Source: an optimization exercise on an open RTL-to-GDS flow (aim: small area). Production flows keep margins and buffers that such runs may drop. At most, simulation tests tie the RTL to the original design; equivalence was not proved. Not every run is shown, and edits may drop behaviour that the tests do not exercise. No functional check of the RTL was part of runs 2 to 4 and 6 to 8. No activity file was given, so power comes from the tool's default toggle rates.

==> flow/design.v <==
module Module_HighPassFilter	(	qzt_clk,
					rst,
					clk_in,
					k,
					Vin,
					Vout);
input		qzt_clk;
input		rst;
input		clk_in;
input	[3:0]	k;
input	[19:0]	Vin;
output	[19:0]	Vout;
reg	[19:0]	Vout;
reg	[19:0]	tmp;
reg	[19:0]	old;
reg		clk_in_old;
always @(posedge qzt_clk) begin
	if (rst) begin
		Vout <= 0;
		tmp <= 0;
		old <= 0;
		clk_in_old <= 0;
	end else begin
		if (clk_in & !clk_in_old) begin
			tmp<=Vin + ~ (Vin[19]? ({25'b1111111111111111111111111,Vin}>>(k+1)): Vin>>(k+1)) + 1;
			Vout<= old + Vin + ~ (Vin[19]? ({25'b1111111111111111111111111,Vin}>>(k+1)): Vin>>(k+1)) + 1 + ~tmp+1;  
			old<= Vout + ~ (Vout[19]? ({25'b1111111111111111111111111,Vout}>>(k)): Vout>>(k)) + 1;                   
		end
		clk_in_old <= clk_in;
	end
end  
endmodule
module Module_LowPassFilter	(	qzt_clk,
					rst,
					clk_in,
					k,
					Vin,
					Vout);
input		qzt_clk;
input		rst;
input		clk_in;
input	[3:0]	k;
input	[19:0]	Vin;
output	[19:0]	Vout;
reg	[19:0]	Vout;
reg	[19:0]	tmp;
reg	[19:0]	old;
reg		clk_in_old;
always @(posedge qzt_clk) begin
	if (rst) begin
		Vout <= 0;
		tmp <= 0;
		old <= 0;
		clk_in_old <= 0;
	end else begin
		if (clk_in & !clk_in_old) begin
			tmp<=Vin[19]? ({25'b1111111111111111111111111,Vin}>>(k+1)): Vin>>(k+1);
			Vout<= old + tmp; 
			old<= Vout + ~(Vout[19]? ({25'b1111111111111111111111111,Vout}>>(k)): Vout>>(k))+1+ tmp; 
		end
		clk_in_old <= clk_in;
	end
end  
endmodule
module Comparing	(	qzt_clk,
					rst,
					Vin,
					Thr,
					overthr);
input		qzt_clk;
input		rst;
input	[19:0]	Vin;
input	[19:0]	Thr;  
output	overthr;
reg	overthr;
always @(posedge qzt_clk) begin
	if (rst)
		overthr <= 0;
	else
		overthr <= (Vin>Thr)? 1 : 0;
end
endmodule
module	Module_Counter_8_bit	(	clk_in,
					rst,
					limit,
					out,
					carry);
input		clk_in;
input		rst;
input	[7:0]	limit;
output	[7:0]	out;
output		carry;
reg	[7:0]	out;
reg		carry;
always @(posedge clk_in) begin
	if (rst) begin
		out <= 0;
		carry <= 0;
	end else if (out >= (limit - 8'b00000001)) begin
		out <= 0;
		carry <= 1;
	end else if (out == 0) begin
		out <= 1;
		carry <= 0;
	end else
		out <= out + 1;
end
endmodule
module	Module_FrequencyDivider	(	clk_in,
					rst,
					period,
					clk_out);
input		clk_in;
input		rst;
input	[29:0]	period;
output		clk_out;
reg		clk_out;
reg	[29:0]	counter;
always @(posedge clk_in) begin
	if (rst) begin
		counter <= 0;
		clk_out <= 0;
	end else if (counter >= (period - 1)) begin
		counter <= 0;
		clk_out <= ~clk_out;
	end else
		counter <= counter + 1;
end
endmodule
module	Module_SynchroCounter_8_bit_SR	(	qzt_clk,
						rst,
						clk_in,
						set,
						reset,
						presetValue,
						limit,
						out,
						carry);
input		qzt_clk;
input		rst;
input		clk_in;
input		set;
input		reset;
input	[7:0]	presetValue;
input	[7:0]	limit;
output	[7:0]	out;
output		carry;
reg	[7:0]	out;
reg		carry;
reg		clk_in_old;
always @(posedge qzt_clk) begin
	if (rst) begin
		out <= 0;
		carry <= 0;
	end else if (reset) begin
		out <= 0;
		carry <= 0;
	end else if (set) begin
		out <= presetValue;
		carry <= 0;
	end else if (!clk_in_old & clk_in) begin
		if (out >= (limit - 8'b00000001)) begin
			out <= 0;
			carry <= 1;
		end else if (out == 0) begin
			out <= 1;
			carry <= 0;
		end else
			out <= out + 1;
	end
	if (rst)
		clk_in_old <= 0;
	else
		clk_in_old <= clk_in;
end
endmodule
module Module_Monostable	(	clk_in,
					rst,
					monostable_input,
					N,
					monostable_output);
input		clk_in;
input		rst;
input		monostable_input;
input	[27:0]	N;
output		monostable_output;
reg		monostable_output;
reg		monostable_input_old;
reg 	[27:0]	counter;
always @(posedge clk_in) begin
	if (rst) begin
		counter <= 0;
		monostable_output <= 0;
		monostable_input_old <= 0;
	end else begin
		if (counter == 0) begin
			if (!monostable_input_old & monostable_input) begin
				counter <=((N)? N : 28'b111101000010010000) - 1;
				monostable_output <= 1;
			end else
				monostable_output <= 0;
		end else
			counter <= counter - 1;
		monostable_input_old <= monostable_input;
	end
end	
endmodule
module Module_ToggleFlipFlop	(	clk_in,
					rst,
					ff_input,
					ff_output);
input		clk_in;
input		rst;
input		ff_input;
output		ff_output;
reg		ff_output;
reg		ff_input_previous;
always @(posedge clk_in) begin
	if (rst) begin
		ff_output <= 0;
		ff_input_previous <= 0;
	end else begin
		if (!ff_input_previous & ff_input) begin
			ff_output <= ~ff_output;
		end
		ff_input_previous <= ff_input;
	end
end	
endmodule
module Module_Buffer_16bit_sync	(	qtz_clk,
					rst,
					clk_in,
					buff_input,
					buff_output);
input		qtz_clk;
input		rst;
input		clk_in;
input		[15:0] buff_input;
output	[15:0] buff_output;
reg		[15:0] buff_output;
reg		old_clk; 
always @(posedge qtz_clk) begin
	if (rst) begin
		buff_output <= 0;
		old_clk <= 0;
	end else begin
		if (!old_clk & clk_in) begin
			buff_output <= buff_input;
		end
		old_clk<=clk_in;
	end
end	
endmodule
module Module_HR_Detection (qzt_clk,
					rst,
					clk_in,
					counter,
					HR);
input		qzt_clk;
input		rst;
input		clk_in; 
input		[15:0] counter;  
output	[15:0] HR;  
reg	[15:0]	HR;
reg	[15:0]	Q;
reg	[15:0]   minute;
reg   count_flag;
reg	old_clk_in;
reg	[15:0]	HR_n;
reg	[15:0]	Q_n;
reg	[15:0]	minute_n;
reg	count_flag_n;
always @ (posedge qzt_clk) begin
if (rst) begin
	HR <= 0;
	Q <= 0;
	minute <= 0;
	count_flag <= 0;
	old_clk_in <= 0;
end else begin
	HR_n = HR;
	Q_n = Q;
	minute_n = minute;
	count_flag_n = count_flag;
	if(clk_in & !old_clk_in) begin 
		count_flag_n=1;
		Q_n=0;
		minute_n = 16'b1110101001100000;
	end
	if (count_flag_n) begin
		if(minute_n<counter) begin
		count_flag_n=0 ;
		HR_n=Q_n;
		end else begin
		minute_n = minute_n + ~counter +1;
		Q_n=Q_n+1;
		end
	end
	HR <= HR_n;
	Q <= Q_n;
	minute <= minute_n;
	count_flag <= count_flag_n;
	old_clk_in <=clk_in;
end
end
endmodule
 module bin2bcd_8_bit(
    bin,
     bcd
    );
    input [7:0] bin;
    output [11:0] bcd;
    reg [11 : 0] bcd; 
     reg [3:0] i;   
     always @(bin)
        begin
            bcd = 0;  
            for (i = 0; i < 8; i = i+1)  
            begin
                bcd = {bcd[10:0],bin[7-i]};  
                if(i < 7 && bcd[3:0] > 4) 
                    bcd[3:0] = bcd[3:0] + 3;
                if(i < 7 && bcd[7:4] > 4)
                    bcd[7:4] = bcd[7:4] + 3;
                if(i < 7 && bcd[11:8] > 4)
                    bcd[11:8] = bcd[11:8] + 3;  
            end
        end     
endmodule
module ecg_hr	(	clk,
				rst,
				sample_clk,
				adc_va,
				adc_vb,
				spi_sck,
				dac_a,
				beat,
				led,
				hr_bcd);
input		clk;
input		rst;
input		sample_clk;
input	[13:0]	adc_va;
input	[13:0]	adc_vb;
output		spi_sck;
output	[11:0]	dac_a;
output		beat;
output	[7:0]	led;
output	[11:0]	hr_bcd;
wire 		overthr;
wire 		monover;
wire 		beat_period;
wire 		clk_un_k;
wire 		c_counter_1;
wire		[13:0]	wb_Va;
wire		[13:0]	wb_Vb;
wire		[19:0]	wb_V_HPF;
wire		[19:0]	wb_Va_filtered;
wire		[15:0]   period_count;
wire		[15:0]   b_period;
wire		[15:0]   HR_to_conv;
wire		[11:0]   HR_show;
assign wb_Va = adc_va;
assign wb_Vb = adc_vb;
Module_Counter_8_bit	SPI_SCK_generator	(	.clk_in(clk),
							.rst(rst),
							.limit(8'd10),
							.carry(spi_sck));
Module_HighPassFilter	HPF		(	.qzt_clk(clk),
						.rst(rst),
						.clk_in(sample_clk),
						.k(4'b1011),
						.Vin({wb_Va,6'b000000}),
						.Vout(wb_V_HPF));
Module_LowPassFilter	LPF		(	.qzt_clk(clk),
						.rst(rst),
						.clk_in(sample_clk),
						.k(4'b1000),
						.Vin(wb_V_HPF),
						.Vout(wb_Va_filtered));
Comparing overt   (	.qzt_clk(clk),
					.rst(rst),
					.Vin({!wb_Va_filtered[19],wb_Va_filtered[18:0]}),
					.Thr({!wb_Vb[13], wb_Vb[12:0], 6'b000000}),
					.overthr(overthr));
Module_Monostable  monov (	.clk_in(clk),
					.rst(rst),
					.monostable_input(overthr),
					.N(28'd5000),
					.monostable_output(monover));
Module_ToggleFlipFlop beat_toggle	(	.clk_in(clk),
					.rst(rst),
					.ff_input(monover),
					.ff_output(beat_period));
Module_FrequencyDivider Clock_1kHz	(	.clk_in(clk),
					.rst(rst),
					.period({2'b00, 28'd25}),
					.clk_out(clk_un_k));
Module_SynchroCounter_8_bit_SR counter_1 	(	.qzt_clk(clk),
						.rst(rst),
						.clk_in(clk_un_k & beat_period),
						.set(1'b0),
						.reset(!monover & !beat_period),
						.presetValue(8'd0),
						.limit(8'd0),
						.out(period_count[7:0]),
						.carry(c_counter_1));
Module_SynchroCounter_8_bit_SR counter_2 	(	.qzt_clk(clk),
						.rst(rst),
						.clk_in(c_counter_1),
						.set(1'b0),
						.reset(!monover & !beat_period),
						.presetValue(8'd0),
						.limit(8'd0),
						.out(period_count[15:8]));
assign led = period_count[9:2];
Module_Buffer_16bit_sync display_buff	(	.qtz_clk(clk),
					.rst(rst),
					.clk_in(!beat_period),
					.buff_input(period_count),
					.buff_output(b_period));
Module_HR_Detection frequency (.qzt_clk(clk),
					.rst(rst),
					.clk_in(!beat_period),
					.counter(b_period),
					.HR(HR_to_conv));
bin2bcd_8_bit decimal_conv(						.bin(HR_to_conv[7:0]),
						.bcd(HR_show));
assign hr_bcd = HR_show;
assign beat = monover;
assign dac_a = {!wb_Va_filtered[19], wb_Va_filtered[18:8]};
endmodule
==> flow/run.sh <==
#!/bin/bash
# synth_recipe.tcl (not shown) runs the flow's synth.tcl, then flattens the netlist and writes it again
# the make line also repeats each setting of config.mk as NAME=value (left out here)
make -C /OpenROAD-flow-scripts/flow DESIGN_CONFIG=/design/flow/config.mk WORK_HOME=/design/flow/orfs CLKGATE_MAP_FILE= SYNTH_SCRIPT=/design/flow/synth_recipe.tcl finish
==> flow/config.mk <==
export PLATFORM = sky130hd
export DESIGN_NAME = ecg_hr
export DESIGN_NICKNAME = ecg_hr
export VERILOG_FILES = /design/flow/design.v
export SDC_FILE = /design/flow/constraint.sdc
export NUM_CORES = 4
export LEC_CHECK = 0
export CAP_MARGIN = 20
export CORE_MARGIN = 2
export CORE_UTILIZATION = 40
export SLEW_MARGIN = 20
==> flow/constraint.sdc <==
create_clock -name core_clock -period 10.0 [get_ports {clk}]
set_input_delay 2.0000 -clock core_clock [delete_from_list [all_inputs] [get_ports {clk}]]
set_output_delay 2.0000 -clock core_clock [all_outputs]
set_load 0.01 [all_outputs]
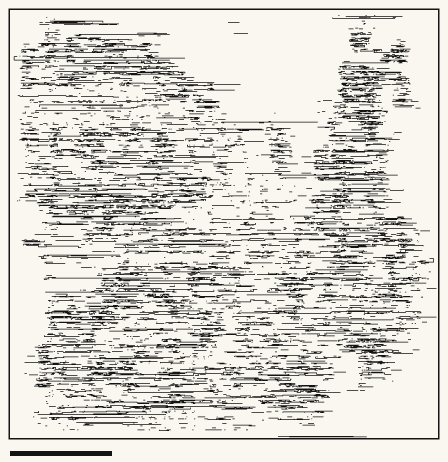
Fig. 1. Metal 1 (run 1).
Bar = 50 um.
The layer carries 18000 um of wire. The layer holds 46% of the routed length. 2217 nets have wire on it.

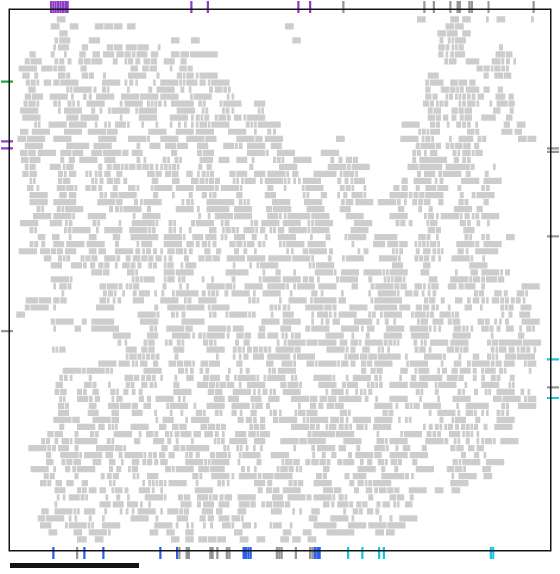
Fig. 2. Pin map (run 1).
Bar = 50 um. Pins as bars across the die edge, other pins in gray.
led: marked cyan, pins 8, direction output, edge 6 south, 2 east. clk: marked green, pins 1, direction input, edge west. adc_va: marked purple, pins 14, direction input, edge 12 north, 2 west. dac_a: marked blue, pins 12, direction output, edge south.
All pins by edge: 33 south, 22 north, 6 east, 4 west.

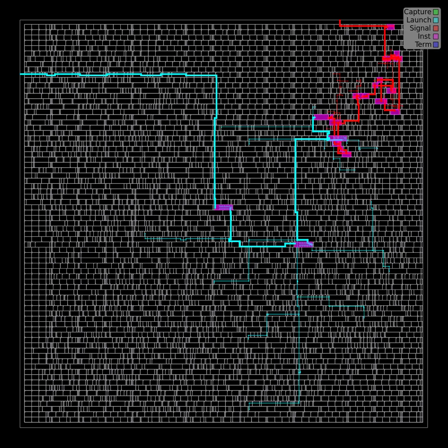
Fig. 3. Path with the least slack (run 1).
final design utilization: 45.4%
time the final worst path needs with I/O delays and setup: 7.63 ns
Setup TNS: 0 ns
final worst slack: 2.37 ns

==> run_summary.xml, run 1 <==
<?xml version="1.0" encoding="UTF-8"?>
<metrics>
  <group name="placement">
    <metric name="detailed_place.area" unit="um^2">17800</metric>
    <metric name="port-buffer-count" unit="">62</metric>
    <metric name="place_ws" unit="ns">3.00</metric>
    <metric name="routabilityCongestion" unit="">0.869</metric>
  </group>
  <group name="global_route">
    <metric name="grt_use_met1" unit="%">22.6</metric>
    <metric name="grt_pass1_vias" unit="">13841</metric>
    <metric name="global_route.peak_usage_layer" unit="">met2</metric>
    <metric name="grt_max_degree" unit="">88</metric>
    <metric name="grt_pass1_wl" unit="um">65700</metric>
    <metric name="grt_util_met2" unit="%">32.3</metric>
    <metric name="grt_util_met3" unit="%">2.03</metric>
    <metric name="grt_util_overall" unit="%">17.8</metric>
  </group>
  <group name="route">
    <metric name="drt.antenna.violating_nets" unit="">0</metric>
    <metric name="drt_wl_total" unit="um">38900</metric>
    <metric name="dr_wl_met2" unit="um">19200</metric>
    <metric name="wl_per_cell" unit="um">14.7</metric>
    <metric name="highest_layer" unit="">met4</metric>
    <metric name="route.met3.wl" unit="um">972</metric>
    <metric name="routed-via-count" unit="">13982</metric>
  </group>
  <group name="yosys">
    <metric name="synth.yosys.seq_area_share" unit="%">30.3</metric>
    <metric name="synth_adder_area_share" unit="%">17.3</metric>
    <metric name="post_synth_and_or_nand_nor_area_fraction" unit="%">18.9</metric>
    <metric name="synth.area.top_cells" unit="">sky130_fd_sc_hd__dfxtp_1, sky130_fd_sc_hd__ha_1, sky130_fd_sc_hd__fa_1, sky130_fd_sc_hd__a21oi_1, sky130_fd_sc_hd__nand2_1</metric>
    <metric name="yosys.area.top_type" unit="">sky130_fd_sc_hd__dfxtp_1</metric>
    <metric name="synth_compound_area_share" unit="%">19.5</metric>
    <metric name="yosys_warnings" unit="">11</metric>
    <metric name="synth_top_cells_by_count" unit="">sky130_fd_sc_hd__dfxtp_1, sky130_fd_sc_hd__nand2_1, sky130_fd_sc_hd__inv_1</metric>
    <metric name="yosys_register_bits" unit="">254</metric>
    <metric name="syn_inst_count" unit="">2051</metric>
    <metric name="distinct_cells_synth" unit="">90</metric>
    <metric name="yosys-mux-area-fraction" unit="%">0.640</metric>
    <metric name="synth_edf_count" unit="">0</metric>
    <metric name="synth_top_family_by_area" unit="">compound AO/OA/AOI/OAI gates</metric>
  </group>
  <group name="timing">
    <metric name="setup_viol_count_final" unit="">0</metric>
    <metric name="drv_slew" unit="">0</metric>
    <metric name="final.setup_skew" unit="ns">0.0162</metric>
    <metric name="min_period_over_period" unit="%">76.3</metric>
    <metric name="maxClockFrequency" unit="MHz">131</metric>
    <metric name="worst_slew_pin_slew" unit="ns">0.978</metric>
  </group>
  <group name="pwr">
    <metric name="vdd_ir_drop_max" unit="mV">0.206</metric>
    <metric name="comb_cell_power" unit="W">0.00243</metric>
    <metric name="power_density" unit="nW/um^2">264</metric>
    <metric name="cell_internal_pwr" unit="W">0.00299</metric>
    <metric name="power.share.sequential" unit="%">27.4</metric>
    <metric name="clock_net_power" unit="W">0.00118</metric>
    <metric name="static_leakage" unit="nW">7.72</metric>
    <metric name="switchingPower" unit="W">0.00199</metric>
    <metric name="switching_share" unit="%">40.0</metric>
    <metric name="clock_power_share" unit="%">23.8</metric>
  </group>
  <group name="finish">
    <metric name="area_of_the_multi_input_gates" unit="um^2">10600</metric>
    <metric name="seq-cell-share" unit="%">26.9</metric>
    <metric name="non_clock_buffer_count" unit="">70</metric>
    <metric name="stdcell_count" unit="">2655</metric>
    <metric name="largest_reg_flops" unit="">30</metric>
    <metric name="final_cell_area" unit="um^2">18900</metric>
    <metric name="cell_group_occupying_the_most_layout_area" unit="">multi-input combinational cells</metric>
    <metric name="area.sequential" unit="um^2">5080</metric>
    <metric name="nets" unit="">2323</metric>
    <metric name="layout.comb_gates.multi_input" unit="">1526</metric>
    <metric name="syn2layout_area_growth" unit="%">12.6</metric>
    <metric name="final.fill_count" unit="">4196</metric>
  </group>
  <group name="clock_tree">
    <metric name="post_cts.resized_instances" unit="">0</metric>
    <metric name="ctsRootBufferMaster" unit="">sky130_fd_sc_hd__clkbuf_16</metric>
    <metric name="tritoncts" unit="">done</metric>
    <metric name="hold_buffers" unit="">0</metric>
    <metric name="cts_buffer_depth" unit="">3</metric>
    <metric name="cts_max_level" unit="">1</metric>
    <metric name="clock_latency" unit="ns">0.56</metric>
  </group>
  <group name="worst_hold_path">
    <metric name="hold_path.startpoint" unit="">HPF.tmp[14]</metric>
    <metric name="min_delay_path_depth" unit="">2</metric>
  </group>
  <group name="worst_setup_path">
    <metric name="crit_top_cell" unit="">sky130_fd_sc_hd__ha_1</metric>
    <metric name="cp_cell_sequence" unit="">inv_1, ha_1, inv_1, ha_1, xor2_2, a22oi_1, or3_1, o311ai_1, a21o_1, ha_1, o211ai_1, xnor2_2, ha_1, inv_1, or3_2, a21oi_1, a221o_1, clkdlybuf4s50_1</metric>
    <metric name="path_max_fanout" unit="">15</metric>
    <metric name="worst_setup_path_start_kind" unit="">register</metric>
    <metric name="critical_path_required" unit="ns">8.00</metric>
    <metric name="timing.rr.start" unit="">beat_toggle.ff_output</metric>
    <metric name="worst-endpoint-arrival" unit="ns">5.63</metric>
    <metric name="worst_setup_path_startpoint" unit="">frequency.HR[5]</metric>
    <metric name="cell_with_the_biggest_individual_delay_on_the_critical_path" unit="">sky130_fd_sc_hd__xor2_2</metric>
    <metric name="rrSetupSlack" unit="ns">5.86</metric>
    <metric name="cp-end-kind" unit="">output pin</metric>
    <metric name="reg2reg_depth" unit="">12</metric>
    <metric name="worst_r2r_endpoint" unit="">frequency.Q[7]</metric>
    <metric name="path_class" unit="">register to output pin</metric>
    <metric name="worstPathBufferInverterCount" unit="">4</metric>
  </group>
  <group name="die">
    <metric name="floorplan.io_pins" unit="">65</metric>
    <metric name="initial_standard_cell_utilization_of_the_core" unit="%">40.3</metric>
    <metric name="fp.dieH" unit="um">209</metric>
    <metric name="row_cnt" unit="">75</metric>
    <metric name="core_region_area" unit="um^2">41700</metric>
    <metric name="floorplan_die_area" unit="um^2">43700</metric>
  </group>
  <group name="run_status">
    <metric name="result_of_the_run" unit="">finished clean</metric>
  </group>
</metrics>
--- run 2 (changed files replaced; the others as in run 1) ---
==> flow/design.v <==
module rca #(parameter N = 8) (a, b, ci, s, co);
input  [N-1:0] a, b;
input          ci;
output [N-1:0] s;
output         co;
wire   [N:0]   c;
assign c[0] = ci;
genvar i;
generate for (i = 0; i < N; i = i + 1) begin : g
	assign s[i]   = a[i] ^ b[i] ^ c[i];
	assign c[i+1] = (a[i] & b[i]) | (c[i] & (a[i] ^ b[i]));
end endgenerate
assign co = c[N];
endmodule
module csa #(parameter N = 8) (a, b, c, s, cy);
input  [N-1:0] a, b, c;
output [N-1:0] s, cy;
assign s  = a ^ b ^ c;
assign cy = (a & b) | (c & (a ^ b));
endmodule
module inc #(parameter N = 8) (a, ci, s);
input  [N-1:0] a;
input          ci;
output [N-1:0] s;
wire   [N:0]   c;
assign c[0] = ci;
genvar i;
generate for (i = 0; i < N; i = i + 1) begin : g
	assign s[i]   = a[i] ^ c[i];
	assign c[i+1] = a[i] & c[i];
end endgenerate
endmodule
module ecg_hr (clk, rst, sample_clk, adc_va, adc_vb,
               spi_sck, dac_a, beat, led, hr_bcd);
input         clk;
input         rst;
input         sample_clk;
input  [13:0] adc_va;
input  [13:0] adc_vb;
output        spi_sck;
output [11:0] dac_a;
output        beat;
output [7:0]  led;
output [11:0] hr_bcd;
reg [5:0] tb;
always @(posedge clk)
	if (rst) tb <= 6'd0;
	else     tb <= (tb == 6'd50) ? 6'd1 : tb + 6'd1;
assign spi_sck = (tb == 6'd10) | (tb == 6'd20) | (tb == 6'd30) |
                 (tb == 6'd40) | (tb == 6'd50);
wire tick = (tb >= 6'd25) & (tb <= 6'd49);
reg s_old;
wire ev = sample_clk & ~s_old;
wire [19:0] V  = {adc_va, 6'b0};
wire [19:0] nvs = ~{{12{adc_va[13]}}, adc_va[13:6]};
reg  [19:0] H, Y;
wire [19:0] ymh, hp_s, hp_c, Hn, Yn;
rca #(20) u_ymh (.a(Y), .b(~H), .ci(1'b1), .s(ymh), .co());
csa #(20) u_hcs (.a(ymh), .b(V), .c(nvs), .s(hp_s), .cy(hp_c));
rca #(20) u_hn  (.a(hp_s), .b({hp_c[18:0], 1'b1}), .ci(1'b0), .s(Hn), .co());
rca #(20) u_yn  (.a(Y), .b(~{{11{H[19]}}, H[19:11]}), .ci(1'b1), .s(Yn), .co());
reg  [19:0] L, M;
reg  [10:0] T;
wire [11:0] th;
wire [19:0] lp_s, lp_c, Mn;
rca #(12) u_th (.a({T[10], T}), .b({H[19], H[19:9]}), .ci(1'b0), .s(th), .co());
csa #(20) u_lcs (.a(L), .b(~{{8{L[19]}}, L[19:8]}), .c({{8{th[11]}}, th}), .s(lp_s), .cy(lp_c));
rca #(20) u_mn  (.a(lp_s), .b({lp_c[18:0], 1'b1}), .ci(1'b0), .s(Mn), .co());
always @(posedge clk)
	if (rst) begin
		s_old <= 1'b0;
		H <= 20'd0; Y <= 20'd0;
		L <= 20'd0; M <= 20'd0; T <= 11'd0;
	end else begin
		s_old <= sample_clk;
		if (ev) begin
			H <= Hn;
			Y <= Yn;
			L <= M;
			M <= Mn;
			T <= H[19:9];
		end
	end
assign dac_a = {~L[19], L[18:8]};
wire gt;
rca #(14) u_cmp (.a({~L[19], L[18:6]}), .b(~{~adc_vb[13], adc_vb[12:0]}), .ci(|L[5:0]), .s(), .co(gt));
reg overthr, ot_old, mono, mono_old, bp;
reg [12:0] mcnt;
always @(posedge clk)
	if (rst) begin
		overthr <= 1'b0; ot_old <= 1'b0; mono <= 1'b0; mono_old <= 1'b0;
		bp <= 1'b0; mcnt <= 13'd0;
	end else begin
		overthr <= gt;
		ot_old <= overthr;
		if (mcnt == 13'd0) begin
			if (overthr & ~ot_old) begin
				mcnt <= 13'd4999;
				mono <= 1'b1;
			end else
				mono <= 1'b0;
		end else
			mcnt <= mcnt - 13'd1;
		mono_old <= mono;
		if (mono & ~mono_old) bp <= ~bp;
	end
assign beat = mono;
reg c1_old, pend;
reg [7:0] c1, c2;
wire cclr = ~mono & ~bp;
wire cin = tick & bp;
wire cedge = cin & ~c1_old;
always @(posedge clk)
	if (rst) begin
		c1_old <= 1'b0; pend <= 1'b0; c1 <= 8'd0; c2 <= 8'd0;
	end else begin
		c1_old <= cin;
		if (cclr) begin
			c1 <= 8'd0; c2 <= 8'd0; pend <= 1'b0;
		end else begin
			pend <= cedge & (c1 == 8'hff);
			if (cedge) c1 <= c1 + 8'd1;
			if (pend) c2 <= c2 + 8'd1;
		end
	end
assign led = {c2[1:0], c1[7:2]};
reg nbp_old;
wire hev = ~bp & ~nbp_old;
reg [15:0] bper;
reg [15:0] minute;
reg [7:0] Q, HR;
reg busy;
wire [15:0] mn = hev ? 16'd60000 : minute;
wire [16:0] diff = {1'b0, mn} - {1'b0, bper};
always @(posedge clk)
	if (rst) begin
		nbp_old <= 1'b0; HR <= 8'd0;
	end else begin
		nbp_old <= ~bp;
		if (hev | busy) begin
			if (diff[16])
				HR <= hev ? 8'd0 : Q;
		end
	end
always @(posedge clk) begin
	if (hev) bper <= {c2, c1};
	if (hev | busy) begin
		busy <= ~diff[16];
		minute <= diff[15:0];
		Q <= (hev ? 8'd0 : Q) + 8'd1;
	end
end
reg [11:0] bcd;
integer i;
always @(*) begin
	bcd = 12'd0;
	for (i = 0; i < 8; i = i + 1) begin
		bcd = {bcd[10:0], HR[7-i]};
		if (i < 7 && bcd[3:0] > 4) bcd[3:0] = bcd[3:0] + 4'd3;
		if (i < 7 && bcd[7:4] > 4) bcd[7:4] = bcd[7:4] + 4'd3;
		if (i < 7 && bcd[11:8] > 4) bcd[11:8] = bcd[11:8] + 4'd3;
	end
end
assign hr_bcd = bcd;
endmodule
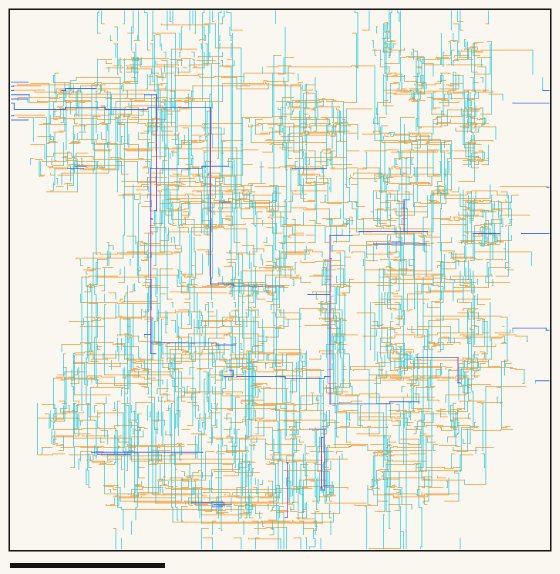
Fig. 4. Routed metal, one color a layer (run 2).
Bar = 50 um.
metal 3: marked blue, wire length 479 um. metal 4: marked purple, wire length 281 um. metal 2: marked cyan, wire length 11500 um. metal 1: marked orange, wire length 10100 um.

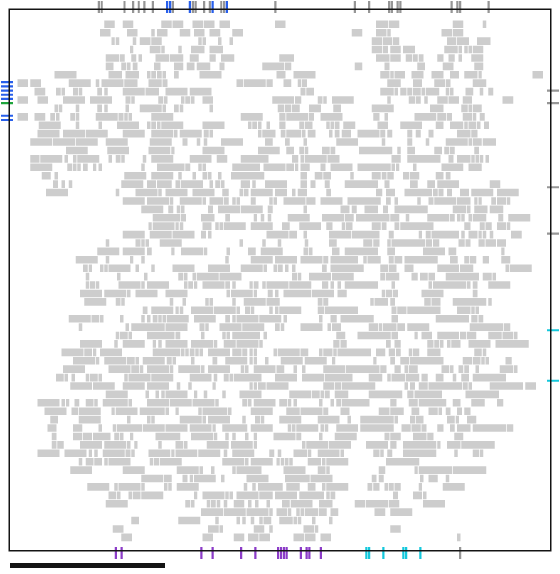
Fig. 5. Pin map (run 2).
Bar = 50 um. Pins as bars across the die edge, other pins in gray.
clk: marked green, pins 1, direction input, edge west. led: marked cyan, pins 8, direction output, edge 6 south, 2 east. dac_a: marked blue, pins 12, direction output, edge 7 west, 5 north. adc_va: marked purple, pins 14, direction input, edge south.
All pins by edge: 30 north, 21 south, 8 west, 6 east.

==> run 2 against run 1 <==
Clock skew about the same. Die area shrank 30%. Worst setup slack worse by 2.0 ns. Fmax decreased by 21%. Non-clock buffer count rose by 3. Global-route usage decreased by 2.1 points. Cell area down 31%. Critical path type is now primary input to register. Largest power group unchanged. Highest routed layer unchanged.
==> run_summary.xml, run 2 <==
<?xml version="1.0" encoding="UTF-8"?>
<metrics>
  <group name="worst_setup_path">
    <metric name="cp-end-kind" unit="">register</metric>
    <metric name="path_depth" unit="">27</metric>
    <metric name="rrSetupSlack" unit="ns">0.57</metric>
    <metric name="worstPathBufferInverterCount" unit="">4</metric>
    <metric name="cp_top_family" unit="">adder cells</metric>
    <metric name="cell_with_the_biggest_individual_delay_on_the_critical_path" unit="">sky130_fd_sc_hd__clkdlybuf4s50_1</metric>
    <metric name="crit_top_cell" unit="">sky130_fd_sc_hd__fa_2</metric>
    <metric name="worst-endpoint-arrival" unit="ns">10.05</metric>
    <metric name="worst_setup_path_startpoint" unit="">adc_va[6]</metric>
    <metric name="worst_setup_path_start_kind" unit="">primary input</metric>
    <metric name="path_max_fanout" unit="">2</metric>
    <metric name="worst_r2r_endpoint" unit="">H[19]</metric>
    <metric name="critical_path_required" unit="ns">10.37</metric>
    <metric name="path_class" unit="">primary input to register</metric>
    <metric name="worst_setup_path_endpoint" unit="">H[19]</metric>
    <metric name="reg2reg_depth" unit="">29</metric>
    <metric name="timing.rr.start" unit="">Y[0]</metric>
    <metric name="maximum_cell_stage_delay_along_the_critical_path" unit="ns">0.45</metric>
  </group>
  <group name="clock_tree">
    <metric name="cts_setup_buffers" unit="">0</metric>
    <metric name="ctsRootBufferMaster" unit="">sky130_fd_sc_hd__clkbuf_16</metric>
    <metric name="cts.sinks" unit="">184</metric>
    <metric name="clk_transition_reported_paths" unit="ns">0.08</metric>
    <metric name="clock_latency" unit="ns">0.44</metric>
    <metric name="cts_buffer_depth" unit="">2</metric>
    <metric name="post_cts.resized_instances" unit="">3</metric>
    <metric name="hold_buffers" unit="">0</metric>
    <metric name="tritoncts" unit="">done</metric>
  </group>
  <group name="route">
    <metric name="dr_wl_met2" unit="um">11500</metric>
    <metric name="drt-met1-wl" unit="um">10100</metric>
    <metric name="wl_per_cell" unit="um">13.4</metric>
    <metric name="detail_route.vias_per_cell" unit="">4.82</metric>
    <metric name="highest_layer" unit="">met4</metric>
    <metric name="drtPass1Iterations" unit="">4</metric>
    <metric name="drcViolationCount" unit="">0</metric>
    <metric name="drt.antenna.violating_nets" unit="">0</metric>
    <metric name="routed-via-count" unit="">8017</metric>
    <metric name="drt_wl_total" unit="um">22300</metric>
    <metric name="drtIter0Drc" unit="">401</metric>
    <metric name="route.met3.wl" unit="um">478</metric>
  </group>
  <group name="placement">
    <metric name="place_ws" unit="ns">-0.572</metric>
    <metric name="detailed_place.area" unit="um^2">12500</metric>
    <metric name="dp_hpwl" unit="um">16200</metric>
    <metric name="placed_cells" unit="">1632</metric>
    <metric name="port-buffer-count" unit="">62</metric>
    <metric name="routabilityCongestion" unit="">0.765</metric>
  </group>
  <group name="yosys">
    <metric name="post-synth-top-area-fraction" unit="%">24.6</metric>
    <metric name="synth_top_family_by_area" unit="">adder cells</metric>
    <metric name="yosys.area.top_type" unit="">sky130_fd_sc_hd__dfxtp_1</metric>
    <metric name="syn-cell-area" unit="um^2">11600</metric>
    <metric name="synth_xor_area_share" unit="%">3.46</metric>
    <metric name="cell_with_the_most_instances_after_synthesis" unit="">sky130_fd_sc_hd__inv_1</metric>
    <metric name="syn_inst_count" unit="">1237</metric>
    <metric name="synth_area_per_cell" unit="um^2">9.41</metric>
    <metric name="synth_edf_count" unit="">41</metric>
    <metric name="synth.yosys.seq_area_share" unit="%">35.2</metric>
    <metric name="yosys_register_bits" unit="">184</metric>
    <metric name="yosys_warnings" unit="">1</metric>
    <metric name="postSynth.asyncResetShare" unit="%">0</metric>
    <metric name="yosys-mux-area-fraction" unit="%">1.53</metric>
    <metric name="distinct_cells_synth" unit="">58</metric>
    <metric name="synth_top_cells_by_count" unit="">sky130_fd_sc_hd__inv_1, sky130_fd_sc_hd__nand2_1, sky130_fd_sc_hd__dfxtp_1</metric>
    <metric name="post_synth_and_or_nand_nor_area_fraction" unit="%">14.0</metric>
    <metric name="synth.area.top_cells" unit="">sky130_fd_sc_hd__dfxtp_1, sky130_fd_sc_hd__fa_1, sky130_fd_sc_hd__edfxtp_1, sky130_fd_sc_hd__ha_1, sky130_fd_sc_hd__inv_1</metric>
    <metric name="synth_adder_area_share" unit="%">26.4</metric>
    <metric name="synth_top_flop_cell" unit="">sky130_fd_sc_hd__dfxtp_1</metric>
    <metric name="synth_compound_area_share" unit="%">10.4</metric>
  </group>
  <group name="finish">
    <metric name="final_cell_area" unit="um^2">13100</metric>
    <metric name="layout.comb_gates.multi_input" unit="">801</metric>
    <metric name="area.sequential" unit="um^2">4090</metric>
    <metric name="syn2layout_area_growth" unit="%">12.9</metric>
    <metric name="area_of_the_multi_input_gates" unit="um^2">6560</metric>
    <metric name="antenna_diodes" unit="">0</metric>
    <metric name="multi_input_area_share" unit="%">49.9</metric>
    <metric name="final-clk-cell-share" unit="%">4.46</metric>
    <metric name="final_core_utilization" unit="%">45.8</metric>
    <metric name="layout.cells.most_common" unit="">sky130_fd_sc_hd__inv_1</metric>
    <metric name="stdcell_count" unit="">1664</metric>
    <metric name="non_clock_inverter_count" unit="">190</metric>
    <metric name="final.fill_count" unit="">2781</metric>
    <metric name="buffer_area_share" unit="%">5.36</metric>
    <metric name="cell_group_occupying_the_most_layout_area" unit="">multi-input combinational cells</metric>
    <metric name="seq-cell-share" unit="%">31.2</metric>
    <metric name="nets" unit="">1475</metric>
    <metric name="layout-drive-gt1-share" unit="%">6.88</metric>
    <metric name="clkbuf_count" unit="">18</metric>
    <metric name="mostFrequentLayoutCells" unit="">sky130_fd_sc_hd__inv_1, sky130_fd_sc_hd__nand2_1, sky130_fd_sc_hd__dfxtp_1</metric>
    <metric name="non_clock_buffer_count" unit="">73</metric>
  </group>
  <group name="pwr">
    <metric name="vdd_ir_drop_max" unit="mV">0.120</metric>
    <metric name="power_sequential" unit="W">0.00107</metric>
    <metric name="static_leakage" unit="nW">5.19</metric>
    <metric name="comb_cell_power" unit="W">0.00184</metric>
    <metric name="largestPowerGroup" unit="">combinational cells</metric>
    <metric name="clock_power_share" unit="%">18.9</metric>
    <metric name="power.share.sequential" unit="%">29.8</metric>
    <metric name="power_density" unit="nW/um^2">273</metric>
    <metric name="total_power" unit="W">0.00359</metric>
    <metric name="clock_net_power" unit="W">0.000679</metric>
    <metric name="cell_internal_pwr" unit="W">0.00220</metric>
    <metric name="combPwrFrac" unit="%">51.3</metric>
    <metric name="switching_share" unit="%">38.6</metric>
    <metric name="switchingPower" unit="W">0.00139</metric>
  </group>
  <group name="timing">
    <metric name="setup_total_negative_slack" unit="ns">0</metric>
    <metric name="drv_slew" unit="">0</metric>
    <metric name="setup_viol_count_final" unit="">0</metric>
    <metric name="min_period_over_period" unit="%">96.8</metric>
    <metric name="final.setup_skew" unit="ns">0.0161</metric>
    <metric name="maxClockFrequency" unit="MHz">103</metric>
    <metric name="worst_slew_pin_slew" unit="ns">1.00</metric>
    <metric name="timing.final.hold_violations" unit="">0</metric>
    <metric name="hold_ws" unit="ns">0.448</metric>
    <metric name="final_worst_slack" unit="ns">0.322</metric>
    <metric name="min_period" unit="ns">9.68</metric>
    <metric name="grt_setup_unrepaired" unit="">no</metric>
    <metric name="relSlewSlack" unit="%">33.2</metric>
  </group>
  <group name="flow_run">
    <metric name="cap_violations" unit="">0</metric>
  </group>
  <group name="global_route">
    <metric name="global_route.peak_usage_layer" unit="">met2</metric>
    <metric name="grt_util_met2" unit="%">28.3</metric>
    <metric name="grt_max_degree" unit="">111</metric>
    <metric name="grt_pass1_vias" unit="">8193</metric>
    <metric name="gr-total-overflow" unit="">0</metric>
    <metric name="grt_util_overall" unit="%">15.7</metric>
    <metric name="grt_use_met1" unit="%">19.9</metric>
    <metric name="antenna_found_initial" unit="">0</metric>
    <metric name="grt_util_met3" unit="%">2.44</metric>
    <metric name="grt_pass1_wl" unit="um">39400</metric>
  </group>
  <group name="die">
    <metric name="row_cnt" unit="">62</metric>
    <metric name="floorplan.io_pins" unit="">65</metric>
    <metric name="core_region_area" unit="um^2">28700</metric>
    <metric name="fp.dieH" unit="um">175</metric>
    <metric name="floorplan_die_area" unit="um^2">30500</metric>
    <metric name="initial_standard_cell_utilization_of_the_core" unit="%">40.6</metric>
    <metric name="n_tap_cell" unit="">384</metric>
    <metric name="die_x" unit="um">175</metric>
  </group>
  <group name="worst_hold_path">
    <metric name="timing.hold.worst.class" unit="">register to register</metric>
    <metric name="worstHoldEndpoint" unit="">bper[15]</metric>
    <metric name="hold_path.startpoint" unit="">c2[7]</metric>
    <metric name="min_delay_path_depth" unit="">0</metric>
  </group>
  <group name="run_status">
    <metric name="result_of_the_run" unit="">finished clean</metric>
  </group>
</metrics>
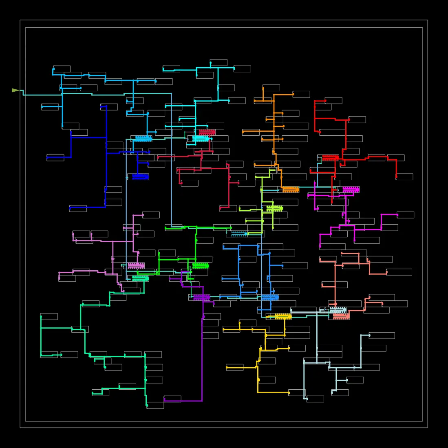
Fig. 6. Clock tree after CTS (run 2).
htree depth: 4
number of CTS-inserted buffers: 17
Seq cells: 184

--- run 3 (changed files replaced; the others as in run 2) ---
==> flow/design.v <==
module rca #(parameter N = 8) (a, b, ci, s, co);
input  [N-1:0] a, b;
input          ci;
output [N-1:0] s;
output         co;
wire   [N:0]   c;
assign c[0] = ci;
genvar i;
generate for (i = 0; i < N; i = i + 1) begin : g
	assign s[i]   = a[i] ^ b[i] ^ c[i];
	assign c[i+1] = (a[i] & b[i]) | (c[i] & (a[i] ^ b[i]));
end endgenerate
assign co = c[N];
endmodule
module csa #(parameter N = 8) (a, b, c, s, cy);
input  [N-1:0] a, b, c;
output [N-1:0] s, cy;
assign s  = a ^ b ^ c;
assign cy = (a & b) | (c & (a ^ b));
endmodule
module inc #(parameter N = 8) (a, ci, s);
input  [N-1:0] a;
input          ci;
output [N-1:0] s;
wire   [N:0]   c;
assign c[0] = ci;
genvar i;
generate for (i = 0; i < N; i = i + 1) begin : g
	assign s[i]   = a[i] ^ c[i];
	assign c[i+1] = a[i] & c[i];
end endgenerate
endmodule
module ecg_tbase (clk, rst, spi, tick, tick_rise);
input  clk, rst;
output spi, tick, tick_rise;
reg [5:0] tb;
always @(posedge clk)
	if (rst) tb <= 6'd0;
	else     tb <= (tb == 6'd50) ? 6'd1 : tb + 6'd1;
assign spi  = (tb == 6'd10) | (tb == 6'd20) | (tb == 6'd30) |
              (tb == 6'd40) | (tb == 6'd50);
assign tick = (tb >= 6'd25) & (tb <= 6'd49);
assign tick_rise = (tb == 6'd25);
endmodule
module ecg_filt (clk, rst, sample_clk, adc_va, L);
input         clk, rst, sample_clk;
input  [13:0] adc_va;
output [19:0] L;
reg s_old;
wire ev = sample_clk & ~s_old;
wire [19:0] V   = {adc_va, 6'b0};
wire [19:0] nvs = ~{{12{adc_va[13]}}, adc_va[13:6]};
reg  [19:0] H, Y;
wire [19:0] ymh, hp_s, hp_c, Hn, Yn;
rca #(20) u_ymh (.a(Y), .b(~H), .ci(1'b1), .s(ymh), .co());
csa #(20) u_hcs (.a(ymh), .b(V), .c(nvs), .s(hp_s), .cy(hp_c));
rca #(20) u_hn  (.a(hp_s), .b({hp_c[18:0], 1'b1}), .ci(1'b0), .s(Hn), .co());
rca #(20) u_yn  (.a(Y), .b(~{{11{H[19]}}, H[19:11]}), .ci(1'b1), .s(Yn), .co());
reg  [19:0] L, M;
reg  [10:0] T;
wire [11:0] th;
wire [19:0] lp_s, lp_c, Mn;
rca #(12) u_th (.a({T[10], T}), .b({H[19], H[19:9]}), .ci(1'b0), .s(th), .co());
csa #(20) u_lcs (.a(L), .b(~{{8{L[19]}}, L[19:8]}), .c({{8{th[11]}}, th}), .s(lp_s), .cy(lp_c));
rca #(20) u_mn  (.a(lp_s), .b({lp_c[18:0], 1'b1}), .ci(1'b0), .s(Mn), .co());
always @(posedge clk)
	if (rst) begin
		s_old <= 1'b0;
		H <= 20'd0; Y <= 20'd0;
		L <= 20'd0; M <= 20'd0; T <= 11'd0;
	end else begin
		s_old <= sample_clk;
		if (ev) begin
			H <= Hn;
			Y <= Yn;
			L <= M;
			M <= Mn;
			T <= H[19:9];
		end
	end
endmodule
module ecg_beat (clk, rst, L, adc_vb, mono, bp);
input         clk, rst;
input  [19:0] L;
input  [13:0] adc_vb;
output        mono, bp;
wire [13:0] ca = {~L[19], L[18:6]};
wire [13:0] cb = {adc_vb[13], ~adc_vb[12:0]};
wire [14:0] cc;
assign cc[0] = |L[5:0];
genvar i;
generate for (i = 0; i < 14; i = i + 1) begin : g_cmp
	assign cc[i+1] = (ca[i] & cb[i]) | (cc[i] & (ca[i] | cb[i]));
end endgenerate
wire gt = cc[14];
reg overthr, ot_old, mono_old, bp;
reg  [12:0] mc;
wire mz   = (mc[11:0] == 12'd0);
wire trig = overthr & ~ot_old;
assign mono = mc[12] | ~mz;
always @(posedge clk)
	if (rst) begin
		overthr <= 1'b0; ot_old <= 1'b0; mono_old <= 1'b0;
		bp <= 1'b0; mc <= 13'd0;
	end else begin
		overthr <= gt;
		ot_old <= overthr;
		if (mz)
			mc <= trig ? 13'd3184 : 13'd0;
		else
			mc <= {mc[11:0], mc[12] ^ mc[3] ^ mc[2] ^ mc[0]};
		mono_old <= mono;
		if (mono & ~mono_old) bp <= ~bp;
	end
endmodule
module ecg_pcnt (clk, rst, clr, cedge, pc);
input         clk, rst, clr, cedge;
output [15:0] pc;
reg pend;
reg [7:0] c1, c2;
wire [7:0] c1n, c2n;
inc #(8) u_c1 (.a(c1), .ci(cedge), .s(c1n));
inc #(8) u_c2 (.a(c2), .ci(pend), .s(c2n));
always @(posedge clk)
	if (rst | clr) begin
		pend <= 1'b0; c1 <= 8'd0; c2 <= 8'd0;
	end else begin
		pend <= cedge & (&c1);
		c1 <= c1n;
		c2 <= c2n;
	end
assign pc = {c2, c1};
endmodule
module ecg_hrdiv (clk, rst, hev, pc, hr_bcd);
input         clk, rst, hev;
input  [15:0] pc;
output [11:0] hr_bcd;
reg [15:0] bper, mb;
reg [1:0]  qh, hh;
reg [3:0]  qt, qu, ht, hu;
reg        busy;
wire [15:0] mbx = hev ? ~16'd60000 : mb;
wire [15:0] dsum;
wire        brw;
rca #(16) u_div (.a(mbx), .b(bper), .ci(1'b0), .s(dsum), .co(brw));
wire [1:0] xh = hev ? 2'd0 : qh;
wire [3:0] xt = hev ? 4'd0 : qt;
wire [3:0] xu = hev ? 4'd0 : qu;
wire u9   = (xu == 4'd9);
wire t9   = (xt == 4'd9);
wire w255 = (xh == 2'd2) & (xt == 4'd5) & (xu == 4'd5);
wire act = hev | busy;
always @(posedge clk) begin
	if (hev) bper <= pc;
	mb <= dsum;
	busy <= act & ~brw;
	if (w255) begin
		qh <= 2'd0; qt <= 4'd0; qu <= 4'd0;
	end else begin
		qu <= u9 ? 4'd0 : xu + 4'd1;
		qt <= u9 ? (t9 ? 4'd0 : xt + 4'd1) : xt;
		qh <= (u9 & t9) ? xh + 2'd1 : xh;
	end
end
always @(posedge clk)
	if (rst) begin
		hh <= 2'd0; ht <= 4'd0; hu <= 4'd0;
	end else if (act & brw) begin
		hh <= xh; ht <= xt; hu <= xu;
	end
assign hr_bcd = {2'b00, hh, ht, hu};
endmodule
module ecg_hr (clk, rst, sample_clk, adc_va, adc_vb,
               spi_sck, dac_a, beat, led, hr_bcd);
input         clk;
input         rst;
input         sample_clk;
input  [13:0] adc_va;
input  [13:0] adc_vb;
output        spi_sck;
output [11:0] dac_a;
output        beat;
output [7:0]  led;
output [11:0] hr_bcd;
wire tick, tick_rise, mono, bp;
wire [19:0] L;
wire [15:0] pc;
ecg_tbase u_tb (.clk(clk), .rst(rst), .spi(spi_sck), .tick(tick), .tick_rise(tick_rise));
ecg_filt  u_f  (.clk(clk), .rst(rst), .sample_clk(sample_clk), .adc_va(adc_va), .L(L));
ecg_beat  u_b  (.clk(clk), .rst(rst), .L(L), .adc_vb(adc_vb), .mono(mono), .bp(bp));
reg nbp_old;
always @(posedge clk)
	if (rst) nbp_old <= 1'b0;
	else     nbp_old <= ~bp;
wire hev = ~bp & ~nbp_old;
wire cedge = bp & (tick_rise | (tick & nbp_old));
ecg_pcnt  u_pc (.clk(clk), .rst(rst), .clr(~mono & ~bp), .cedge(cedge), .pc(pc));
ecg_hrdiv u_hr (.clk(clk), .rst(rst), .hev(hev), .pc(pc), .hr_bcd(hr_bcd));
assign dac_a = {~L[19], L[18:8]};
assign beat  = mono;
assign led   = pc[9:2];
endmodule
==> flow/config.mk <==
export PLATFORM = sky130hd
export DESIGN_NAME = ecg_hr
export DESIGN_NICKNAME = ecg_hr
export VERILOG_FILES = /design/flow/design.v
export SDC_FILE = /design/flow/constraint.sdc
export NUM_CORES = 4
export LEC_CHECK = 0
export CAP_MARGIN = 20
export CORE_MARGIN = 2
export CORE_UTILIZATION = 40
export CTS_BUF_LIST = sky130_fd_sc_hd__clkbuf_8
export SLEW_MARGIN = 20
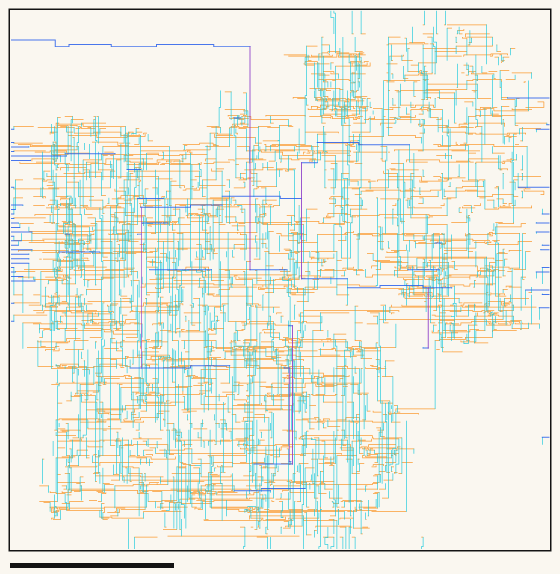
Fig. 7. Routed metal, one color a layer (run 3).
Bar = 50 um.
metal 2: marked cyan, wire length 8850 um. metal 4: marked purple, wire length 241 um. metal 1: marked orange, wire length 9000 um. metal 3: marked blue, wire length 524 um.
Via Count: 6617
GRT Util Overall: 15.2%
Wirelength per Cell: 13.0 um

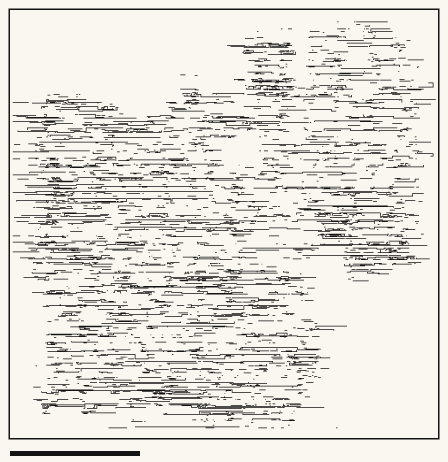
Fig. 8. Metal 1 (run 3).
Bar = 50 um.
The layer carries 9000 um of wire. The longest straight run is 56.6 um. The layer holds 48% of the routed length. The wires run mostly horizontal.

==> run 3 against run 2 <==
Largest power group unchanged. Highest routed layer unchanged. Clock power shrank 22%. Clock skew grew 0.0053 ns. Critical endpoint is now u_f.H[19]. Critical path type unchanged. Count of clock-buffer cells in the layout shrank 1. Fmax shrank 0.48%.
==> run_summary.xml, run 3 <==
<?xml version="1.0" encoding="UTF-8"?>
<metrics>
  <group name="run_status">
    <metric name="result_of_the_run" unit="">finished clean</metric>
  </group>
  <group name="die">
    <metric name="initial_standard_cell_utilization_of_the_core" unit="%">40.8</metric>
    <metric name="n_tap_cell" unit="">330</metric>
    <metric name="floorplan_die_area" unit="um^2">27100</metric>
    <metric name="fp.dieH" unit="um">164</metric>
    <metric name="die_x" unit="um">164</metric>
    <metric name="row_cnt" unit="">58</metric>
  </group>
  <group name="worst_setup_path">
    <metric name="reg2reg_depth" unit="">29</metric>
    <metric name="worst-endpoint-arrival" unit="ns">10.14</metric>
    <metric name="path_depth" unit="">27</metric>
    <metric name="cp_top_family" unit="">adder cells</metric>
    <metric name="worst_setup_path_startpoint" unit="">adc_va[6]</metric>
    <metric name="maximum_cell_stage_delay_along_the_critical_path" unit="ns">0.45</metric>
    <metric name="timing.rr.start" unit="">u_f.Y[0]</metric>
    <metric name="worst_r2r_endpoint" unit="">u_f.H[19]</metric>
    <metric name="path_max_fanout" unit="">2</metric>
    <metric name="cell_with_the_biggest_individual_delay_on_the_critical_path" unit="">sky130_fd_sc_hd__clkdlybuf4s50_1</metric>
    <metric name="worst_setup_path_start_kind" unit="">primary input</metric>
  </group>
  <group name="finish">
    <metric name="area.sequential" unit="um^2">3880</metric>
    <metric name="final_cell_area" unit="um^2">11700</metric>
    <metric name="mostFrequentLayoutCells" unit="">sky130_fd_sc_hd__inv_1, sky130_fd_sc_hd__dfxtp_1, sky130_fd_sc_hd__nand2_1</metric>
    <metric name="layout.cells.most_common" unit="">sky130_fd_sc_hd__inv_1</metric>
    <metric name="layout-drive-gt1-share" unit="%">8.87</metric>
    <metric name="non_clock_inverter_count" unit="">178</metric>
    <metric name="n_sequential_cell" unit="">186</metric>
    <metric name="nets" unit="">1284</metric>
    <metric name="antenna_diodes" unit="">0</metric>
    <metric name="non_clock_buffer_count" unit="">76</metric>
    <metric name="cell_group_occupying_the_most_layout_area" unit="">multi-input combinational cells</metric>
    <metric name="layout.comb_gates.multi_input" unit="">633</metric>
    <metric name="final-clk-cell-share" unit="%">3.80</metric>
  </group>
  <group name="timing">
    <metric name="hold_ws" unit="ns">0.439</metric>
    <metric name="setup_total_negative_slack" unit="ns">0</metric>
    <metric name="drv_slew" unit="">0</metric>
    <metric name="final.setup_skew" unit="ns">0.0214</metric>
    <metric name="grt_setup_unrepaired" unit="">no</metric>
    <metric name="timing.final.hold_violations" unit="">0</metric>
  </group>
  <group name="yosys">
    <metric name="synth_top_flop_cell" unit="">sky130_fd_sc_hd__dfxtp_1</metric>
    <metric name="postSynth.asyncResetShare" unit="%">0</metric>
    <metric name="yosys.area.top_type" unit="">sky130_fd_sc_hd__dfxtp_1</metric>
    <metric name="synth_xor_area_share" unit="%">1.70</metric>
    <metric name="synth_compound_area_share" unit="%">7.86</metric>
    <metric name="synth_top_cells_by_count" unit="">sky130_fd_sc_hd__inv_1, sky130_fd_sc_hd__dfxtp_1, sky130_fd_sc_hd__nand2_1</metric>
    <metric name="yosys-mux-area-fraction" unit="%">0.352</metric>
    <metric name="distinct_cells_synth" unit="">57</metric>
    <metric name="synth.yosys.seq_area_share" unit="%">37.7</metric>
    <metric name="synth.area.top_cells" unit="">sky130_fd_sc_hd__dfxtp_1, sky130_fd_sc_hd__fa_1, sky130_fd_sc_hd__inv_1, sky130_fd_sc_hd__nand2_1, sky130_fd_sc_hd__edfxtp_1</metric>
    <metric name="yosys_register_bits" unit="">186</metric>
    <metric name="post-synth-top-area-fraction" unit="%">33.0</metric>
    <metric name="synth_top_family_by_area" unit="">adder cells</metric>
    <metric name="synth_edf_count" unit="">16</metric>
  </group>
  <group name="route">
    <metric name="highest_layer" unit="">met4</metric>
    <metric name="drtIter0Drc" unit="">326</metric>
    <metric name="drt_wl_total" unit="um">18600</metric>
    <metric name="route.met3.wl" unit="um">524</metric>
    <metric name="drcViolationCount" unit="">0</metric>
    <metric name="dr_wl_met2" unit="um">8850</metric>
    <metric name="detail_route.vias_per_cell" unit="">4.61</metric>
  </group>
  <group name="global_route">
    <metric name="grt_util_met2" unit="%">24.6</metric>
    <metric name="grt_max_degree" unit="">112</metric>
    <metric name="grt_pass1_wl" unit="um">32400</metric>
  </group>
  <group name="pwr">
    <metric name="largestPowerGroup" unit="">combinational cells</metric>
    <metric name="clock_net_power" unit="W">0.000530</metric>
    <metric name="vdd_ir_drop_max" unit="mV">0.152</metric>
    <metric name="combPwrFrac" unit="%">51.9</metric>
    <metric name="clock_power_share" unit="%">16.3</metric>
    <metric name="switching_share" unit="%">41.1</metric>
    <metric name="cell_internal_pwr" unit="W">0.00192</metric>
    <metric name="power_sequential" unit="W">0.00103</metric>
  </group>
  <group name="worst_hold_path">
    <metric name="timing.hold.worst.class" unit="">register to register</metric>
    <metric name="hold_path.startpoint" unit="">u_b.mc[10]</metric>
  </group>
  <group name="clock_tree">
    <metric name="cts.sinks" unit="">186</metric>
    <metric name="cts_buffer_depth" unit="">2</metric>
    <metric name="cts_setup_buffers" unit="">0</metric>
    <metric name="cts-buffers-inserted" unit="">17</metric>
    <metric name="clk_transition_reported_paths" unit="ns">0.12</metric>
    <metric name="clock_latency" unit="ns">0.47</metric>
    <metric name="ctsRootBufferMaster" unit="">sky130_fd_sc_hd__clkbuf_8</metric>
    <metric name="cts_max_level" unit="">4</metric>
    <metric name="post_cts.resized_instances" unit="">8</metric>
  </group>
  <group name="placement">
    <metric name="detailed_place.area" unit="um^2">11100</metric>
  </group>
</metrics>
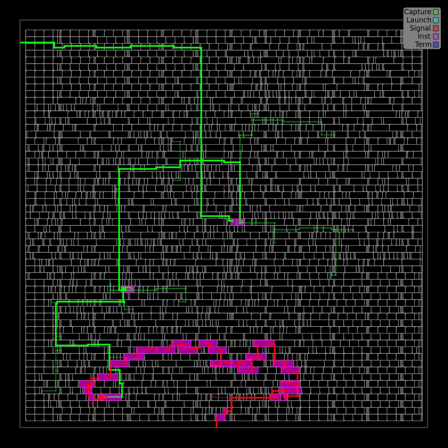
Fig. 9. Path with the least slack (run 3).
time the final worst path needs with I/O delays and setup: 9.72 ns
final cell count without fillers: 1435
final design utilization: 46.2%
final worst slack: 0.276 ns

==> run 3 -> run 4 <==
--- a/flow/design.v
+++ b/flow/design.v
@@ -52,8 +52,14 @@
 wire [19:0] nvs = ~{{12{adc_va[13]}}, adc_va[13:6]};
 reg  [19:0] H, Y;
-wire [19:0] ymh, hp_s, hp_c, Hn, Yn;
+reg         hc;
+wire [19:0] ymh, hp_s, hp_c, Yn;
+wire [13:0] Hn_lo;
+wire [5:0]  Hn_hi, H_hi_inc;
+wire        c14;
 rca #(20) u_ymh (.a(Y), .b(~H), .ci(1'b1), .s(ymh), .co());
 csa #(20) u_hcs (.a(ymh), .b(V), .c(nvs), .s(hp_s), .cy(hp_c));
-rca #(20) u_hn  (.a(hp_s), .b({hp_c[18:0], 1'b1}), .ci(1'b0), .s(Hn), .co());
+rca #(14) u_hlo (.a(hp_s[13:0]), .b({hp_c[12:0], 1'b1}), .ci(1'b0), .s(Hn_lo), .co(c14));
+rca #(6)  u_hhi (.a(hp_s[19:14]), .b(hp_c[18:13]), .ci(1'b0), .s(Hn_hi), .co());
+inc #(6)  u_hfx (.a(H[19:14]), .ci(hc), .s(H_hi_inc));
 rca #(20) u_yn  (.a(Y), .b(~{{11{H[19]}}, H[19:11]}), .ci(1'b1), .s(Yn), .co());
 reg  [19:0] L, M;
@@ -66,11 +72,15 @@
 always @(posedge clk)
 	if (rst) begin
-		s_old <= 1'b0;
+		s_old <= 1'b0; hc <= 1'b0;
 		H <= 20'd0; Y <= 20'd0;
 		L <= 20'd0; M <= 20'd0; T <= 11'd0;
 	end else begin
 		s_old <= sample_clk;
+		hc <= ev & c14;
+		if (ev)
+			H <= {Hn_hi, Hn_lo};
+		else
+			H[19:14] <= H_hi_inc;
 		if (ev) begin
-			H <= Hn;
 			Y <= Yn;
 			L <= M;
--- a/flow/config.mk
+++ b/flow/config.mk
@@ -9,4 +9,3 @@
 export CORE_MARGIN = 2
 export CORE_UTILIZATION = 40
-export CTS_BUF_LIST = sky130_fd_sc_hd__clkbuf_8
 export SLEW_MARGIN = 20
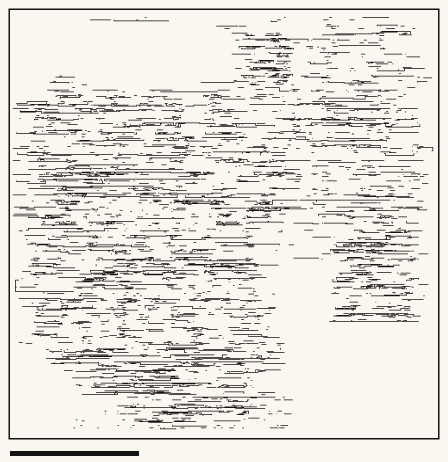
Fig. 10. Metal 1 (run 4).
Bar = 50 um.
The wires run mostly horizontal. 1179 nets have wire on it. The longest straight run is 36.8 um. The layer carries 8720 um of wire. The layer holds 46% of the routed length.
met1 usage in global routing: 19.6%
Via Count: 6727
post-detailed-routing wire length: 19100 um

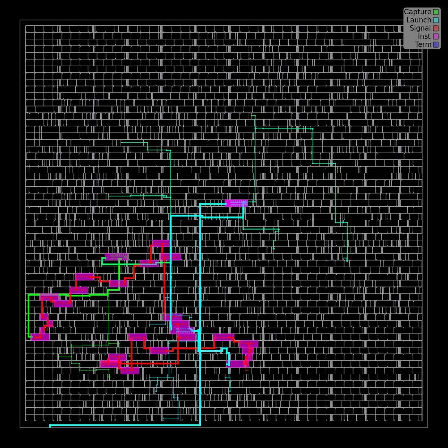
Fig. 11. Path with the least slack (run 4).
time the final worst path needs with I/O delays and setup: 9.59 ns
final design utilization: 46.3%
final worst slack: 0.413 ns
final cell count without fillers: 1438

==> run 4 against run 3 <==
Worst setup slack gained 0.14 ns. Sequential power is essentially flat. Combinational power is essentially flat. Synthesized cell count is essentially flat. Sequential cell count grew 1. Critical endpoint is now u_f.Y[19]. Critical path type is now register to register.
==> run_summary.xml, run 4 <==
<?xml version="1.0" encoding="UTF-8"?>
<metrics>
  <group name="worst_setup_path">
    <metric name="path_depth" unit="">24</metric>
    <metric name="worst_r2r_endpoint" unit="">u_f.Y[19]</metric>
    <metric name="worstPathBufferInverterCount" unit="">2</metric>
    <metric name="worst_setup_path_start_kind" unit="">register</metric>
    <metric name="cp-end-kind" unit="">register</metric>
    <metric name="worst_setup_path_endpoint" unit="">u_f.Y[19]</metric>
    <metric name="path_max_fanout" unit="">2</metric>
    <metric name="timing.rr.start" unit="">u_f.Y[0]</metric>
    <metric name="worst_setup_path_startpoint" unit="">u_f.Y[0]</metric>
    <metric name="reg2reg_depth" unit="">24</metric>
    <metric name="rrSetupSlack" unit="ns">0.41</metric>
    <metric name="crit_top_cell" unit="">sky130_fd_sc_hd__fa_1</metric>
    <metric name="cell_with_the_biggest_individual_delay_on_the_critical_path" unit="">sky130_fd_sc_hd__fa_1</metric>
    <metric name="cp_cell_sequence" unit="">inv_1, buf_4, ha_1, fa_1, fa_2, fa_1, fa_1, fa_1, fa_1, fa_2, fa_1, fa_1, fa_1, fa_2, fa_1, fa_1, fa_1, fa_1, fa_1, fa_1, fa_1, xnor2_1, or3_1, a21oi_1</metric>
    <metric name="critical_path_required" unit="ns">10.37</metric>
    <metric name="maximum_cell_stage_delay_along_the_critical_path" unit="ns">0.48</metric>
    <metric name="worst-endpoint-arrival" unit="ns">9.96</metric>
    <metric name="path_class" unit="">register to register</metric>
    <metric name="cp_top_family" unit="">adder cells</metric>
  </group>
  <group name="pwr">
    <metric name="total_power" unit="W">0.00342</metric>
    <metric name="switchingPower" unit="W">0.00136</metric>
    <metric name="comb_cell_power" unit="W">0.00166</metric>
    <metric name="vdd_ir_drop_max" unit="mV">0.148</metric>
    <metric name="power.share.sequential" unit="%">30.1</metric>
    <metric name="cell_internal_pwr" unit="W">0.00205</metric>
    <metric name="clock_power_share" unit="%">21.1</metric>
    <metric name="largestPowerGroup" unit="">combinational cells</metric>
    <metric name="switching_share" unit="%">39.9</metric>
    <metric name="power_sequential" unit="W">0.00103</metric>
    <metric name="combPwrFrac" unit="%">48.7</metric>
    <metric name="clock_net_power" unit="W">0.000722</metric>
    <metric name="power_density" unit="nW/um^2">286</metric>
    <metric name="static_leakage" unit="nW">4.86</metric>
  </group>
  <group name="die">
    <metric name="floorplan.io_pins" unit="">65</metric>
    <metric name="n_tap_cell" unit="">335</metric>
    <metric name="die_x" unit="um">165</metric>
    <metric name="row_cnt" unit="">59</metric>
    <metric name="fp.dieH" unit="um">165</metric>
    <metric name="initial_standard_cell_utilization_of_the_core" unit="%">40.4</metric>
    <metric name="core_region_area" unit="um^2">25800</metric>
    <metric name="floorplan_die_area" unit="um^2">27400</metric>
  </group>
  <group name="finish">
    <metric name="antenna_diodes" unit="">0</metric>
    <metric name="buffer_area_share" unit="%">6.09</metric>
    <metric name="cell_group_occupying_the_most_layout_area" unit="">multi-input combinational cells</metric>
    <metric name="seq-cell-share" unit="%">32.6</metric>
    <metric name="clkbuf_count" unit="">17</metric>
    <metric name="layout-drive-gt1-share" unit="%">8.07</metric>
    <metric name="multi_input_area_share" unit="%">46.9</metric>
    <metric name="syn2layout_area_growth" unit="%">14.6</metric>
    <metric name="non_clock_inverter_count" unit="">177</metric>
    <metric name="final_cell_area" unit="um^2">12000</metric>
    <metric name="area.sequential" unit="um^2">3900</metric>
    <metric name="area_of_the_multi_input_gates" unit="um^2">5600</metric>
    <metric name="final-clk-cell-share" unit="%">5.34</metric>
    <metric name="non_clock_buffer_count" unit="">74</metric>
    <metric name="final.fill_count" unit="">2452</metric>
    <metric name="mostFrequentLayoutCells" unit="">sky130_fd_sc_hd__inv_1, sky130_fd_sc_hd__dfxtp_1, sky130_fd_sc_hd__nand2_1</metric>
    <metric name="layout.comb_gates.multi_input" unit="">633</metric>
    <metric name="n_sequential_cell" unit="">187</metric>
    <metric name="layout.cells.most_common" unit="">sky130_fd_sc_hd__inv_1</metric>
    <metric name="nets" unit="">1287</metric>
  </group>
  <group name="timing">
    <metric name="timing.final.hold_violations" unit="">0</metric>
    <metric name="relSlewSlack" unit="%">45.7</metric>
    <metric name="drv_slew" unit="">0</metric>
    <metric name="setup_total_negative_slack" unit="ns">0</metric>
    <metric name="grt_setup_unrepaired" unit="">no</metric>
    <metric name="worst_slew_pin_slew" unit="ns">0.813</metric>
    <metric name="final.setup_skew" unit="ns">0.0209</metric>
    <metric name="maxClockFrequency" unit="MHz">104</metric>
    <metric name="min_period_over_period" unit="%">95.9</metric>
    <metric name="setup_viol_count_final" unit="">0</metric>
    <metric name="hold_ws" unit="ns">0.427</metric>
  </group>
  <group name="clock_tree">
    <metric name="tritoncts" unit="">done</metric>
    <metric name="cts_max_level" unit="">4</metric>
    <metric name="clk_transition_reported_paths" unit="ns">0.08</metric>
    <metric name="ctsRootBufferMaster" unit="">sky130_fd_sc_hd__clkbuf_16</metric>
    <metric name="clock_latency" unit="ns">0.45</metric>
    <metric name="cts_buffer_depth" unit="">2</metric>
    <metric name="cts-buffers-inserted" unit="">17</metric>
    <metric name="post_cts.resized_instances" unit="">6</metric>
    <metric name="hold_buffers" unit="">0</metric>
    <metric name="cts_setup_buffers" unit="">0</metric>
    <metric name="cts.sinks" unit="">187</metric>
  </group>
  <group name="yosys">
    <metric name="yosys_register_bits" unit="">187</metric>
    <metric name="synth.yosys.seq_area_share" unit="%">37.4</metric>
    <metric name="synth.area.top_cells" unit="">sky130_fd_sc_hd__dfxtp_1, sky130_fd_sc_hd__fa_1, sky130_fd_sc_hd__inv_1, sky130_fd_sc_hd__nand2_1, sky130_fd_sc_hd__edfxtp_1</metric>
    <metric name="post-synth-top-area-fraction" unit="%">32.8</metric>
    <metric name="synth_compound_area_share" unit="%">7.66</metric>
    <metric name="postSynth.asyncResetShare" unit="%">0</metric>
    <metric name="synth_adder_area_share" unit="%">29.6</metric>
    <metric name="synth_top_flop_cell" unit="">sky130_fd_sc_hd__dfxtp_1</metric>
    <metric name="yosys.area.top_type" unit="">sky130_fd_sc_hd__dfxtp_1</metric>
    <metric name="syn-cell-area" unit="um^2">10400</metric>
    <metric name="synth_xor_area_share" unit="%">1.68</metric>
    <metric name="syn_inst_count" unit="">1062</metric>
    <metric name="synth_edf_count" unit="">16</metric>
    <metric name="cell_with_the_most_instances_after_synthesis" unit="">sky130_fd_sc_hd__inv_1</metric>
    <metric name="synth_top_cells_by_count" unit="">sky130_fd_sc_hd__inv_1, sky130_fd_sc_hd__dfxtp_1, sky130_fd_sc_hd__nand2_1</metric>
    <metric name="yosys_warnings" unit="">6</metric>
    <metric name="distinct_cells_synth" unit="">59</metric>
    <metric name="synth_top_family_by_area" unit="">adder cells</metric>
    <metric name="post_synth_and_or_nand_nor_area_fraction" unit="%">13.4</metric>
    <metric name="synth_area_per_cell" unit="um^2">9.82</metric>
    <metric name="yosys-mux-area-fraction" unit="%">0.432</metric>
  </group>
  <group name="worst_hold_path">
    <metric name="hold_path.startpoint" unit="">u_pc.c2[6]</metric>
    <metric name="worstHoldEndpoint" unit="">u_hr.bper[14]</metric>
    <metric name="min_delay_path_depth" unit="">0</metric>
    <metric name="timing.hold.worst.class" unit="">register to register</metric>
  </group>
  <group name="run_status">
    <metric name="result_of_the_run" unit="">finished clean</metric>
  </group>
  <group name="placement">
    <metric name="place_ws" unit="ns">-0.276</metric>
    <metric name="routabilityCongestion" unit="">0.764</metric>
    <metric name="placed_cells" unit="">1405</metric>
    <metric name="detailed_place.area" unit="um^2">11200</metric>
    <metric name="dp_hpwl" unit="um">13900</metric>
    <metric name="port-buffer-count" unit="">62</metric>
  </group>
  <group name="global_route">
    <metric name="gr-total-overflow" unit="">0</metric>
    <metric name="grt_pass1_vias" unit="">6872</metric>
    <metric name="grt_util_overall" unit="%">15.5</metric>
    <metric name="grt_util_met2" unit="%">26.9</metric>
    <metric name="grt_util_met3" unit="%">2.75</metric>
    <metric name="grt_pass1_wl" unit="um">33100</metric>
    <metric name="global_route.peak_usage_layer" unit="">met2</metric>
    <metric name="antenna_found_initial" unit="">0</metric>
    <metric name="grt_max_degree" unit="">67</metric>
  </group>
  <group name="route">
    <metric name="highest_layer" unit="">met4</metric>
    <metric name="dr_wl_met2" unit="um">9720</metric>
    <metric name="detail_route.vias_per_cell" unit="">4.68</metric>
    <metric name="wl_per_cell" unit="um">13.3</metric>
    <metric name="route.met3.wl" unit="um">468</metric>
    <metric name="drcViolationCount" unit="">0</metric>
    <metric name="drt-met1-wl" unit="um">8720</metric>
    <metric name="drt.antenna.violating_nets" unit="">0</metric>
    <metric name="drtIter0Drc" unit="">304</metric>
    <metric name="drtPass1Iterations" unit="">5</metric>
  </group>
  <group name="flow_run">
    <metric name="cap_violations" unit="">0</metric>
  </group>
</metrics>
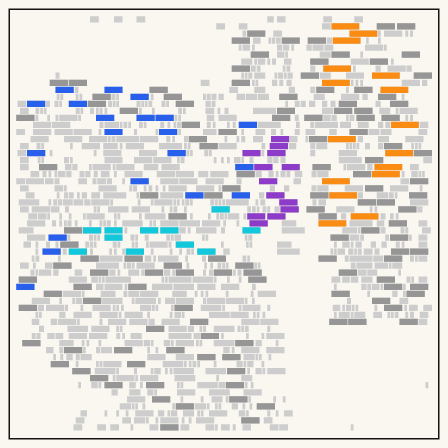
Fig. 12. Sequential cells grouped by signal name (run 4).
u_b.mc: marked purple, flops 13. u_f.T: marked cyan, flops 11. u_hr.bper: marked orange, flops 16. u_f.M: marked blue, flops 20.
Another 127 sequential cells are not colored.

==> run 4 -> run 5 <==
--- a/flow/design.v
+++ b/flow/design.v
@@ -52,14 +52,8 @@
 wire [19:0] nvs = ~{{12{adc_va[13]}}, adc_va[13:6]};
 reg  [19:0] H, Y;
-reg         hc;
-wire [19:0] ymh, hp_s, hp_c, Yn;
-wire [13:0] Hn_lo;
-wire [5:0]  Hn_hi, H_hi_inc;
-wire        c14;
+wire [19:0] ymh, hp_s, hp_c, Hn, Yn;
 rca #(20) u_ymh (.a(Y), .b(~H), .ci(1'b1), .s(ymh), .co());
 csa #(20) u_hcs (.a(ymh), .b(V), .c(nvs), .s(hp_s), .cy(hp_c));
-rca #(14) u_hlo (.a(hp_s[13:0]), .b({hp_c[12:0], 1'b1}), .ci(1'b0), .s(Hn_lo), .co(c14));
-rca #(6)  u_hhi (.a(hp_s[19:14]), .b(hp_c[18:13]), .ci(1'b0), .s(Hn_hi), .co());
-inc #(6)  u_hfx (.a(H[19:14]), .ci(hc), .s(H_hi_inc));
+rca #(20) u_hn  (.a(hp_s), .b({hp_c[18:0], 1'b1}), .ci(1'b0), .s(Hn), .co());
 rca #(20) u_yn  (.a(Y), .b(~{{11{H[19]}}, H[19:11]}), .ci(1'b1), .s(Yn), .co());
 reg  [19:0] L, M;
@@ -72,15 +66,11 @@
 always @(posedge clk)
 	if (rst) begin
-		s_old <= 1'b0; hc <= 1'b0;
+		s_old <= 1'b0;
 		H <= 20'd0; Y <= 20'd0;
 		L <= 20'd0; M <= 20'd0; T <= 11'd0;
 	end else begin
 		s_old <= sample_clk;
-		hc <= ev & c14;
-		if (ev)
-			H <= {Hn_hi, Hn_lo};
-		else
-			H[19:14] <= H_hi_inc;
 		if (ev) begin
+			H <= Hn;
 			Y <= Yn;
 			L <= M;
@@ -95,29 +85,23 @@
 input  [13:0] adc_vb;
 output        mono, bp;
-wire [13:0] ca = {~L[19], L[18:6]};
-wire [13:0] cb = {adc_vb[13], ~adc_vb[12:0]};
-wire [14:0] cc;
-assign cc[0] = |L[5:0];
-genvar i;
-generate for (i = 0; i < 14; i = i + 1) begin : g_cmp
-	assign cc[i+1] = (ca[i] & cb[i]) | (cc[i] & (ca[i] | cb[i]));
-end endgenerate
-wire gt = cc[14];
-reg overthr, ot_old, mono_old, bp;
+wire gt;
+rca #(14) u_cmp (.a({~L[19], L[18:6]}), .b(~{~adc_vb[13], adc_vb[12:0]}), .ci(|L[5:0]), .s(), .co(gt));
+reg overthr, ot_old, mono, mono_old, bp;
 reg  [12:0] mc;
-wire mz   = (mc[11:0] == 12'd0);
+wire mz   = (mc == 13'd0);
+wire mfb  = mc[12] ^ mc[3] ^ mc[2] ^ mc[0] ^ (mc[11:0] == 12'd0);
 wire trig = overthr & ~ot_old;
-assign mono = mc[12] | ~mz;
 always @(posedge clk)
 	if (rst) begin
-		overthr <= 1'b0; ot_old <= 1'b0; mono_old <= 1'b0;
+		overthr <= 1'b0; ot_old <= 1'b0; mono <= 1'b0; mono_old <= 1'b0;
 		bp <= 1'b0; mc <= 13'd0;
 	end else begin
 		overthr <= gt;
 		ot_old <= overthr;
-		if (mz)
-			mc <= trig ? 13'd3184 : 13'd0;
-		else
-			mc <= {mc[11:0], mc[12] ^ mc[3] ^ mc[2] ^ mc[0]};
+		if (mz) begin
+			mc <= trig ? 13'd6368 : 13'd0;
+			mono <= trig;
+		end else
+			mc <= {mc[11:0], mfb};
 		mono_old <= mono;
 		if (mono & ~mono_old) bp <= ~bp;
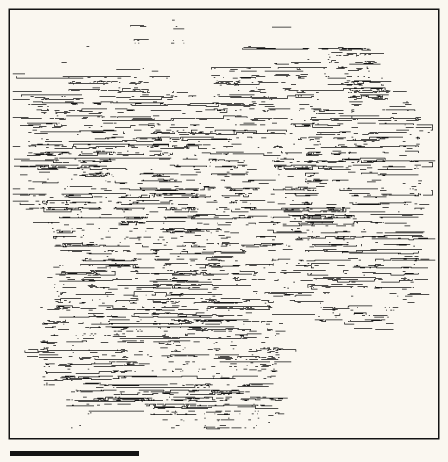
Fig. 13. Metal 1 (run 5).
Bar = 50 um.
The wires run mostly horizontal. The longest straight run is 49.7 um. The layer carries 8950 um of wire.

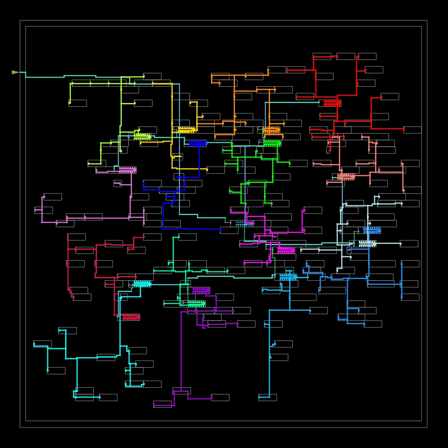
Fig. 14. Clock tree after CTS (run 5).
Clk Tree Root Cell: sky130_fd_sc_hd__clkbuf_16
Seq cells: 187
clk sink count: 187

==> run 5 against run 4 <==
First-iteration DRC count increased by 4.9%. Sequential share of layout area is 0.19 points higher. Sequential power hardly changed. Critical endpoint is now u_f.H[19]. Worst setup slack worse by 0.13 ns. Register-to-register slack got worse by 0.08 ns.
==> run_summary.xml, run 5 <==
<?xml version="1.0" encoding="UTF-8"?>
<metrics>
  <group name="yosys">
    <metric name="post-synth-top-area-fraction" unit="%">32.8</metric>
    <metric name="yosys_register_bits" unit="">187</metric>
    <metric name="yosys_warnings" unit="">6</metric>
    <metric name="synth_top_cells_by_count" unit="">sky130_fd_sc_hd__inv_1, sky130_fd_sc_hd__dfxtp_1, sky130_fd_sc_hd__nand2_1</metric>
    <metric name="synth_top_flop_cell" unit="">sky130_fd_sc_hd__dfxtp_1</metric>
    <metric name="synth_xor_area_share" unit="%">1.68</metric>
    <metric name="postSynth.asyncResetShare" unit="%">0</metric>
    <metric name="syn_inst_count" unit="">1064</metric>
    <metric name="yosys.area.top_type" unit="">sky130_fd_sc_hd__dfxtp_1</metric>
    <metric name="cell_with_the_most_instances_after_synthesis" unit="">sky130_fd_sc_hd__inv_1</metric>
    <metric name="post_synth_and_or_nand_nor_area_fraction" unit="%">13.0</metric>
    <metric name="synth_edf_count" unit="">16</metric>
    <metric name="yosys-mux-area-fraction" unit="%">0.790</metric>
  </group>
  <group name="timing">
    <metric name="setup_total_negative_slack" unit="ns">0</metric>
    <metric name="min_period_over_period" unit="%">97.1</metric>
    <metric name="drv_slew" unit="">0</metric>
    <metric name="setup_viol_count_final" unit="">0</metric>
    <metric name="worst_slew_pin_slew" unit="ns">0.893</metric>
    <metric name="min_period" unit="ns">9.71</metric>
  </group>
  <group name="run_status">
    <metric name="result_of_the_run" unit="">finished clean</metric>
  </group>
  <group name="pwr">
    <metric name="switchingPower" unit="W">0.00125</metric>
    <metric name="cell_internal_pwr" unit="W">0.00197</metric>
    <metric name="largestPowerGroup" unit="">combinational cells</metric>
    <metric name="clock_net_power" unit="W">0.000638</metric>
    <metric name="comb_cell_power" unit="W">0.00158</metric>
    <metric name="power_density" unit="nW/um^2">271</metric>
    <metric name="static_leakage" unit="nW">4.85</metric>
  </group>
  <group name="finish">
    <metric name="final_core_utilization" unit="%">46.0</metric>
    <metric name="layout.cells.most_common" unit="">sky130_fd_sc_hd__inv_1</metric>
    <metric name="antenna_diodes" unit="">0</metric>
    <metric name="area_of_the_multi_input_gates" unit="um^2">5630</metric>
    <metric name="cell_group_occupying_the_most_layout_area" unit="">multi-input combinational cells</metric>
    <metric name="clkbuf_count" unit="">18</metric>
    <metric name="buffer_area_share" unit="%">5.96</metric>
    <metric name="non_clock_buffer_count" unit="">74</metric>
    <metric name="non_clock_inverter_count" unit="">182</metric>
    <metric name="stdcell_count" unit="">1440</metric>
    <metric name="layout-drive-gt1-share" unit="%">7.96</metric>
    <metric name="multi_input_area_share" unit="%">47.4</metric>
    <metric name="nets" unit="">1298</metric>
  </group>
  <group name="clock_tree">
    <metric name="post_cts.resized_instances" unit="">9</metric>
    <metric name="tritoncts" unit="">done</metric>
    <metric name="cts_setup_buffers" unit="">0</metric>
    <metric name="hold_buffers" unit="">0</metric>
    <metric name="cts_buffer_depth" unit="">2</metric>
    <metric name="clk_transition_reported_paths" unit="ns">0.07</metric>
  </group>
  <group name="worst_setup_path">
    <metric name="worst-endpoint-arrival" unit="ns">10.08</metric>
    <metric name="maximum_cell_stage_delay_along_the_critical_path" unit="ns">0.45</metric>
    <metric name="cp_top_family" unit="">adder cells</metric>
    <metric name="worst_setup_path_endpoint" unit="">u_f.H[19]</metric>
    <metric name="worst_r2r_endpoint" unit="">u_f.H[19]</metric>
    <metric name="critical_path_required" unit="ns">10.36</metric>
    <metric name="reg2reg_depth" unit="">29</metric>
    <metric name="path_depth" unit="">27</metric>
    <metric name="path_class" unit="">primary input to register</metric>
    <metric name="worst_setup_path_startpoint" unit="">adc_va[6]</metric>
    <metric name="cell_with_the_biggest_individual_delay_on_the_critical_path" unit="">sky130_fd_sc_hd__clkdlybuf4s50_1</metric>
    <metric name="cp-end-kind" unit="">register</metric>
    <metric name="path_max_fanout" unit="">2</metric>
    <metric name="worst_setup_path_start_kind" unit="">primary input</metric>
    <metric name="timing.rr.start" unit="">u_f.Y[0]</metric>
  </group>
  <group name="route">
    <metric name="drtIter0Drc" unit="">319</metric>
    <metric name="drtPass1Iterations" unit="">5</metric>
    <metric name="highest_layer" unit="">met4</metric>
    <metric name="drt.antenna.violating_nets" unit="">0</metric>
    <metric name="detail_route.vias_per_cell" unit="">4.70</metric>
    <metric name="route.met3.wl" unit="um">613</metric>
    <metric name="dr_wl_met2" unit="um">9490</metric>
    <metric name="drt_wl_total" unit="um">19200</metric>
  </group>
  <group name="global_route">
    <metric name="grt_pass1_wl" unit="um">34200</metric>
    <metric name="antenna_found_initial" unit="">0</metric>
    <metric name="grt_pass1_vias" unit="">6862</metric>
    <metric name="global_route.peak_usage_layer" unit="">met2</metric>
    <metric name="grt_util_met3" unit="%">3.18</metric>
    <metric name="gr-total-overflow" unit="">0</metric>
    <metric name="grt_util_met2" unit="%">25.3</metric>
    <metric name="grt_use_met1" unit="%">20.8</metric>
  </group>
  <group name="die">
    <metric name="floorplan.io_pins" unit="">65</metric>
    <metric name="floorplan_die_area" unit="um^2">27400</metric>
    <metric name="fp.dieH" unit="um">166</metric>
    <metric name="core_region_area" unit="um^2">25800</metric>
    <metric name="row_cnt" unit="">59</metric>
    <metric name="die_x" unit="um">166</metric>
    <metric name="initial_standard_cell_utilization_of_the_core" unit="%">40.4</metric>
    <metric name="n_tap_cell" unit="">335</metric>
  </group>
  <group name="worst_hold_path">
    <metric name="worstHoldEndpoint" unit="">u_hr.bper[11]</metric>
    <metric name="min_delay_path_depth" unit="">0</metric>
    <metric name="hold_path.startpoint" unit="">u_pc.c2[3]</metric>
    <metric name="timing.hold.worst.class" unit="">register to register</metric>
  </group>
  <group name="placement">
    <metric name="routabilityCongestion" unit="">0.767</metric>
    <metric name="port-buffer-count" unit="">62</metric>
    <metric name="detailed_place.area" unit="um^2">11300</metric>
    <metric name="placed_cells" unit="">1408</metric>
    <metric name="place_ws" unit="ns">-0.610</metric>
  </group>
  <group name="flow_run">
    <metric name="cap_violations" unit="">0</metric>
  </group>
</metrics>
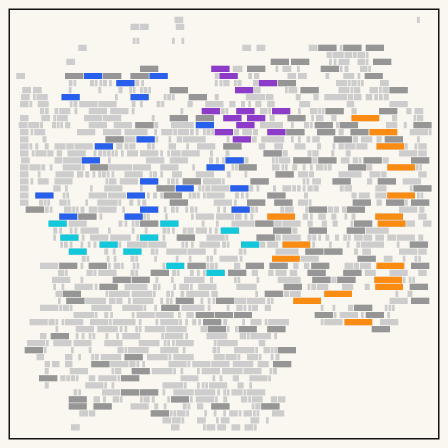
Fig. 15. Sequential cells grouped by signal name (run 5).
u_f.T: marked cyan, flops 11. u_f.M: marked blue, flops 20. u_b.mc: marked purple, flops 13, where north. u_hr.bper: marked orange, flops 16, where east.
flip-flop and latch share of the layout cell area: 32.8%
Seq group: 0.00101 W

==> run 5 -> run 6 <==
--- a/flow/design.v
+++ b/flow/design.v
@@ -49,32 +49,41 @@
 reg s_old;
 wire ev = sample_clk & ~s_old;
-wire [19:0] V   = {adc_va, 6'b0};
+reg  [19:0] Hb, Y, L, M;
+reg  [10:0] Tb;
+reg         hc;
 wire [19:0] nvs = ~{{12{adc_va[13]}}, adc_va[13:6]};
-reg  [19:0] H, Y;
-wire [19:0] ymh, hp_s, hp_c, Hn, Yn;
-rca #(20) u_ymh (.a(Y), .b(~H), .ci(1'b1), .s(ymh), .co());
-csa #(20) u_hcs (.a(ymh), .b(V), .c(nvs), .s(hp_s), .cy(hp_c));
-rca #(20) u_hn  (.a(hp_s), .b({hp_c[18:0], 1'b1}), .ci(1'b0), .s(Hn), .co());
-rca #(20) u_yn  (.a(Y), .b(~{{11{H[19]}}, H[19:11]}), .ci(1'b1), .s(Yn), .co());
-reg  [19:0] L, M;
-reg  [10:0] T;
-wire [11:0] th;
-wire [19:0] lp_s, lp_c, Mn;
-rca #(12) u_th (.a({T[10], T}), .b({H[19], H[19:9]}), .ci(1'b0), .s(th), .co());
-csa #(20) u_lcs (.a(L), .b(~{{8{L[19]}}, L[19:8]}), .c({{8{th[11]}}, th}), .s(lp_s), .cy(lp_c));
-rca #(20) u_mn  (.a(lp_s), .b({lp_c[18:0], 1'b1}), .ci(1'b0), .s(Mn), .co());
+wire [19:0] s1, c1, s2, c2;
+csa #(20) u_h1 (.a(Y), .b(Hb), .c({adc_va, 6'b000001}), .s(s1), .cy(c1));
+csa #(20) u_h2 (.a(s1), .b({c1[18:0], 1'b1}), .c(nvs), .s(s2), .cy(c2));
+wire [13:0] Hn_lo;
+wire [5:0]  Hn_hi;
+wire        c14;
+rca #(14) u_hlo (.a(s2[13:0]), .b({c2[12:0], 1'b0}), .ci(1'b0), .s(Hn_lo), .co(c14));
+rca #(6)  u_hhi (.a(s2[19:14]), .b(c2[18:13]), .ci(1'b0), .s(Hn_hi), .co());
+wire [5:0]  Hb_fix = Hb[19:14] - {5'd0, hc};
+wire [19:0] Yn;
+rca #(20) u_yn (.a(Y), .b({{11{Hb[19]}}, Hb[19:11]}), .ci(1'b1), .s(Yn), .co());
+wire [13:0] z1, zc, Z;
+csa #(14) u_z1 (.a({{2{L[19]}}, L[19:8]}), .b({{3{Tb[10]}}, Tb}), .c({{3{Hb[19]}}, Hb[19:9]}), .s(z1), .cy(zc));
+rca #(14) u_z2 (.a(z1), .b({zc[12:0], 1'b1}), .ci(1'b1), .s(Z), .co());
+wire [19:0] Mn;
+rca #(20) u_mn (.a(L), .b(~{{6{Z[13]}}, Z}), .ci(1'b1), .s(Mn), .co());
 always @(posedge clk)
 	if (rst) begin
-		s_old <= 1'b0;
-		H <= 20'd0; Y <= 20'd0;
-		L <= 20'd0; M <= 20'd0; T <= 11'd0;
+		s_old <= 1'b0; hc <= 1'b0;
+		Hb <= 20'hfffff; Y <= 20'd0;
+		L <= 20'd0; M <= 20'd0; Tb <= 11'h7ff;
 	end else begin
 		s_old <= sample_clk;
+		hc <= ev & c14;
+		if (ev)
+			Hb <= ~{Hn_hi, Hn_lo};
+		else
+			Hb[19:14] <= Hb_fix;
 		if (ev) begin
-			H <= Hn;
 			Y <= Yn;
 			L <= M;
 			M <= Mn;
-			T <= H[19:9];
+			Tb <= Hb[19:9];
 		end
 	end
@@ -85,23 +94,29 @@
 input  [13:0] adc_vb;
 output        mono, bp;
-wire gt;
-rca #(14) u_cmp (.a({~L[19], L[18:6]}), .b(~{~adc_vb[13], adc_vb[12:0]}), .ci(|L[5:0]), .s(), .co(gt));
-reg overthr, ot_old, mono, mono_old, bp;
+wire [13:0] ca = {~L[19], L[18:6]};
+wire [13:0] cb = {adc_vb[13], ~adc_vb[12:0]};
+wire [14:0] cc;
+assign cc[0] = |L[5:0];
+genvar i;
+generate for (i = 0; i < 14; i = i + 1) begin : g_cmp
+	assign cc[i+1] = (ca[i] & cb[i]) | (cc[i] & (ca[i] | cb[i]));
+end endgenerate
+wire gt = cc[14];
+reg overthr, ot_old, mono_old, bp;
 reg  [12:0] mc;
-wire mz   = (mc == 13'd0);
-wire mfb  = mc[12] ^ mc[3] ^ mc[2] ^ mc[0] ^ (mc[11:0] == 12'd0);
+wire mz   = (mc[11:0] == 12'd0);
 wire trig = overthr & ~ot_old;
+assign mono = mc[12] | ~mz;
 always @(posedge clk)
 	if (rst) begin
-		overthr <= 1'b0; ot_old <= 1'b0; mono <= 1'b0; mono_old <= 1'b0;
+		overthr <= 1'b0; ot_old <= 1'b0; mono_old <= 1'b0;
 		bp <= 1'b0; mc <= 13'd0;
 	end else begin
 		overthr <= gt;
 		ot_old <= overthr;
-		if (mz) begin
-			mc <= trig ? 13'd6368 : 13'd0;
-			mono <= trig;
-		end else
-			mc <= {mc[11:0], mfb};
+		if (mz)
+			mc <= trig ? 13'd3184 : 13'd0;
+		else
+			mc <= {mc[11:0], mc[12] ^ mc[3] ^ mc[2] ^ mc[0]};
 		mono_old <= mono;
 		if (mono & ~mono_old) bp <= ~bp;
--- a/flow/config.mk
+++ b/flow/config.mk
@@ -6,4 +6,5 @@
 export NUM_CORES = 4
 export LEC_CHECK = 0
+export ABC_AREA = 1
 export CAP_MARGIN = 20
 export CORE_MARGIN = 2
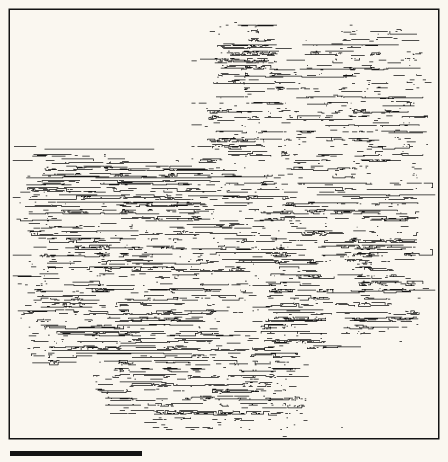
Fig. 16. Metal 1 (run 6).
Bar = 50 um.
The longest straight run is 45.1 um. The layer carries 8810 um of wire. 1200 nets have wire on it.
Via Count: 6528
met1 usage in global routing: 20.4%
post-detailed-routing wire length: 18100 um

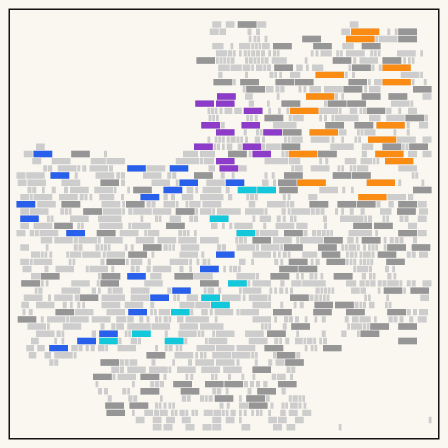
Fig. 17. Sequential cells grouped by signal name (run 6).
u_hr.bper: marked orange, flops 16. u_b.mc: marked purple, flops 13. u_f.Tb: marked cyan, flops 11. u_f.Hb: marked blue, flops 20.
Another 127 sequential cells are not colored.
final design utilization: 46.7%
Seq group: 0.00109 W
flip-flop and latch share of the layout cell area: 34.3%

==> run 6 against run 5 <==
Still clean. Area after synthesis decreased by 4.5%. Sequential power increased by 8%. Clock power increased by 11%. First-iteration DRC count increased by 23%. Critical path type is now register to register. Highest routed layer unchanged.
==> run_summary.xml, run 6 <==
<?xml version="1.0" encoding="UTF-8"?>
<metrics>
  <group name="run_status">
    <metric name="result_of_the_run" unit="">finished clean</metric>
  </group>
  <group name="worst_setup_path">
    <metric name="path_class" unit="">register to register</metric>
    <metric name="timing.rr.start" unit="">u_f.Hb[11]</metric>
    <metric name="worst_setup_path_start_kind" unit="">register</metric>
    <metric name="reg2reg_depth" unit="">24</metric>
    <metric name="worst_setup_path_startpoint" unit="">u_f.Hb[11]</metric>
    <metric name="cp_top_family" unit="">adder cells</metric>
    <metric name="worst_r2r_endpoint" unit="">u_f.Y[19]</metric>
    <metric name="cp_cell_sequence" unit="">inv_1, ha_1, inv_1, fa_1, fa_1, fa_1, fa_1, fa_1, fa_1, fa_1, fa_1, fa_1, fa_1, fa_1, fa_1, fa_1, fa_1, fa_1, fa_1, fa_1, fa_1, xnor2_1, o21ai_0, inv_1</metric>
    <metric name="path_depth" unit="">24</metric>
    <metric name="cell_with_the_biggest_individual_delay_on_the_critical_path" unit="">sky130_fd_sc_hd__fa_1</metric>
    <metric name="critical_path_required" unit="ns">10.34</metric>
    <metric name="cp-end-kind" unit="">register</metric>
    <metric name="path_max_fanout" unit="">4</metric>
    <metric name="maximum_cell_stage_delay_along_the_critical_path" unit="ns">0.48</metric>
  </group>
  <group name="clock_tree">
    <metric name="hold_buffers" unit="">0</metric>
    <metric name="post_cts.resized_instances" unit="">0</metric>
    <metric name="cts_buffer_depth" unit="">2</metric>
    <metric name="cts_setup_buffers" unit="">0</metric>
    <metric name="tritoncts" unit="">done</metric>
    <metric name="clk_transition_reported_paths" unit="ns">0.08</metric>
    <metric name="ctsRootBufferMaster" unit="">sky130_fd_sc_hd__clkbuf_16</metric>
  </group>
  <group name="global_route">
    <metric name="gr-total-overflow" unit="">0</metric>
    <metric name="global_route.peak_usage_layer" unit="">met2</metric>
    <metric name="grt_util_met3" unit="%">3.22</metric>
    <metric name="grt_pass1_wl" unit="um">31700</metric>
    <metric name="antenna_found_initial" unit="">0</metric>
    <metric name="grt_util_met2" unit="%">24.5</metric>
  </group>
  <group name="yosys">
    <metric name="synth_xor_area_share" unit="%">1.23</metric>
    <metric name="synth_top_flop_cell" unit="">sky130_fd_sc_hd__dfxtp_1</metric>
    <metric name="post-synth-top-area-fraction" unit="%">34.3</metric>
    <metric name="yosys_warnings" unit="">6</metric>
    <metric name="synth_top_cells_by_count" unit="">sky130_fd_sc_hd__inv_1, sky130_fd_sc_hd__dfxtp_1, sky130_fd_sc_hd__nor2_1</metric>
    <metric name="syn_inst_count" unit="">1052</metric>
    <metric name="yosys_register_bits" unit="">187</metric>
    <metric name="yosys-mux-area-fraction" unit="%">0</metric>
    <metric name="cell_with_the_most_instances_after_synthesis" unit="">sky130_fd_sc_hd__inv_1</metric>
    <metric name="postSynth.asyncResetShare" unit="%">0</metric>
  </group>
  <group name="finish">
    <metric name="n_sequential_cell" unit="">187</metric>
    <metric name="non_clock_inverter_count" unit="">186</metric>
    <metric name="antenna_diodes" unit="">0</metric>
    <metric name="non_clock_buffer_count" unit="">68</metric>
    <metric name="layout-drive-gt1-share" unit="%">4.57</metric>
    <metric name="cell_group_occupying_the_most_layout_area" unit="">multi-input combinational cells</metric>
    <metric name="layout.cells.most_common" unit="">sky130_fd_sc_hd__inv_1</metric>
    <metric name="clkbuf_count" unit="">17</metric>
    <metric name="stdcell_count" unit="">1419</metric>
    <metric name="area_of_the_multi_input_gates" unit="um^2">5080</metric>
  </group>
  <group name="pwr">
    <metric name="largestPowerGroup" unit="">combinational cells</metric>
    <metric name="power_density" unit="nW/um^2">300</metric>
    <metric name="static_leakage" unit="nW">4.97</metric>
    <metric name="cell_internal_pwr" unit="W">0.00205</metric>
    <metric name="switchingPower" unit="W">0.00137</metric>
  </group>
  <group name="timing">
    <metric name="setup_total_negative_slack" unit="ns">0</metric>
    <metric name="min_period_over_period" unit="%">93.7</metric>
    <metric name="drv_slew" unit="">0</metric>
    <metric name="worst_slew_pin_slew" unit="ns">0.887</metric>
    <metric name="min_period" unit="ns">9.37</metric>
  </group>
  <group name="worst_hold_path">
    <metric name="worstHoldEndpoint" unit="">u_b.mc[7]</metric>
    <metric name="hold_path.startpoint" unit="">u_b.mc[6]</metric>
    <metric name="min_delay_path_depth" unit="">2</metric>
    <metric name="timing.hold.worst.class" unit="">register to register</metric>
  </group>
  <group name="placement">
    <metric name="port-buffer-count" unit="">62</metric>
    <metric name="place_ws" unit="ns">0.575</metric>
    <metric name="routabilityCongestion" unit="">0.765</metric>
    <metric name="placed_cells" unit="">1387</metric>
    <metric name="detailed_place.area" unit="um^2">10800</metric>
  </group>
  <group name="flow_run">
    <metric name="cap_violations" unit="">0</metric>
  </group>
  <group name="route">
    <metric name="drt.antenna.violating_nets" unit="">0</metric>
    <metric name="drtIter0Drc" unit="">392</metric>
    <metric name="detail_route.vias_per_cell" unit="">4.60</metric>
  </group>
  <group name="die">
    <metric name="row_cnt" unit="">57</metric>
    <metric name="core_region_area" unit="um^2">24400</metric>
    <metric name="initial_standard_cell_utilization_of_the_core" unit="%">40.9</metric>
    <metric name="die_x" unit="um">162</metric>
    <metric name="fp.dieH" unit="um">162</metric>
    <metric name="floorplan_die_area" unit="um^2">26200</metric>
    <metric name="n_tap_cell" unit="">324</metric>
  </group>
</metrics>
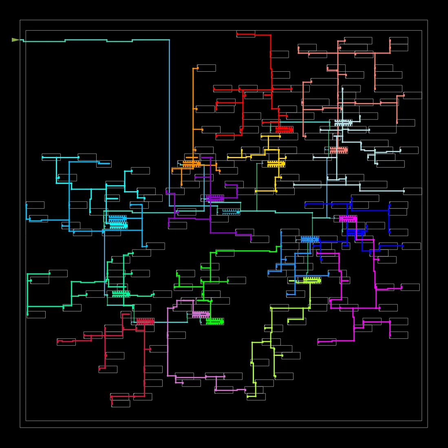
Fig. 18. Clock tree after CTS (run 6).

==> run 6 -> run 7 <==
--- a/flow/config.mk
+++ b/flow/config.mk
@@ -6,5 +6,4 @@
 export NUM_CORES = 4
 export LEC_CHECK = 0
-export ABC_AREA = 1
 export CAP_MARGIN = 20
 export CORE_MARGIN = 2
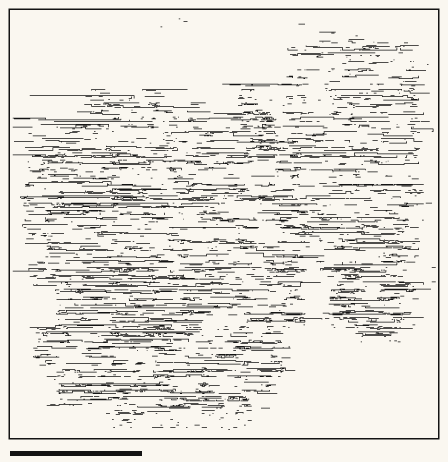
Fig. 19. Metal 1 (run 7).
Bar = 50 um.
The layer carries 8990 um of wire. 1130 nets have wire on it. The longest straight run is 58.2 um. The wires run mostly horizontal. The layer holds 48% of the routed length.

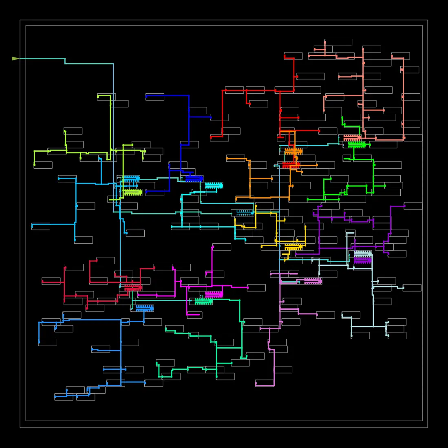
Fig. 20. Clock tree after CTS (run 7).

==> run 7 against run 6 <==
Sequential share of layout area is 0.19 points lower. Core utilization is 0.82 points lower. Critical path type unchanged. Largest cell class unchanged. Critical endpoint unchanged. Global-route usage is 0.45 points higher. Highest routed layer unchanged.
==> run_summary.xml, run 7 <==
<?xml version="1.0" encoding="UTF-8"?>
<metrics>
  <group name="yosys">
    <metric name="yosys_register_bits" unit="">187</metric>
    <metric name="syn-cell-area" unit="um^2">10100</metric>
    <metric name="postSynth.asyncResetShare" unit="%">0</metric>
    <metric name="synth_area_per_cell" unit="um^2">9.99</metric>
    <metric name="synth_xor_area_share" unit="%">1.91</metric>
    <metric name="yosys.area.top_type" unit="">sky130_fd_sc_hd__dfxtp_1</metric>
    <metric name="post-synth-top-area-fraction" unit="%">34.0</metric>
    <metric name="synth_top_flop_cell" unit="">sky130_fd_sc_hd__dfxtp_1</metric>
    <metric name="synth_top_cells_by_count" unit="">sky130_fd_sc_hd__nand2_1, sky130_fd_sc_hd__dfxtp_1, sky130_fd_sc_hd__fa_1</metric>
    <metric name="cell_with_the_most_instances_after_synthesis" unit="">sky130_fd_sc_hd__nand2_1</metric>
    <metric name="synth_top_family_by_area" unit="">adder cells</metric>
    <metric name="distinct_cells_synth" unit="">54</metric>
    <metric name="syn_inst_count" unit="">1007</metric>
    <metric name="yosys_warnings" unit="">6</metric>
    <metric name="synth_edf_count" unit="">16</metric>
    <metric name="synth_compound_area_share" unit="%">7.63</metric>
    <metric name="synth.yosys.seq_area_share" unit="%">38.8</metric>
    <metric name="yosys-mux-area-fraction" unit="%">0.199</metric>
  </group>
  <group name="clock_tree">
    <metric name="cts_buffer_depth" unit="">2</metric>
    <metric name="ctsRootBufferMaster" unit="">sky130_fd_sc_hd__clkbuf_16</metric>
    <metric name="cts.sinks" unit="">187</metric>
    <metric name="cts_setup_buffers" unit="">0</metric>
    <metric name="hold_buffers" unit="">0</metric>
    <metric name="clk_transition_reported_paths" unit="ns">0.08</metric>
    <metric name="cts_max_level" unit="">4</metric>
    <metric name="tritoncts" unit="">done</metric>
    <metric name="post_cts.resized_instances" unit="">0</metric>
  </group>
  <group name="worst_setup_path">
    <metric name="worstPathBufferInverterCount" unit="">2</metric>
    <metric name="worst_setup_path_endpoint" unit="">u_f.Y[19]</metric>
    <metric name="worst_r2r_endpoint" unit="">u_f.Y[19]</metric>
    <metric name="crit_top_cell" unit="">sky130_fd_sc_hd__fa_1</metric>
    <metric name="worst_setup_path_start_kind" unit="">register</metric>
    <metric name="rrSetupSlack" unit="ns">0.49</metric>
    <metric name="maximum_cell_stage_delay_along_the_critical_path" unit="ns">0.47</metric>
    <metric name="path_depth" unit="">24</metric>
    <metric name="worst_setup_path_startpoint" unit="">u_f.Hb[11]</metric>
    <metric name="reg2reg_depth" unit="">24</metric>
    <metric name="timing.rr.start" unit="">u_f.Hb[11]</metric>
    <metric name="path_class" unit="">register to register</metric>
    <metric name="cp_cell_sequence" unit="">inv_1, ha_1, inv_1, fa_1, fa_1, fa_2, fa_1, fa_1, fa_1, fa_1, fa_1, fa_1, fa_1, fa_1, fa_1, fa_1, fa_1, fa_1, fa_1, fa_1, fa_1, xnor2_1, or3_1, a21oi_1</metric>
    <metric name="critical_path_required" unit="ns">10.36</metric>
    <metric name="cp-end-kind" unit="">register</metric>
    <metric name="path_max_fanout" unit="">4</metric>
    <metric name="cell_with_the_biggest_individual_delay_on_the_critical_path" unit="">sky130_fd_sc_hd__fa_1</metric>
    <metric name="cp_top_family" unit="">adder cells</metric>
  </group>
  <group name="timing">
    <metric name="timing.final.hold_violations" unit="">0</metric>
    <metric name="worst_slew_pin_slew" unit="ns">0.843</metric>
    <metric name="relSlewSlack" unit="%">43.7</metric>
    <metric name="setup_total_negative_slack" unit="ns">0</metric>
    <metric name="maxClockFrequency" unit="MHz">105</metric>
    <metric name="drv_slew" unit="">0</metric>
    <metric name="min_period" unit="ns">9.51</metric>
    <metric name="min_period_over_period" unit="%">95.1</metric>
    <metric name="final.setup_skew" unit="ns">0.0151</metric>
  </group>
  <group name="global_route">
    <metric name="antenna_found_initial" unit="">0</metric>
    <metric name="grt_use_met1" unit="%">21.2</metric>
    <metric name="grt_util_met2" unit="%">25.7</metric>
    <metric name="global_route.peak_usage_layer" unit="">met2</metric>
    <metric name="grt_pass1_wl" unit="um">32600</metric>
    <metric name="grt_util_met3" unit="%">2.85</metric>
    <metric name="gr-total-overflow" unit="">0</metric>
  </group>
  <group name="pwr">
    <metric name="power_sequential" unit="W">0.00111</metric>
    <metric name="vdd_ir_drop_max" unit="mV">0.212</metric>
    <metric name="total_power" unit="W">0.00356</metric>
    <metric name="cell_internal_pwr" unit="W">0.00211</metric>
    <metric name="comb_cell_power" unit="W">0.00175</metric>
    <metric name="switching_share" unit="%">40.7</metric>
    <metric name="power_density" unit="nW/um^2">311</metric>
    <metric name="largestPowerGroup" unit="">combinational cells</metric>
    <metric name="switchingPower" unit="W">0.00145</metric>
    <metric name="clock_net_power" unit="W">0.000689</metric>
    <metric name="static_leakage" unit="nW">4.73</metric>
  </group>
  <group name="finish">
    <metric name="non_clock_buffer_count" unit="">68</metric>
    <metric name="multi_input_area_share" unit="%">47.2</metric>
    <metric name="layout-drive-gt1-share" unit="%">5.07</metric>
    <metric name="final.fill_count" unit="">2405</metric>
    <metric name="buffer_area_share" unit="%">5.97</metric>
    <metric name="cell_group_occupying_the_most_layout_area" unit="">multi-input combinational cells</metric>
    <metric name="area_of_the_multi_input_gates" unit="um^2">5400</metric>
    <metric name="non_clock_inverter_count" unit="">117</metric>
    <metric name="nets" unit="">1222</metric>
    <metric name="antenna_diodes" unit="">0</metric>
    <metric name="layout.cells.most_common" unit="">sky130_fd_sc_hd__nand2_1</metric>
    <metric name="clkbuf_count" unit="">17</metric>
    <metric name="stdcell_count" unit="">1376</metric>
    <metric name="n_sequential_cell" unit="">187</metric>
    <metric name="seq-cell-share" unit="%">34.1</metric>
    <metric name="final_core_utilization" unit="%">45.9</metric>
  </group>
  <group name="route">
    <metric name="drtPass1Iterations" unit="">4</metric>
    <metric name="dr_wl_met2" unit="um">9080</metric>
    <metric name="drt_wl_total" unit="um">18800</metric>
    <metric name="drt.antenna.violating_nets" unit="">0</metric>
    <metric name="routed-via-count" unit="">6462</metric>
    <metric name="route.met3.wl" unit="um">555</metric>
    <metric name="drtIter0Drc" unit="">372</metric>
    <metric name="detail_route.vias_per_cell" unit="">4.70</metric>
  </group>
  <group name="placement">
    <metric name="placed_cells" unit="">1343</metric>
    <metric name="routabilityCongestion" unit="">0.796</metric>
    <metric name="detailed_place.area" unit="um^2">10800</metric>
    <metric name="place_ws" unit="ns">0.345</metric>
  </group>
  <group name="die">
    <metric name="floorplan_die_area" unit="um^2">26400</metric>
    <metric name="core_region_area" unit="um^2">25000</metric>
    <metric name="initial_standard_cell_utilization_of_the_core" unit="%">40.3</metric>
    <metric name="n_tap_cell" unit="">330</metric>
    <metric name="row_cnt" unit="">58</metric>
  </group>
  <group name="flow_run">
    <metric name="cap_violations" unit="">0</metric>
  </group>
  <group name="worst_hold_path">
    <metric name="min_delay_path_depth" unit="">0</metric>
    <metric name="timing.hold.worst.class" unit="">register to register</metric>
    <metric name="hold_path.startpoint" unit="">u_pc.c2[3]</metric>
    <metric name="worstHoldEndpoint" unit="">u_hr.bper[11]</metric>
  </group>
  <group name="run_status">
    <metric name="result_of_the_run" unit="">finished clean</metric>
  </group>
</metrics>
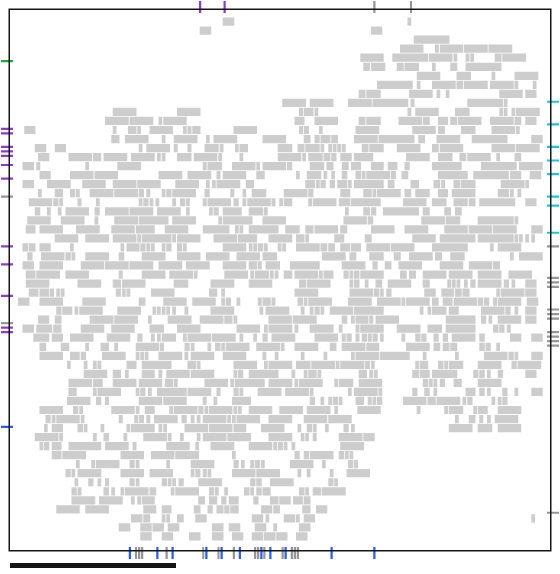
Fig. 21. Pin map (run 7).
Bar = 50 um. Pins as bars across the die edge, other pins in gray.
clk: marked green, pins 1, direction input, edge west. adc_va: marked purple, pins 14, direction input, edge 12 west, 2 north. dac_a: marked blue, pins 12, direction output, edge 11 south, 1 west. led: marked cyan, pins 8, direction output, edge east.
All pins by edge: 25 south, 20 east, 16 west, 4 north.
height of the chip: 163 um
Die X-Extent: 163 um
count of input and output buffers: 62

==> run 7 -> run 8 <==
==> flow/flow/run.sh (new file) <==
#!/bin/bash
# Layout flow: the standard synthesis and layout, with small port buffers
# (buf_1) and a clock tree of clkbuf_4/clkbuf_8 cells without dummy loads.
set -euo pipefail
bash standard.sh synth > synth.log 2>&1
bash standard.sh \
  "BUFFER_PORTS_ARGS=-buffer_cell sky130_fd_sc_hd__buf_1" \
  "CTS_ARGS=-sink_clustering_enable -repair_clock_nets -dont_use_dummy_load -buf_list {sky130_fd_sc_hd__clkbuf_4 sky130_fd_sc_hd__clkbuf_8}" \
  finish > layout.log 2>&1
==> flow/standard.sh (new file) <==
#!/bin/bash
# synth_recipe.tcl (not shown) runs the flow's synth.tcl, then flattens the netlist and writes it again
# the make line also repeats each setting of config.mk as NAME=value (left out here)
make -C /OpenROAD-flow-scripts/flow DESIGN_CONFIG=/design/flow/config.mk WORK_HOME=/design/flow/orfs CLKGATE_MAP_FILE= SYNTH_SCRIPT=/design/flow/synth_recipe.tcl "${@:-finish}"
removed: flow/run.sh
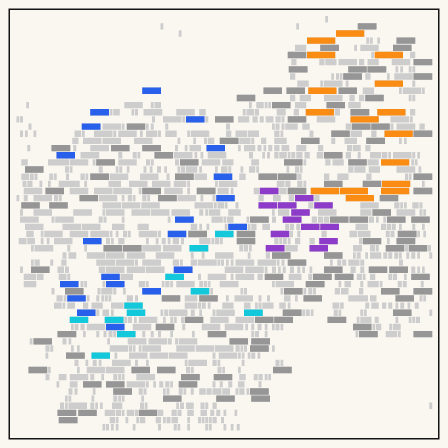
Fig. 22. Sequential cells grouped by signal name (run 8).
u_b.mc: marked purple, flops 13. u_f.Tb: marked cyan, flops 11. u_f.Hb: marked blue, flops 20. u_hr.bper: marked orange, flops 16.
Another 127 sequential cells are not colored.
flip-flop and latch share of the layout cell area: 36.5%
Reg area: 3900 um^2

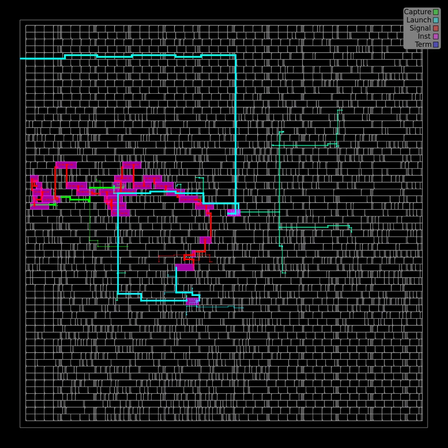
Fig. 23. Path with the least slack (run 8).
final worst slack: 0.548 ns
final cell count without fillers: 1362
time the final worst path needs with I/O delays and setup: 9.45 ns
final design utilization: 42.8%

==> run 8 against run 7 <==
Non-clock buffer count is 1 higher. Clock skew is 0.026 ns higher. Sequential power hardly changed. Wire length is 2.3% lower. Critical endpoint unchanged.
==> run_summary.xml, run 8 <==
<?xml version="1.0" encoding="UTF-8"?>
<metrics>
  <group name="worst_setup_path">
    <metric name="worst_setup_path_start_kind" unit="">register</metric>
    <metric name="cell_with_the_biggest_individual_delay_on_the_critical_path" unit="">sky130_fd_sc_hd__fa_1</metric>
    <metric name="cp_top_family" unit="">adder cells</metric>
    <metric name="worst_r2r_endpoint" unit="">u_f.Y[19]</metric>
    <metric name="maximum_cell_stage_delay_along_the_critical_path" unit="ns">0.46</metric>
    <metric name="timing.rr.start" unit="">u_f.Hb[11]</metric>
    <metric name="critical_path_required" unit="ns">10.36</metric>
    <metric name="path_class" unit="">register to register</metric>
    <metric name="crit_top_cell" unit="">sky130_fd_sc_hd__fa_1</metric>
    <metric name="cp_cell_sequence" unit="">inv_1, ha_1, inv_1, fa_1, fa_1, fa_1, fa_1, fa_1, fa_1, fa_1, fa_1, fa_1, fa_1, fa_1, fa_1, fa_1, fa_1, fa_2, fa_2, fa_1, fa_1, xnor2_1, or3_1, a21oi_1</metric>
    <metric name="path_depth" unit="">24</metric>
    <metric name="worst-endpoint-arrival" unit="ns">9.81</metric>
    <metric name="cp-end-kind" unit="">register</metric>
    <metric name="rrSetupSlack" unit="ns">0.55</metric>
    <metric name="reg2reg_depth" unit="">24</metric>
    <metric name="path_max_fanout" unit="">4</metric>
    <metric name="worst_setup_path_endpoint" unit="">u_f.Y[19]</metric>
    <metric name="worst_setup_path_startpoint" unit="">u_f.Hb[11]</metric>
    <metric name="worstPathBufferInverterCount" unit="">2</metric>
  </group>
  <group name="global_route">
    <metric name="grt_pass1_wl" unit="um">31600</metric>
    <metric name="gr-total-overflow" unit="">0</metric>
    <metric name="grt_util_overall" unit="%">15.0</metric>
    <metric name="grt_max_degree" unit="">99</metric>
    <metric name="grt_util_met2" unit="%">24.3</metric>
    <metric name="global_route.peak_usage_layer" unit="">met2</metric>
    <metric name="grt_util_met3" unit="%">2.90</metric>
    <metric name="antenna_found_initial" unit="">0</metric>
    <metric name="grt_pass1_vias" unit="">6373</metric>
  </group>
  <group name="yosys">
    <metric name="yosys_warnings" unit="">6</metric>
    <metric name="synth_top_family_by_area" unit="">adder cells</metric>
    <metric name="synth_top_flop_cell" unit="">sky130_fd_sc_hd__dfxtp_1</metric>
    <metric name="syn_inst_count" unit="">1007</metric>
    <metric name="synth_xor_area_share" unit="%">1.91</metric>
    <metric name="cell_with_the_most_instances_after_synthesis" unit="">sky130_fd_sc_hd__nand2_1</metric>
    <metric name="yosys_register_bits" unit="">187</metric>
    <metric name="post-synth-top-area-fraction" unit="%">34.0</metric>
    <metric name="synth_compound_area_share" unit="%">7.63</metric>
    <metric name="yosys-mux-area-fraction" unit="%">0.199</metric>
    <metric name="synth_adder_area_share" unit="%">28.9</metric>
    <metric name="syn-cell-area" unit="um^2">10100</metric>
    <metric name="synth.yosys.seq_area_share" unit="%">38.8</metric>
    <metric name="postSynth.asyncResetShare" unit="%">0</metric>
    <metric name="synth.area.top_cells" unit="">sky130_fd_sc_hd__dfxtp_1, sky130_fd_sc_hd__fa_1, sky130_fd_sc_hd__nand2_1, sky130_fd_sc_hd__edfxtp_1, sky130_fd_sc_hd__ha_1</metric>
    <metric name="yosys.area.top_type" unit="">sky130_fd_sc_hd__dfxtp_1</metric>
    <metric name="distinct_cells_synth" unit="">54</metric>
    <metric name="synth_area_per_cell" unit="um^2">9.99</metric>
    <metric name="synth_edf_count" unit="">16</metric>
    <metric name="synth_top_cells_by_count" unit="">sky130_fd_sc_hd__nand2_1, sky130_fd_sc_hd__dfxtp_1, sky130_fd_sc_hd__fa_1</metric>
    <metric name="post_synth_and_or_nand_nor_area_fraction" unit="%">14.8</metric>
  </group>
  <group name="finish">
    <metric name="multi_input_area_share" unit="%">50.5</metric>
    <metric name="layout.cells.most_common" unit="">sky130_fd_sc_hd__nand2_1</metric>
    <metric name="syn2layout_area_growth" unit="%">6.27</metric>
    <metric name="buffer_area_share" unit="%">2.82</metric>
    <metric name="n_sequential_cell" unit="">187</metric>
    <metric name="non_clock_buffer_count" unit="">69</metric>
    <metric name="antenna_diodes" unit="">0</metric>
    <metric name="layout.comb_gates.multi_input" unit="">642</metric>
    <metric name="non_clock_inverter_count" unit="">117</metric>
    <metric name="cell_group_occupying_the_most_layout_area" unit="">multi-input combinational cells</metric>
    <metric name="clkbuf_count" unit="">17</metric>
    <metric name="final.fill_count" unit="">2479</metric>
    <metric name="layout-drive-gt1-share" unit="%">3.88</metric>
    <metric name="final-clk-cell-share" unit="%">2.19</metric>
    <metric name="area_of_the_multi_input_gates" unit="um^2">5400</metric>
    <metric name="mostFrequentLayoutCells" unit="">sky130_fd_sc_hd__nand2_1, sky130_fd_sc_hd__dfxtp_1, sky130_fd_sc_hd__fa_1</metric>
    <metric name="nets" unit="">1223</metric>
    <metric name="final_cell_area" unit="um^2">10700</metric>
  </group>
  <group name="die">
    <metric name="floorplan.io_pins" unit="">65</metric>
    <metric name="n_tap_cell" unit="">330</metric>
    <metric name="fp.dieH" unit="um">163</metric>
    <metric name="floorplan_die_area" unit="um^2">26400</metric>
    <metric name="die_x" unit="um">163</metric>
    <metric name="initial_standard_cell_utilization_of_the_core" unit="%">40.3</metric>
    <metric name="core_region_area" unit="um^2">25000</metric>
    <metric name="row_cnt" unit="">58</metric>
  </group>
  <group name="timing">
    <metric name="maxClockFrequency" unit="MHz">106</metric>
    <metric name="grt_setup_unrepaired" unit="">no</metric>
    <metric name="hold_ws" unit="ns">0.437</metric>
    <metric name="final.setup_skew" unit="ns">0.0410</metric>
    <metric name="timing.final.hold_violations" unit="">0</metric>
    <metric name="relSlewSlack" unit="%">41.4</metric>
    <metric name="worst_slew_pin_slew" unit="ns">0.878</metric>
    <metric name="drv_slew" unit="">0</metric>
    <metric name="min_period_over_period" unit="%">94.5</metric>
    <metric name="setup_viol_count_final" unit="">0</metric>
    <metric name="setup_total_negative_slack" unit="ns">0</metric>
  </group>
  <group name="clock_tree">
    <metric name="cts_buffer_depth" unit="">2</metric>
    <metric name="cts.sinks" unit="">187</metric>
    <metric name="tritoncts" unit="">done</metric>
    <metric name="cts_setup_buffers" unit="">0</metric>
    <metric name="post_cts.resized_instances" unit="">0</metric>
    <metric name="hold_buffers" unit="">0</metric>
    <metric name="cts_max_level" unit="">4</metric>
    <metric name="clk_transition_reported_paths" unit="ns">0.09</metric>
    <metric name="clock_latency" unit="ns">0.47</metric>
    <metric name="ctsRootBufferMaster" unit="">sky130_fd_sc_hd__clkbuf_8</metric>
    <metric name="cts-buffers-inserted" unit="">17</metric>
  </group>
  <group name="worst_hold_path">
    <metric name="hold_path.startpoint" unit="">u_f.M[2]</metric>
    <metric name="worstHoldEndpoint" unit="">u_f.L[2]</metric>
    <metric name="timing.hold.worst.class" unit="">register to register</metric>
    <metric name="min_delay_path_depth" unit="">2</metric>
  </group>
  <group name="placement">
    <metric name="port-buffer-count" unit="">62</metric>
    <metric name="routabilityCongestion" unit="">0.777</metric>
    <metric name="dp_hpwl" unit="um">13300</metric>
    <metric name="detailed_place.area" unit="um^2">10400</metric>
    <metric name="place_ws" unit="ns">0.391</metric>
    <metric name="placed_cells" unit="">1344</metric>
  </group>
  <group name="flow_run">
    <metric name="cap_violations" unit="">0</metric>
  </group>
  <group name="route">
    <metric name="drcViolationCount" unit="">0</metric>
    <metric name="detail_route.vias_per_cell" unit="">4.72</metric>
    <metric name="dr_wl_met2" unit="um">8620</metric>
    <metric name="wl_per_cell" unit="um">13.5</metric>
    <metric name="drtPass1Iterations" unit="">5</metric>
    <metric name="route.met3.wl" unit="um">596</metric>
    <metric name="drt.antenna.violating_nets" unit="">0</metric>
    <metric name="highest_layer" unit="">met4</metric>
    <metric name="routed-via-count" unit="">6423</metric>
    <metric name="drtIter0Drc" unit="">394</metric>
    <metric name="drt-met1-wl" unit="um">8920</metric>
  </group>
  <group name="pwr">
    <metric name="switching_share" unit="%">41.2</metric>
    <metric name="static_leakage" unit="nW">4.41</metric>
    <metric name="cell_internal_pwr" unit="W">0.00190</metric>
    <metric name="switchingPower" unit="W">0.00133</metric>
    <metric name="clock_net_power" unit="W">0.000386</metric>
    <metric name="power_sequential" unit="W">0.00111</metric>
    <metric name="largestPowerGroup" unit="">combinational cells</metric>
    <metric name="vdd_ir_drop_max" unit="mV">0.251</metric>
    <metric name="power.share.sequential" unit="%">34.4</metric>
    <metric name="combPwrFrac" unit="%">53.6</metric>
    <metric name="power_density" unit="nW/um^2">301</metric>
    <metric name="comb_cell_power" unit="W">0.00173</metric>
    <metric name="clock_power_share" unit="%">12.0</metric>
    <metric name="total_power" unit="W">0.00322</metric>
  </group>
  <group name="run_status">
    <metric name="result_of_the_run" unit="">finished clean</metric>
  </group>
</metrics>
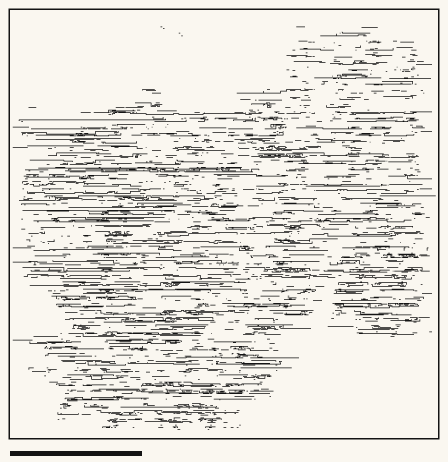
Fig. 24. Metal 1 (run 8).
Bar = 50 um.
1128 nets have wire on it. The wires run mostly horizontal.
met1 usage in global routing: 20.8%
post-detailed-routing wire length: 18300 um


==> notes/layouts.md <==
Pictures saved along the way, in no particular order.

Sequential cells grouped by signal name.
Plate I
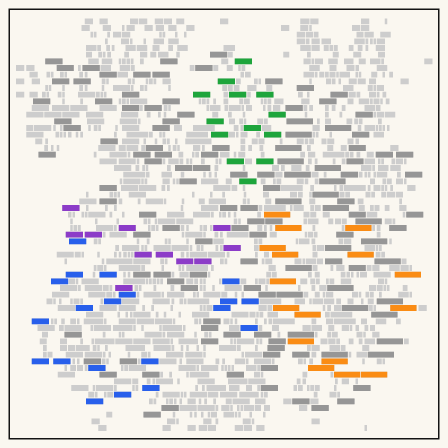
Plate II
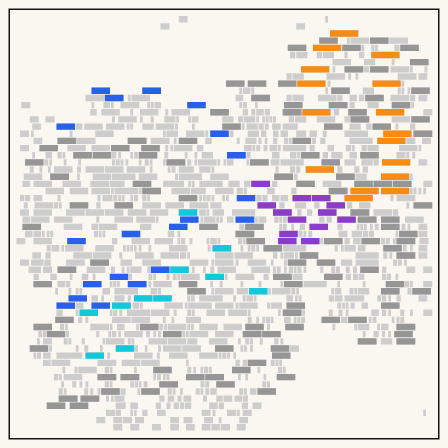
Plate III
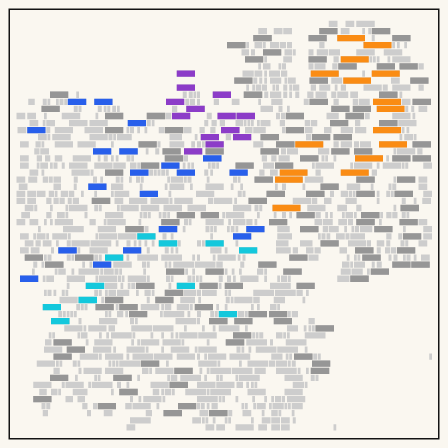
Plate IV
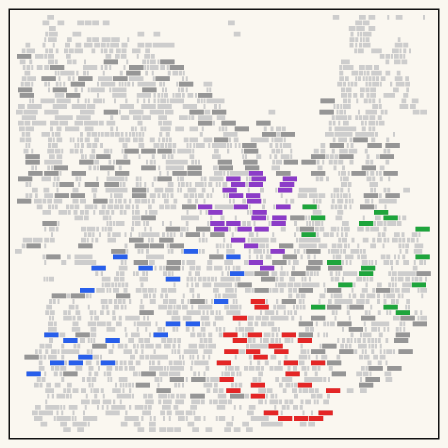
Of these, most cells: Plate IV
Of these, most sequential cells: Plate IV
For run 2, see Plate I.
For run 1, see Plate IV.
For run 3, see Plate III.
For run 7, see Plate II.

## re-timing with driven ports
How much do the figures lean on ideal ports? The routed layouts below were timed once more, with nothing changed but the port constraints. Step 1 sets driving cells, clkbuf_16 on the clock port and buf_2 on the other inputs (assumed; they add their load-dependent delay and slew). Step 2 times the ports against the registers' clock, not the clock port: input delays grow and output delays shrink by t, the midpoint of the rising clock arrivals with the driver on. Slacks: ideal ports / drivers / drivers and shift; pairs: ideal ports / drivers.
| run | t, ns | setup WS [ns] | latest minus earliest clock arrival (ns) | slew at the worst register clock pin (ns) | cell pins on the clock port's net |
|---|---|---|---|---|---|
| run 1 | 0.605 | 2.365 / 2.313 / 2.917 | 0.017 / 0.017 | 0.07 / 0.07 | 1 |
| run 2 | 0.478 | 0.322 / 0.349 / -0.128 | 0.021 / 0.021 | 0.08 / 0.08 | 1 |
| run 3 | 0.505 | 0.276 / 0.296 / -0.209 | 0.024 / 0.024 | 0.12 / 0.12 | 1 |
| run 4 | 0.484 | 0.413 / 0.413 / 0.413 | 0.024 / 0.024 | 0.09 / 0.09 | 1 |
| run 5 | 0.476 | 0.286 / 0.307 / -0.169 | 0.012 / 0.013 | 0.08 / 0.08 | 1 |
| run 6 | 0.476 | 0.626 / 0.626 / 0.626 | 0.015 / 0.015 | 0.09 / 0.09 | 1 |
| run 7 | 0.473 | 0.494 / 0.494 / 0.494 | 0.015 / 0.015 | 0.08 / 0.08 | 1 |
| run 8 | 0.487 | 0.548 / 0.548 / 0.548 | 0.054 / 0.053 | 0.12 / 0.12 | 1 |
Met with ideal ports but missed after step 2: setup timing in run 2, run 3 and run 5. The setup slack of run 3, which loses most, moves by +0.020 ns with the drivers and by -0.485 ns with both steps.
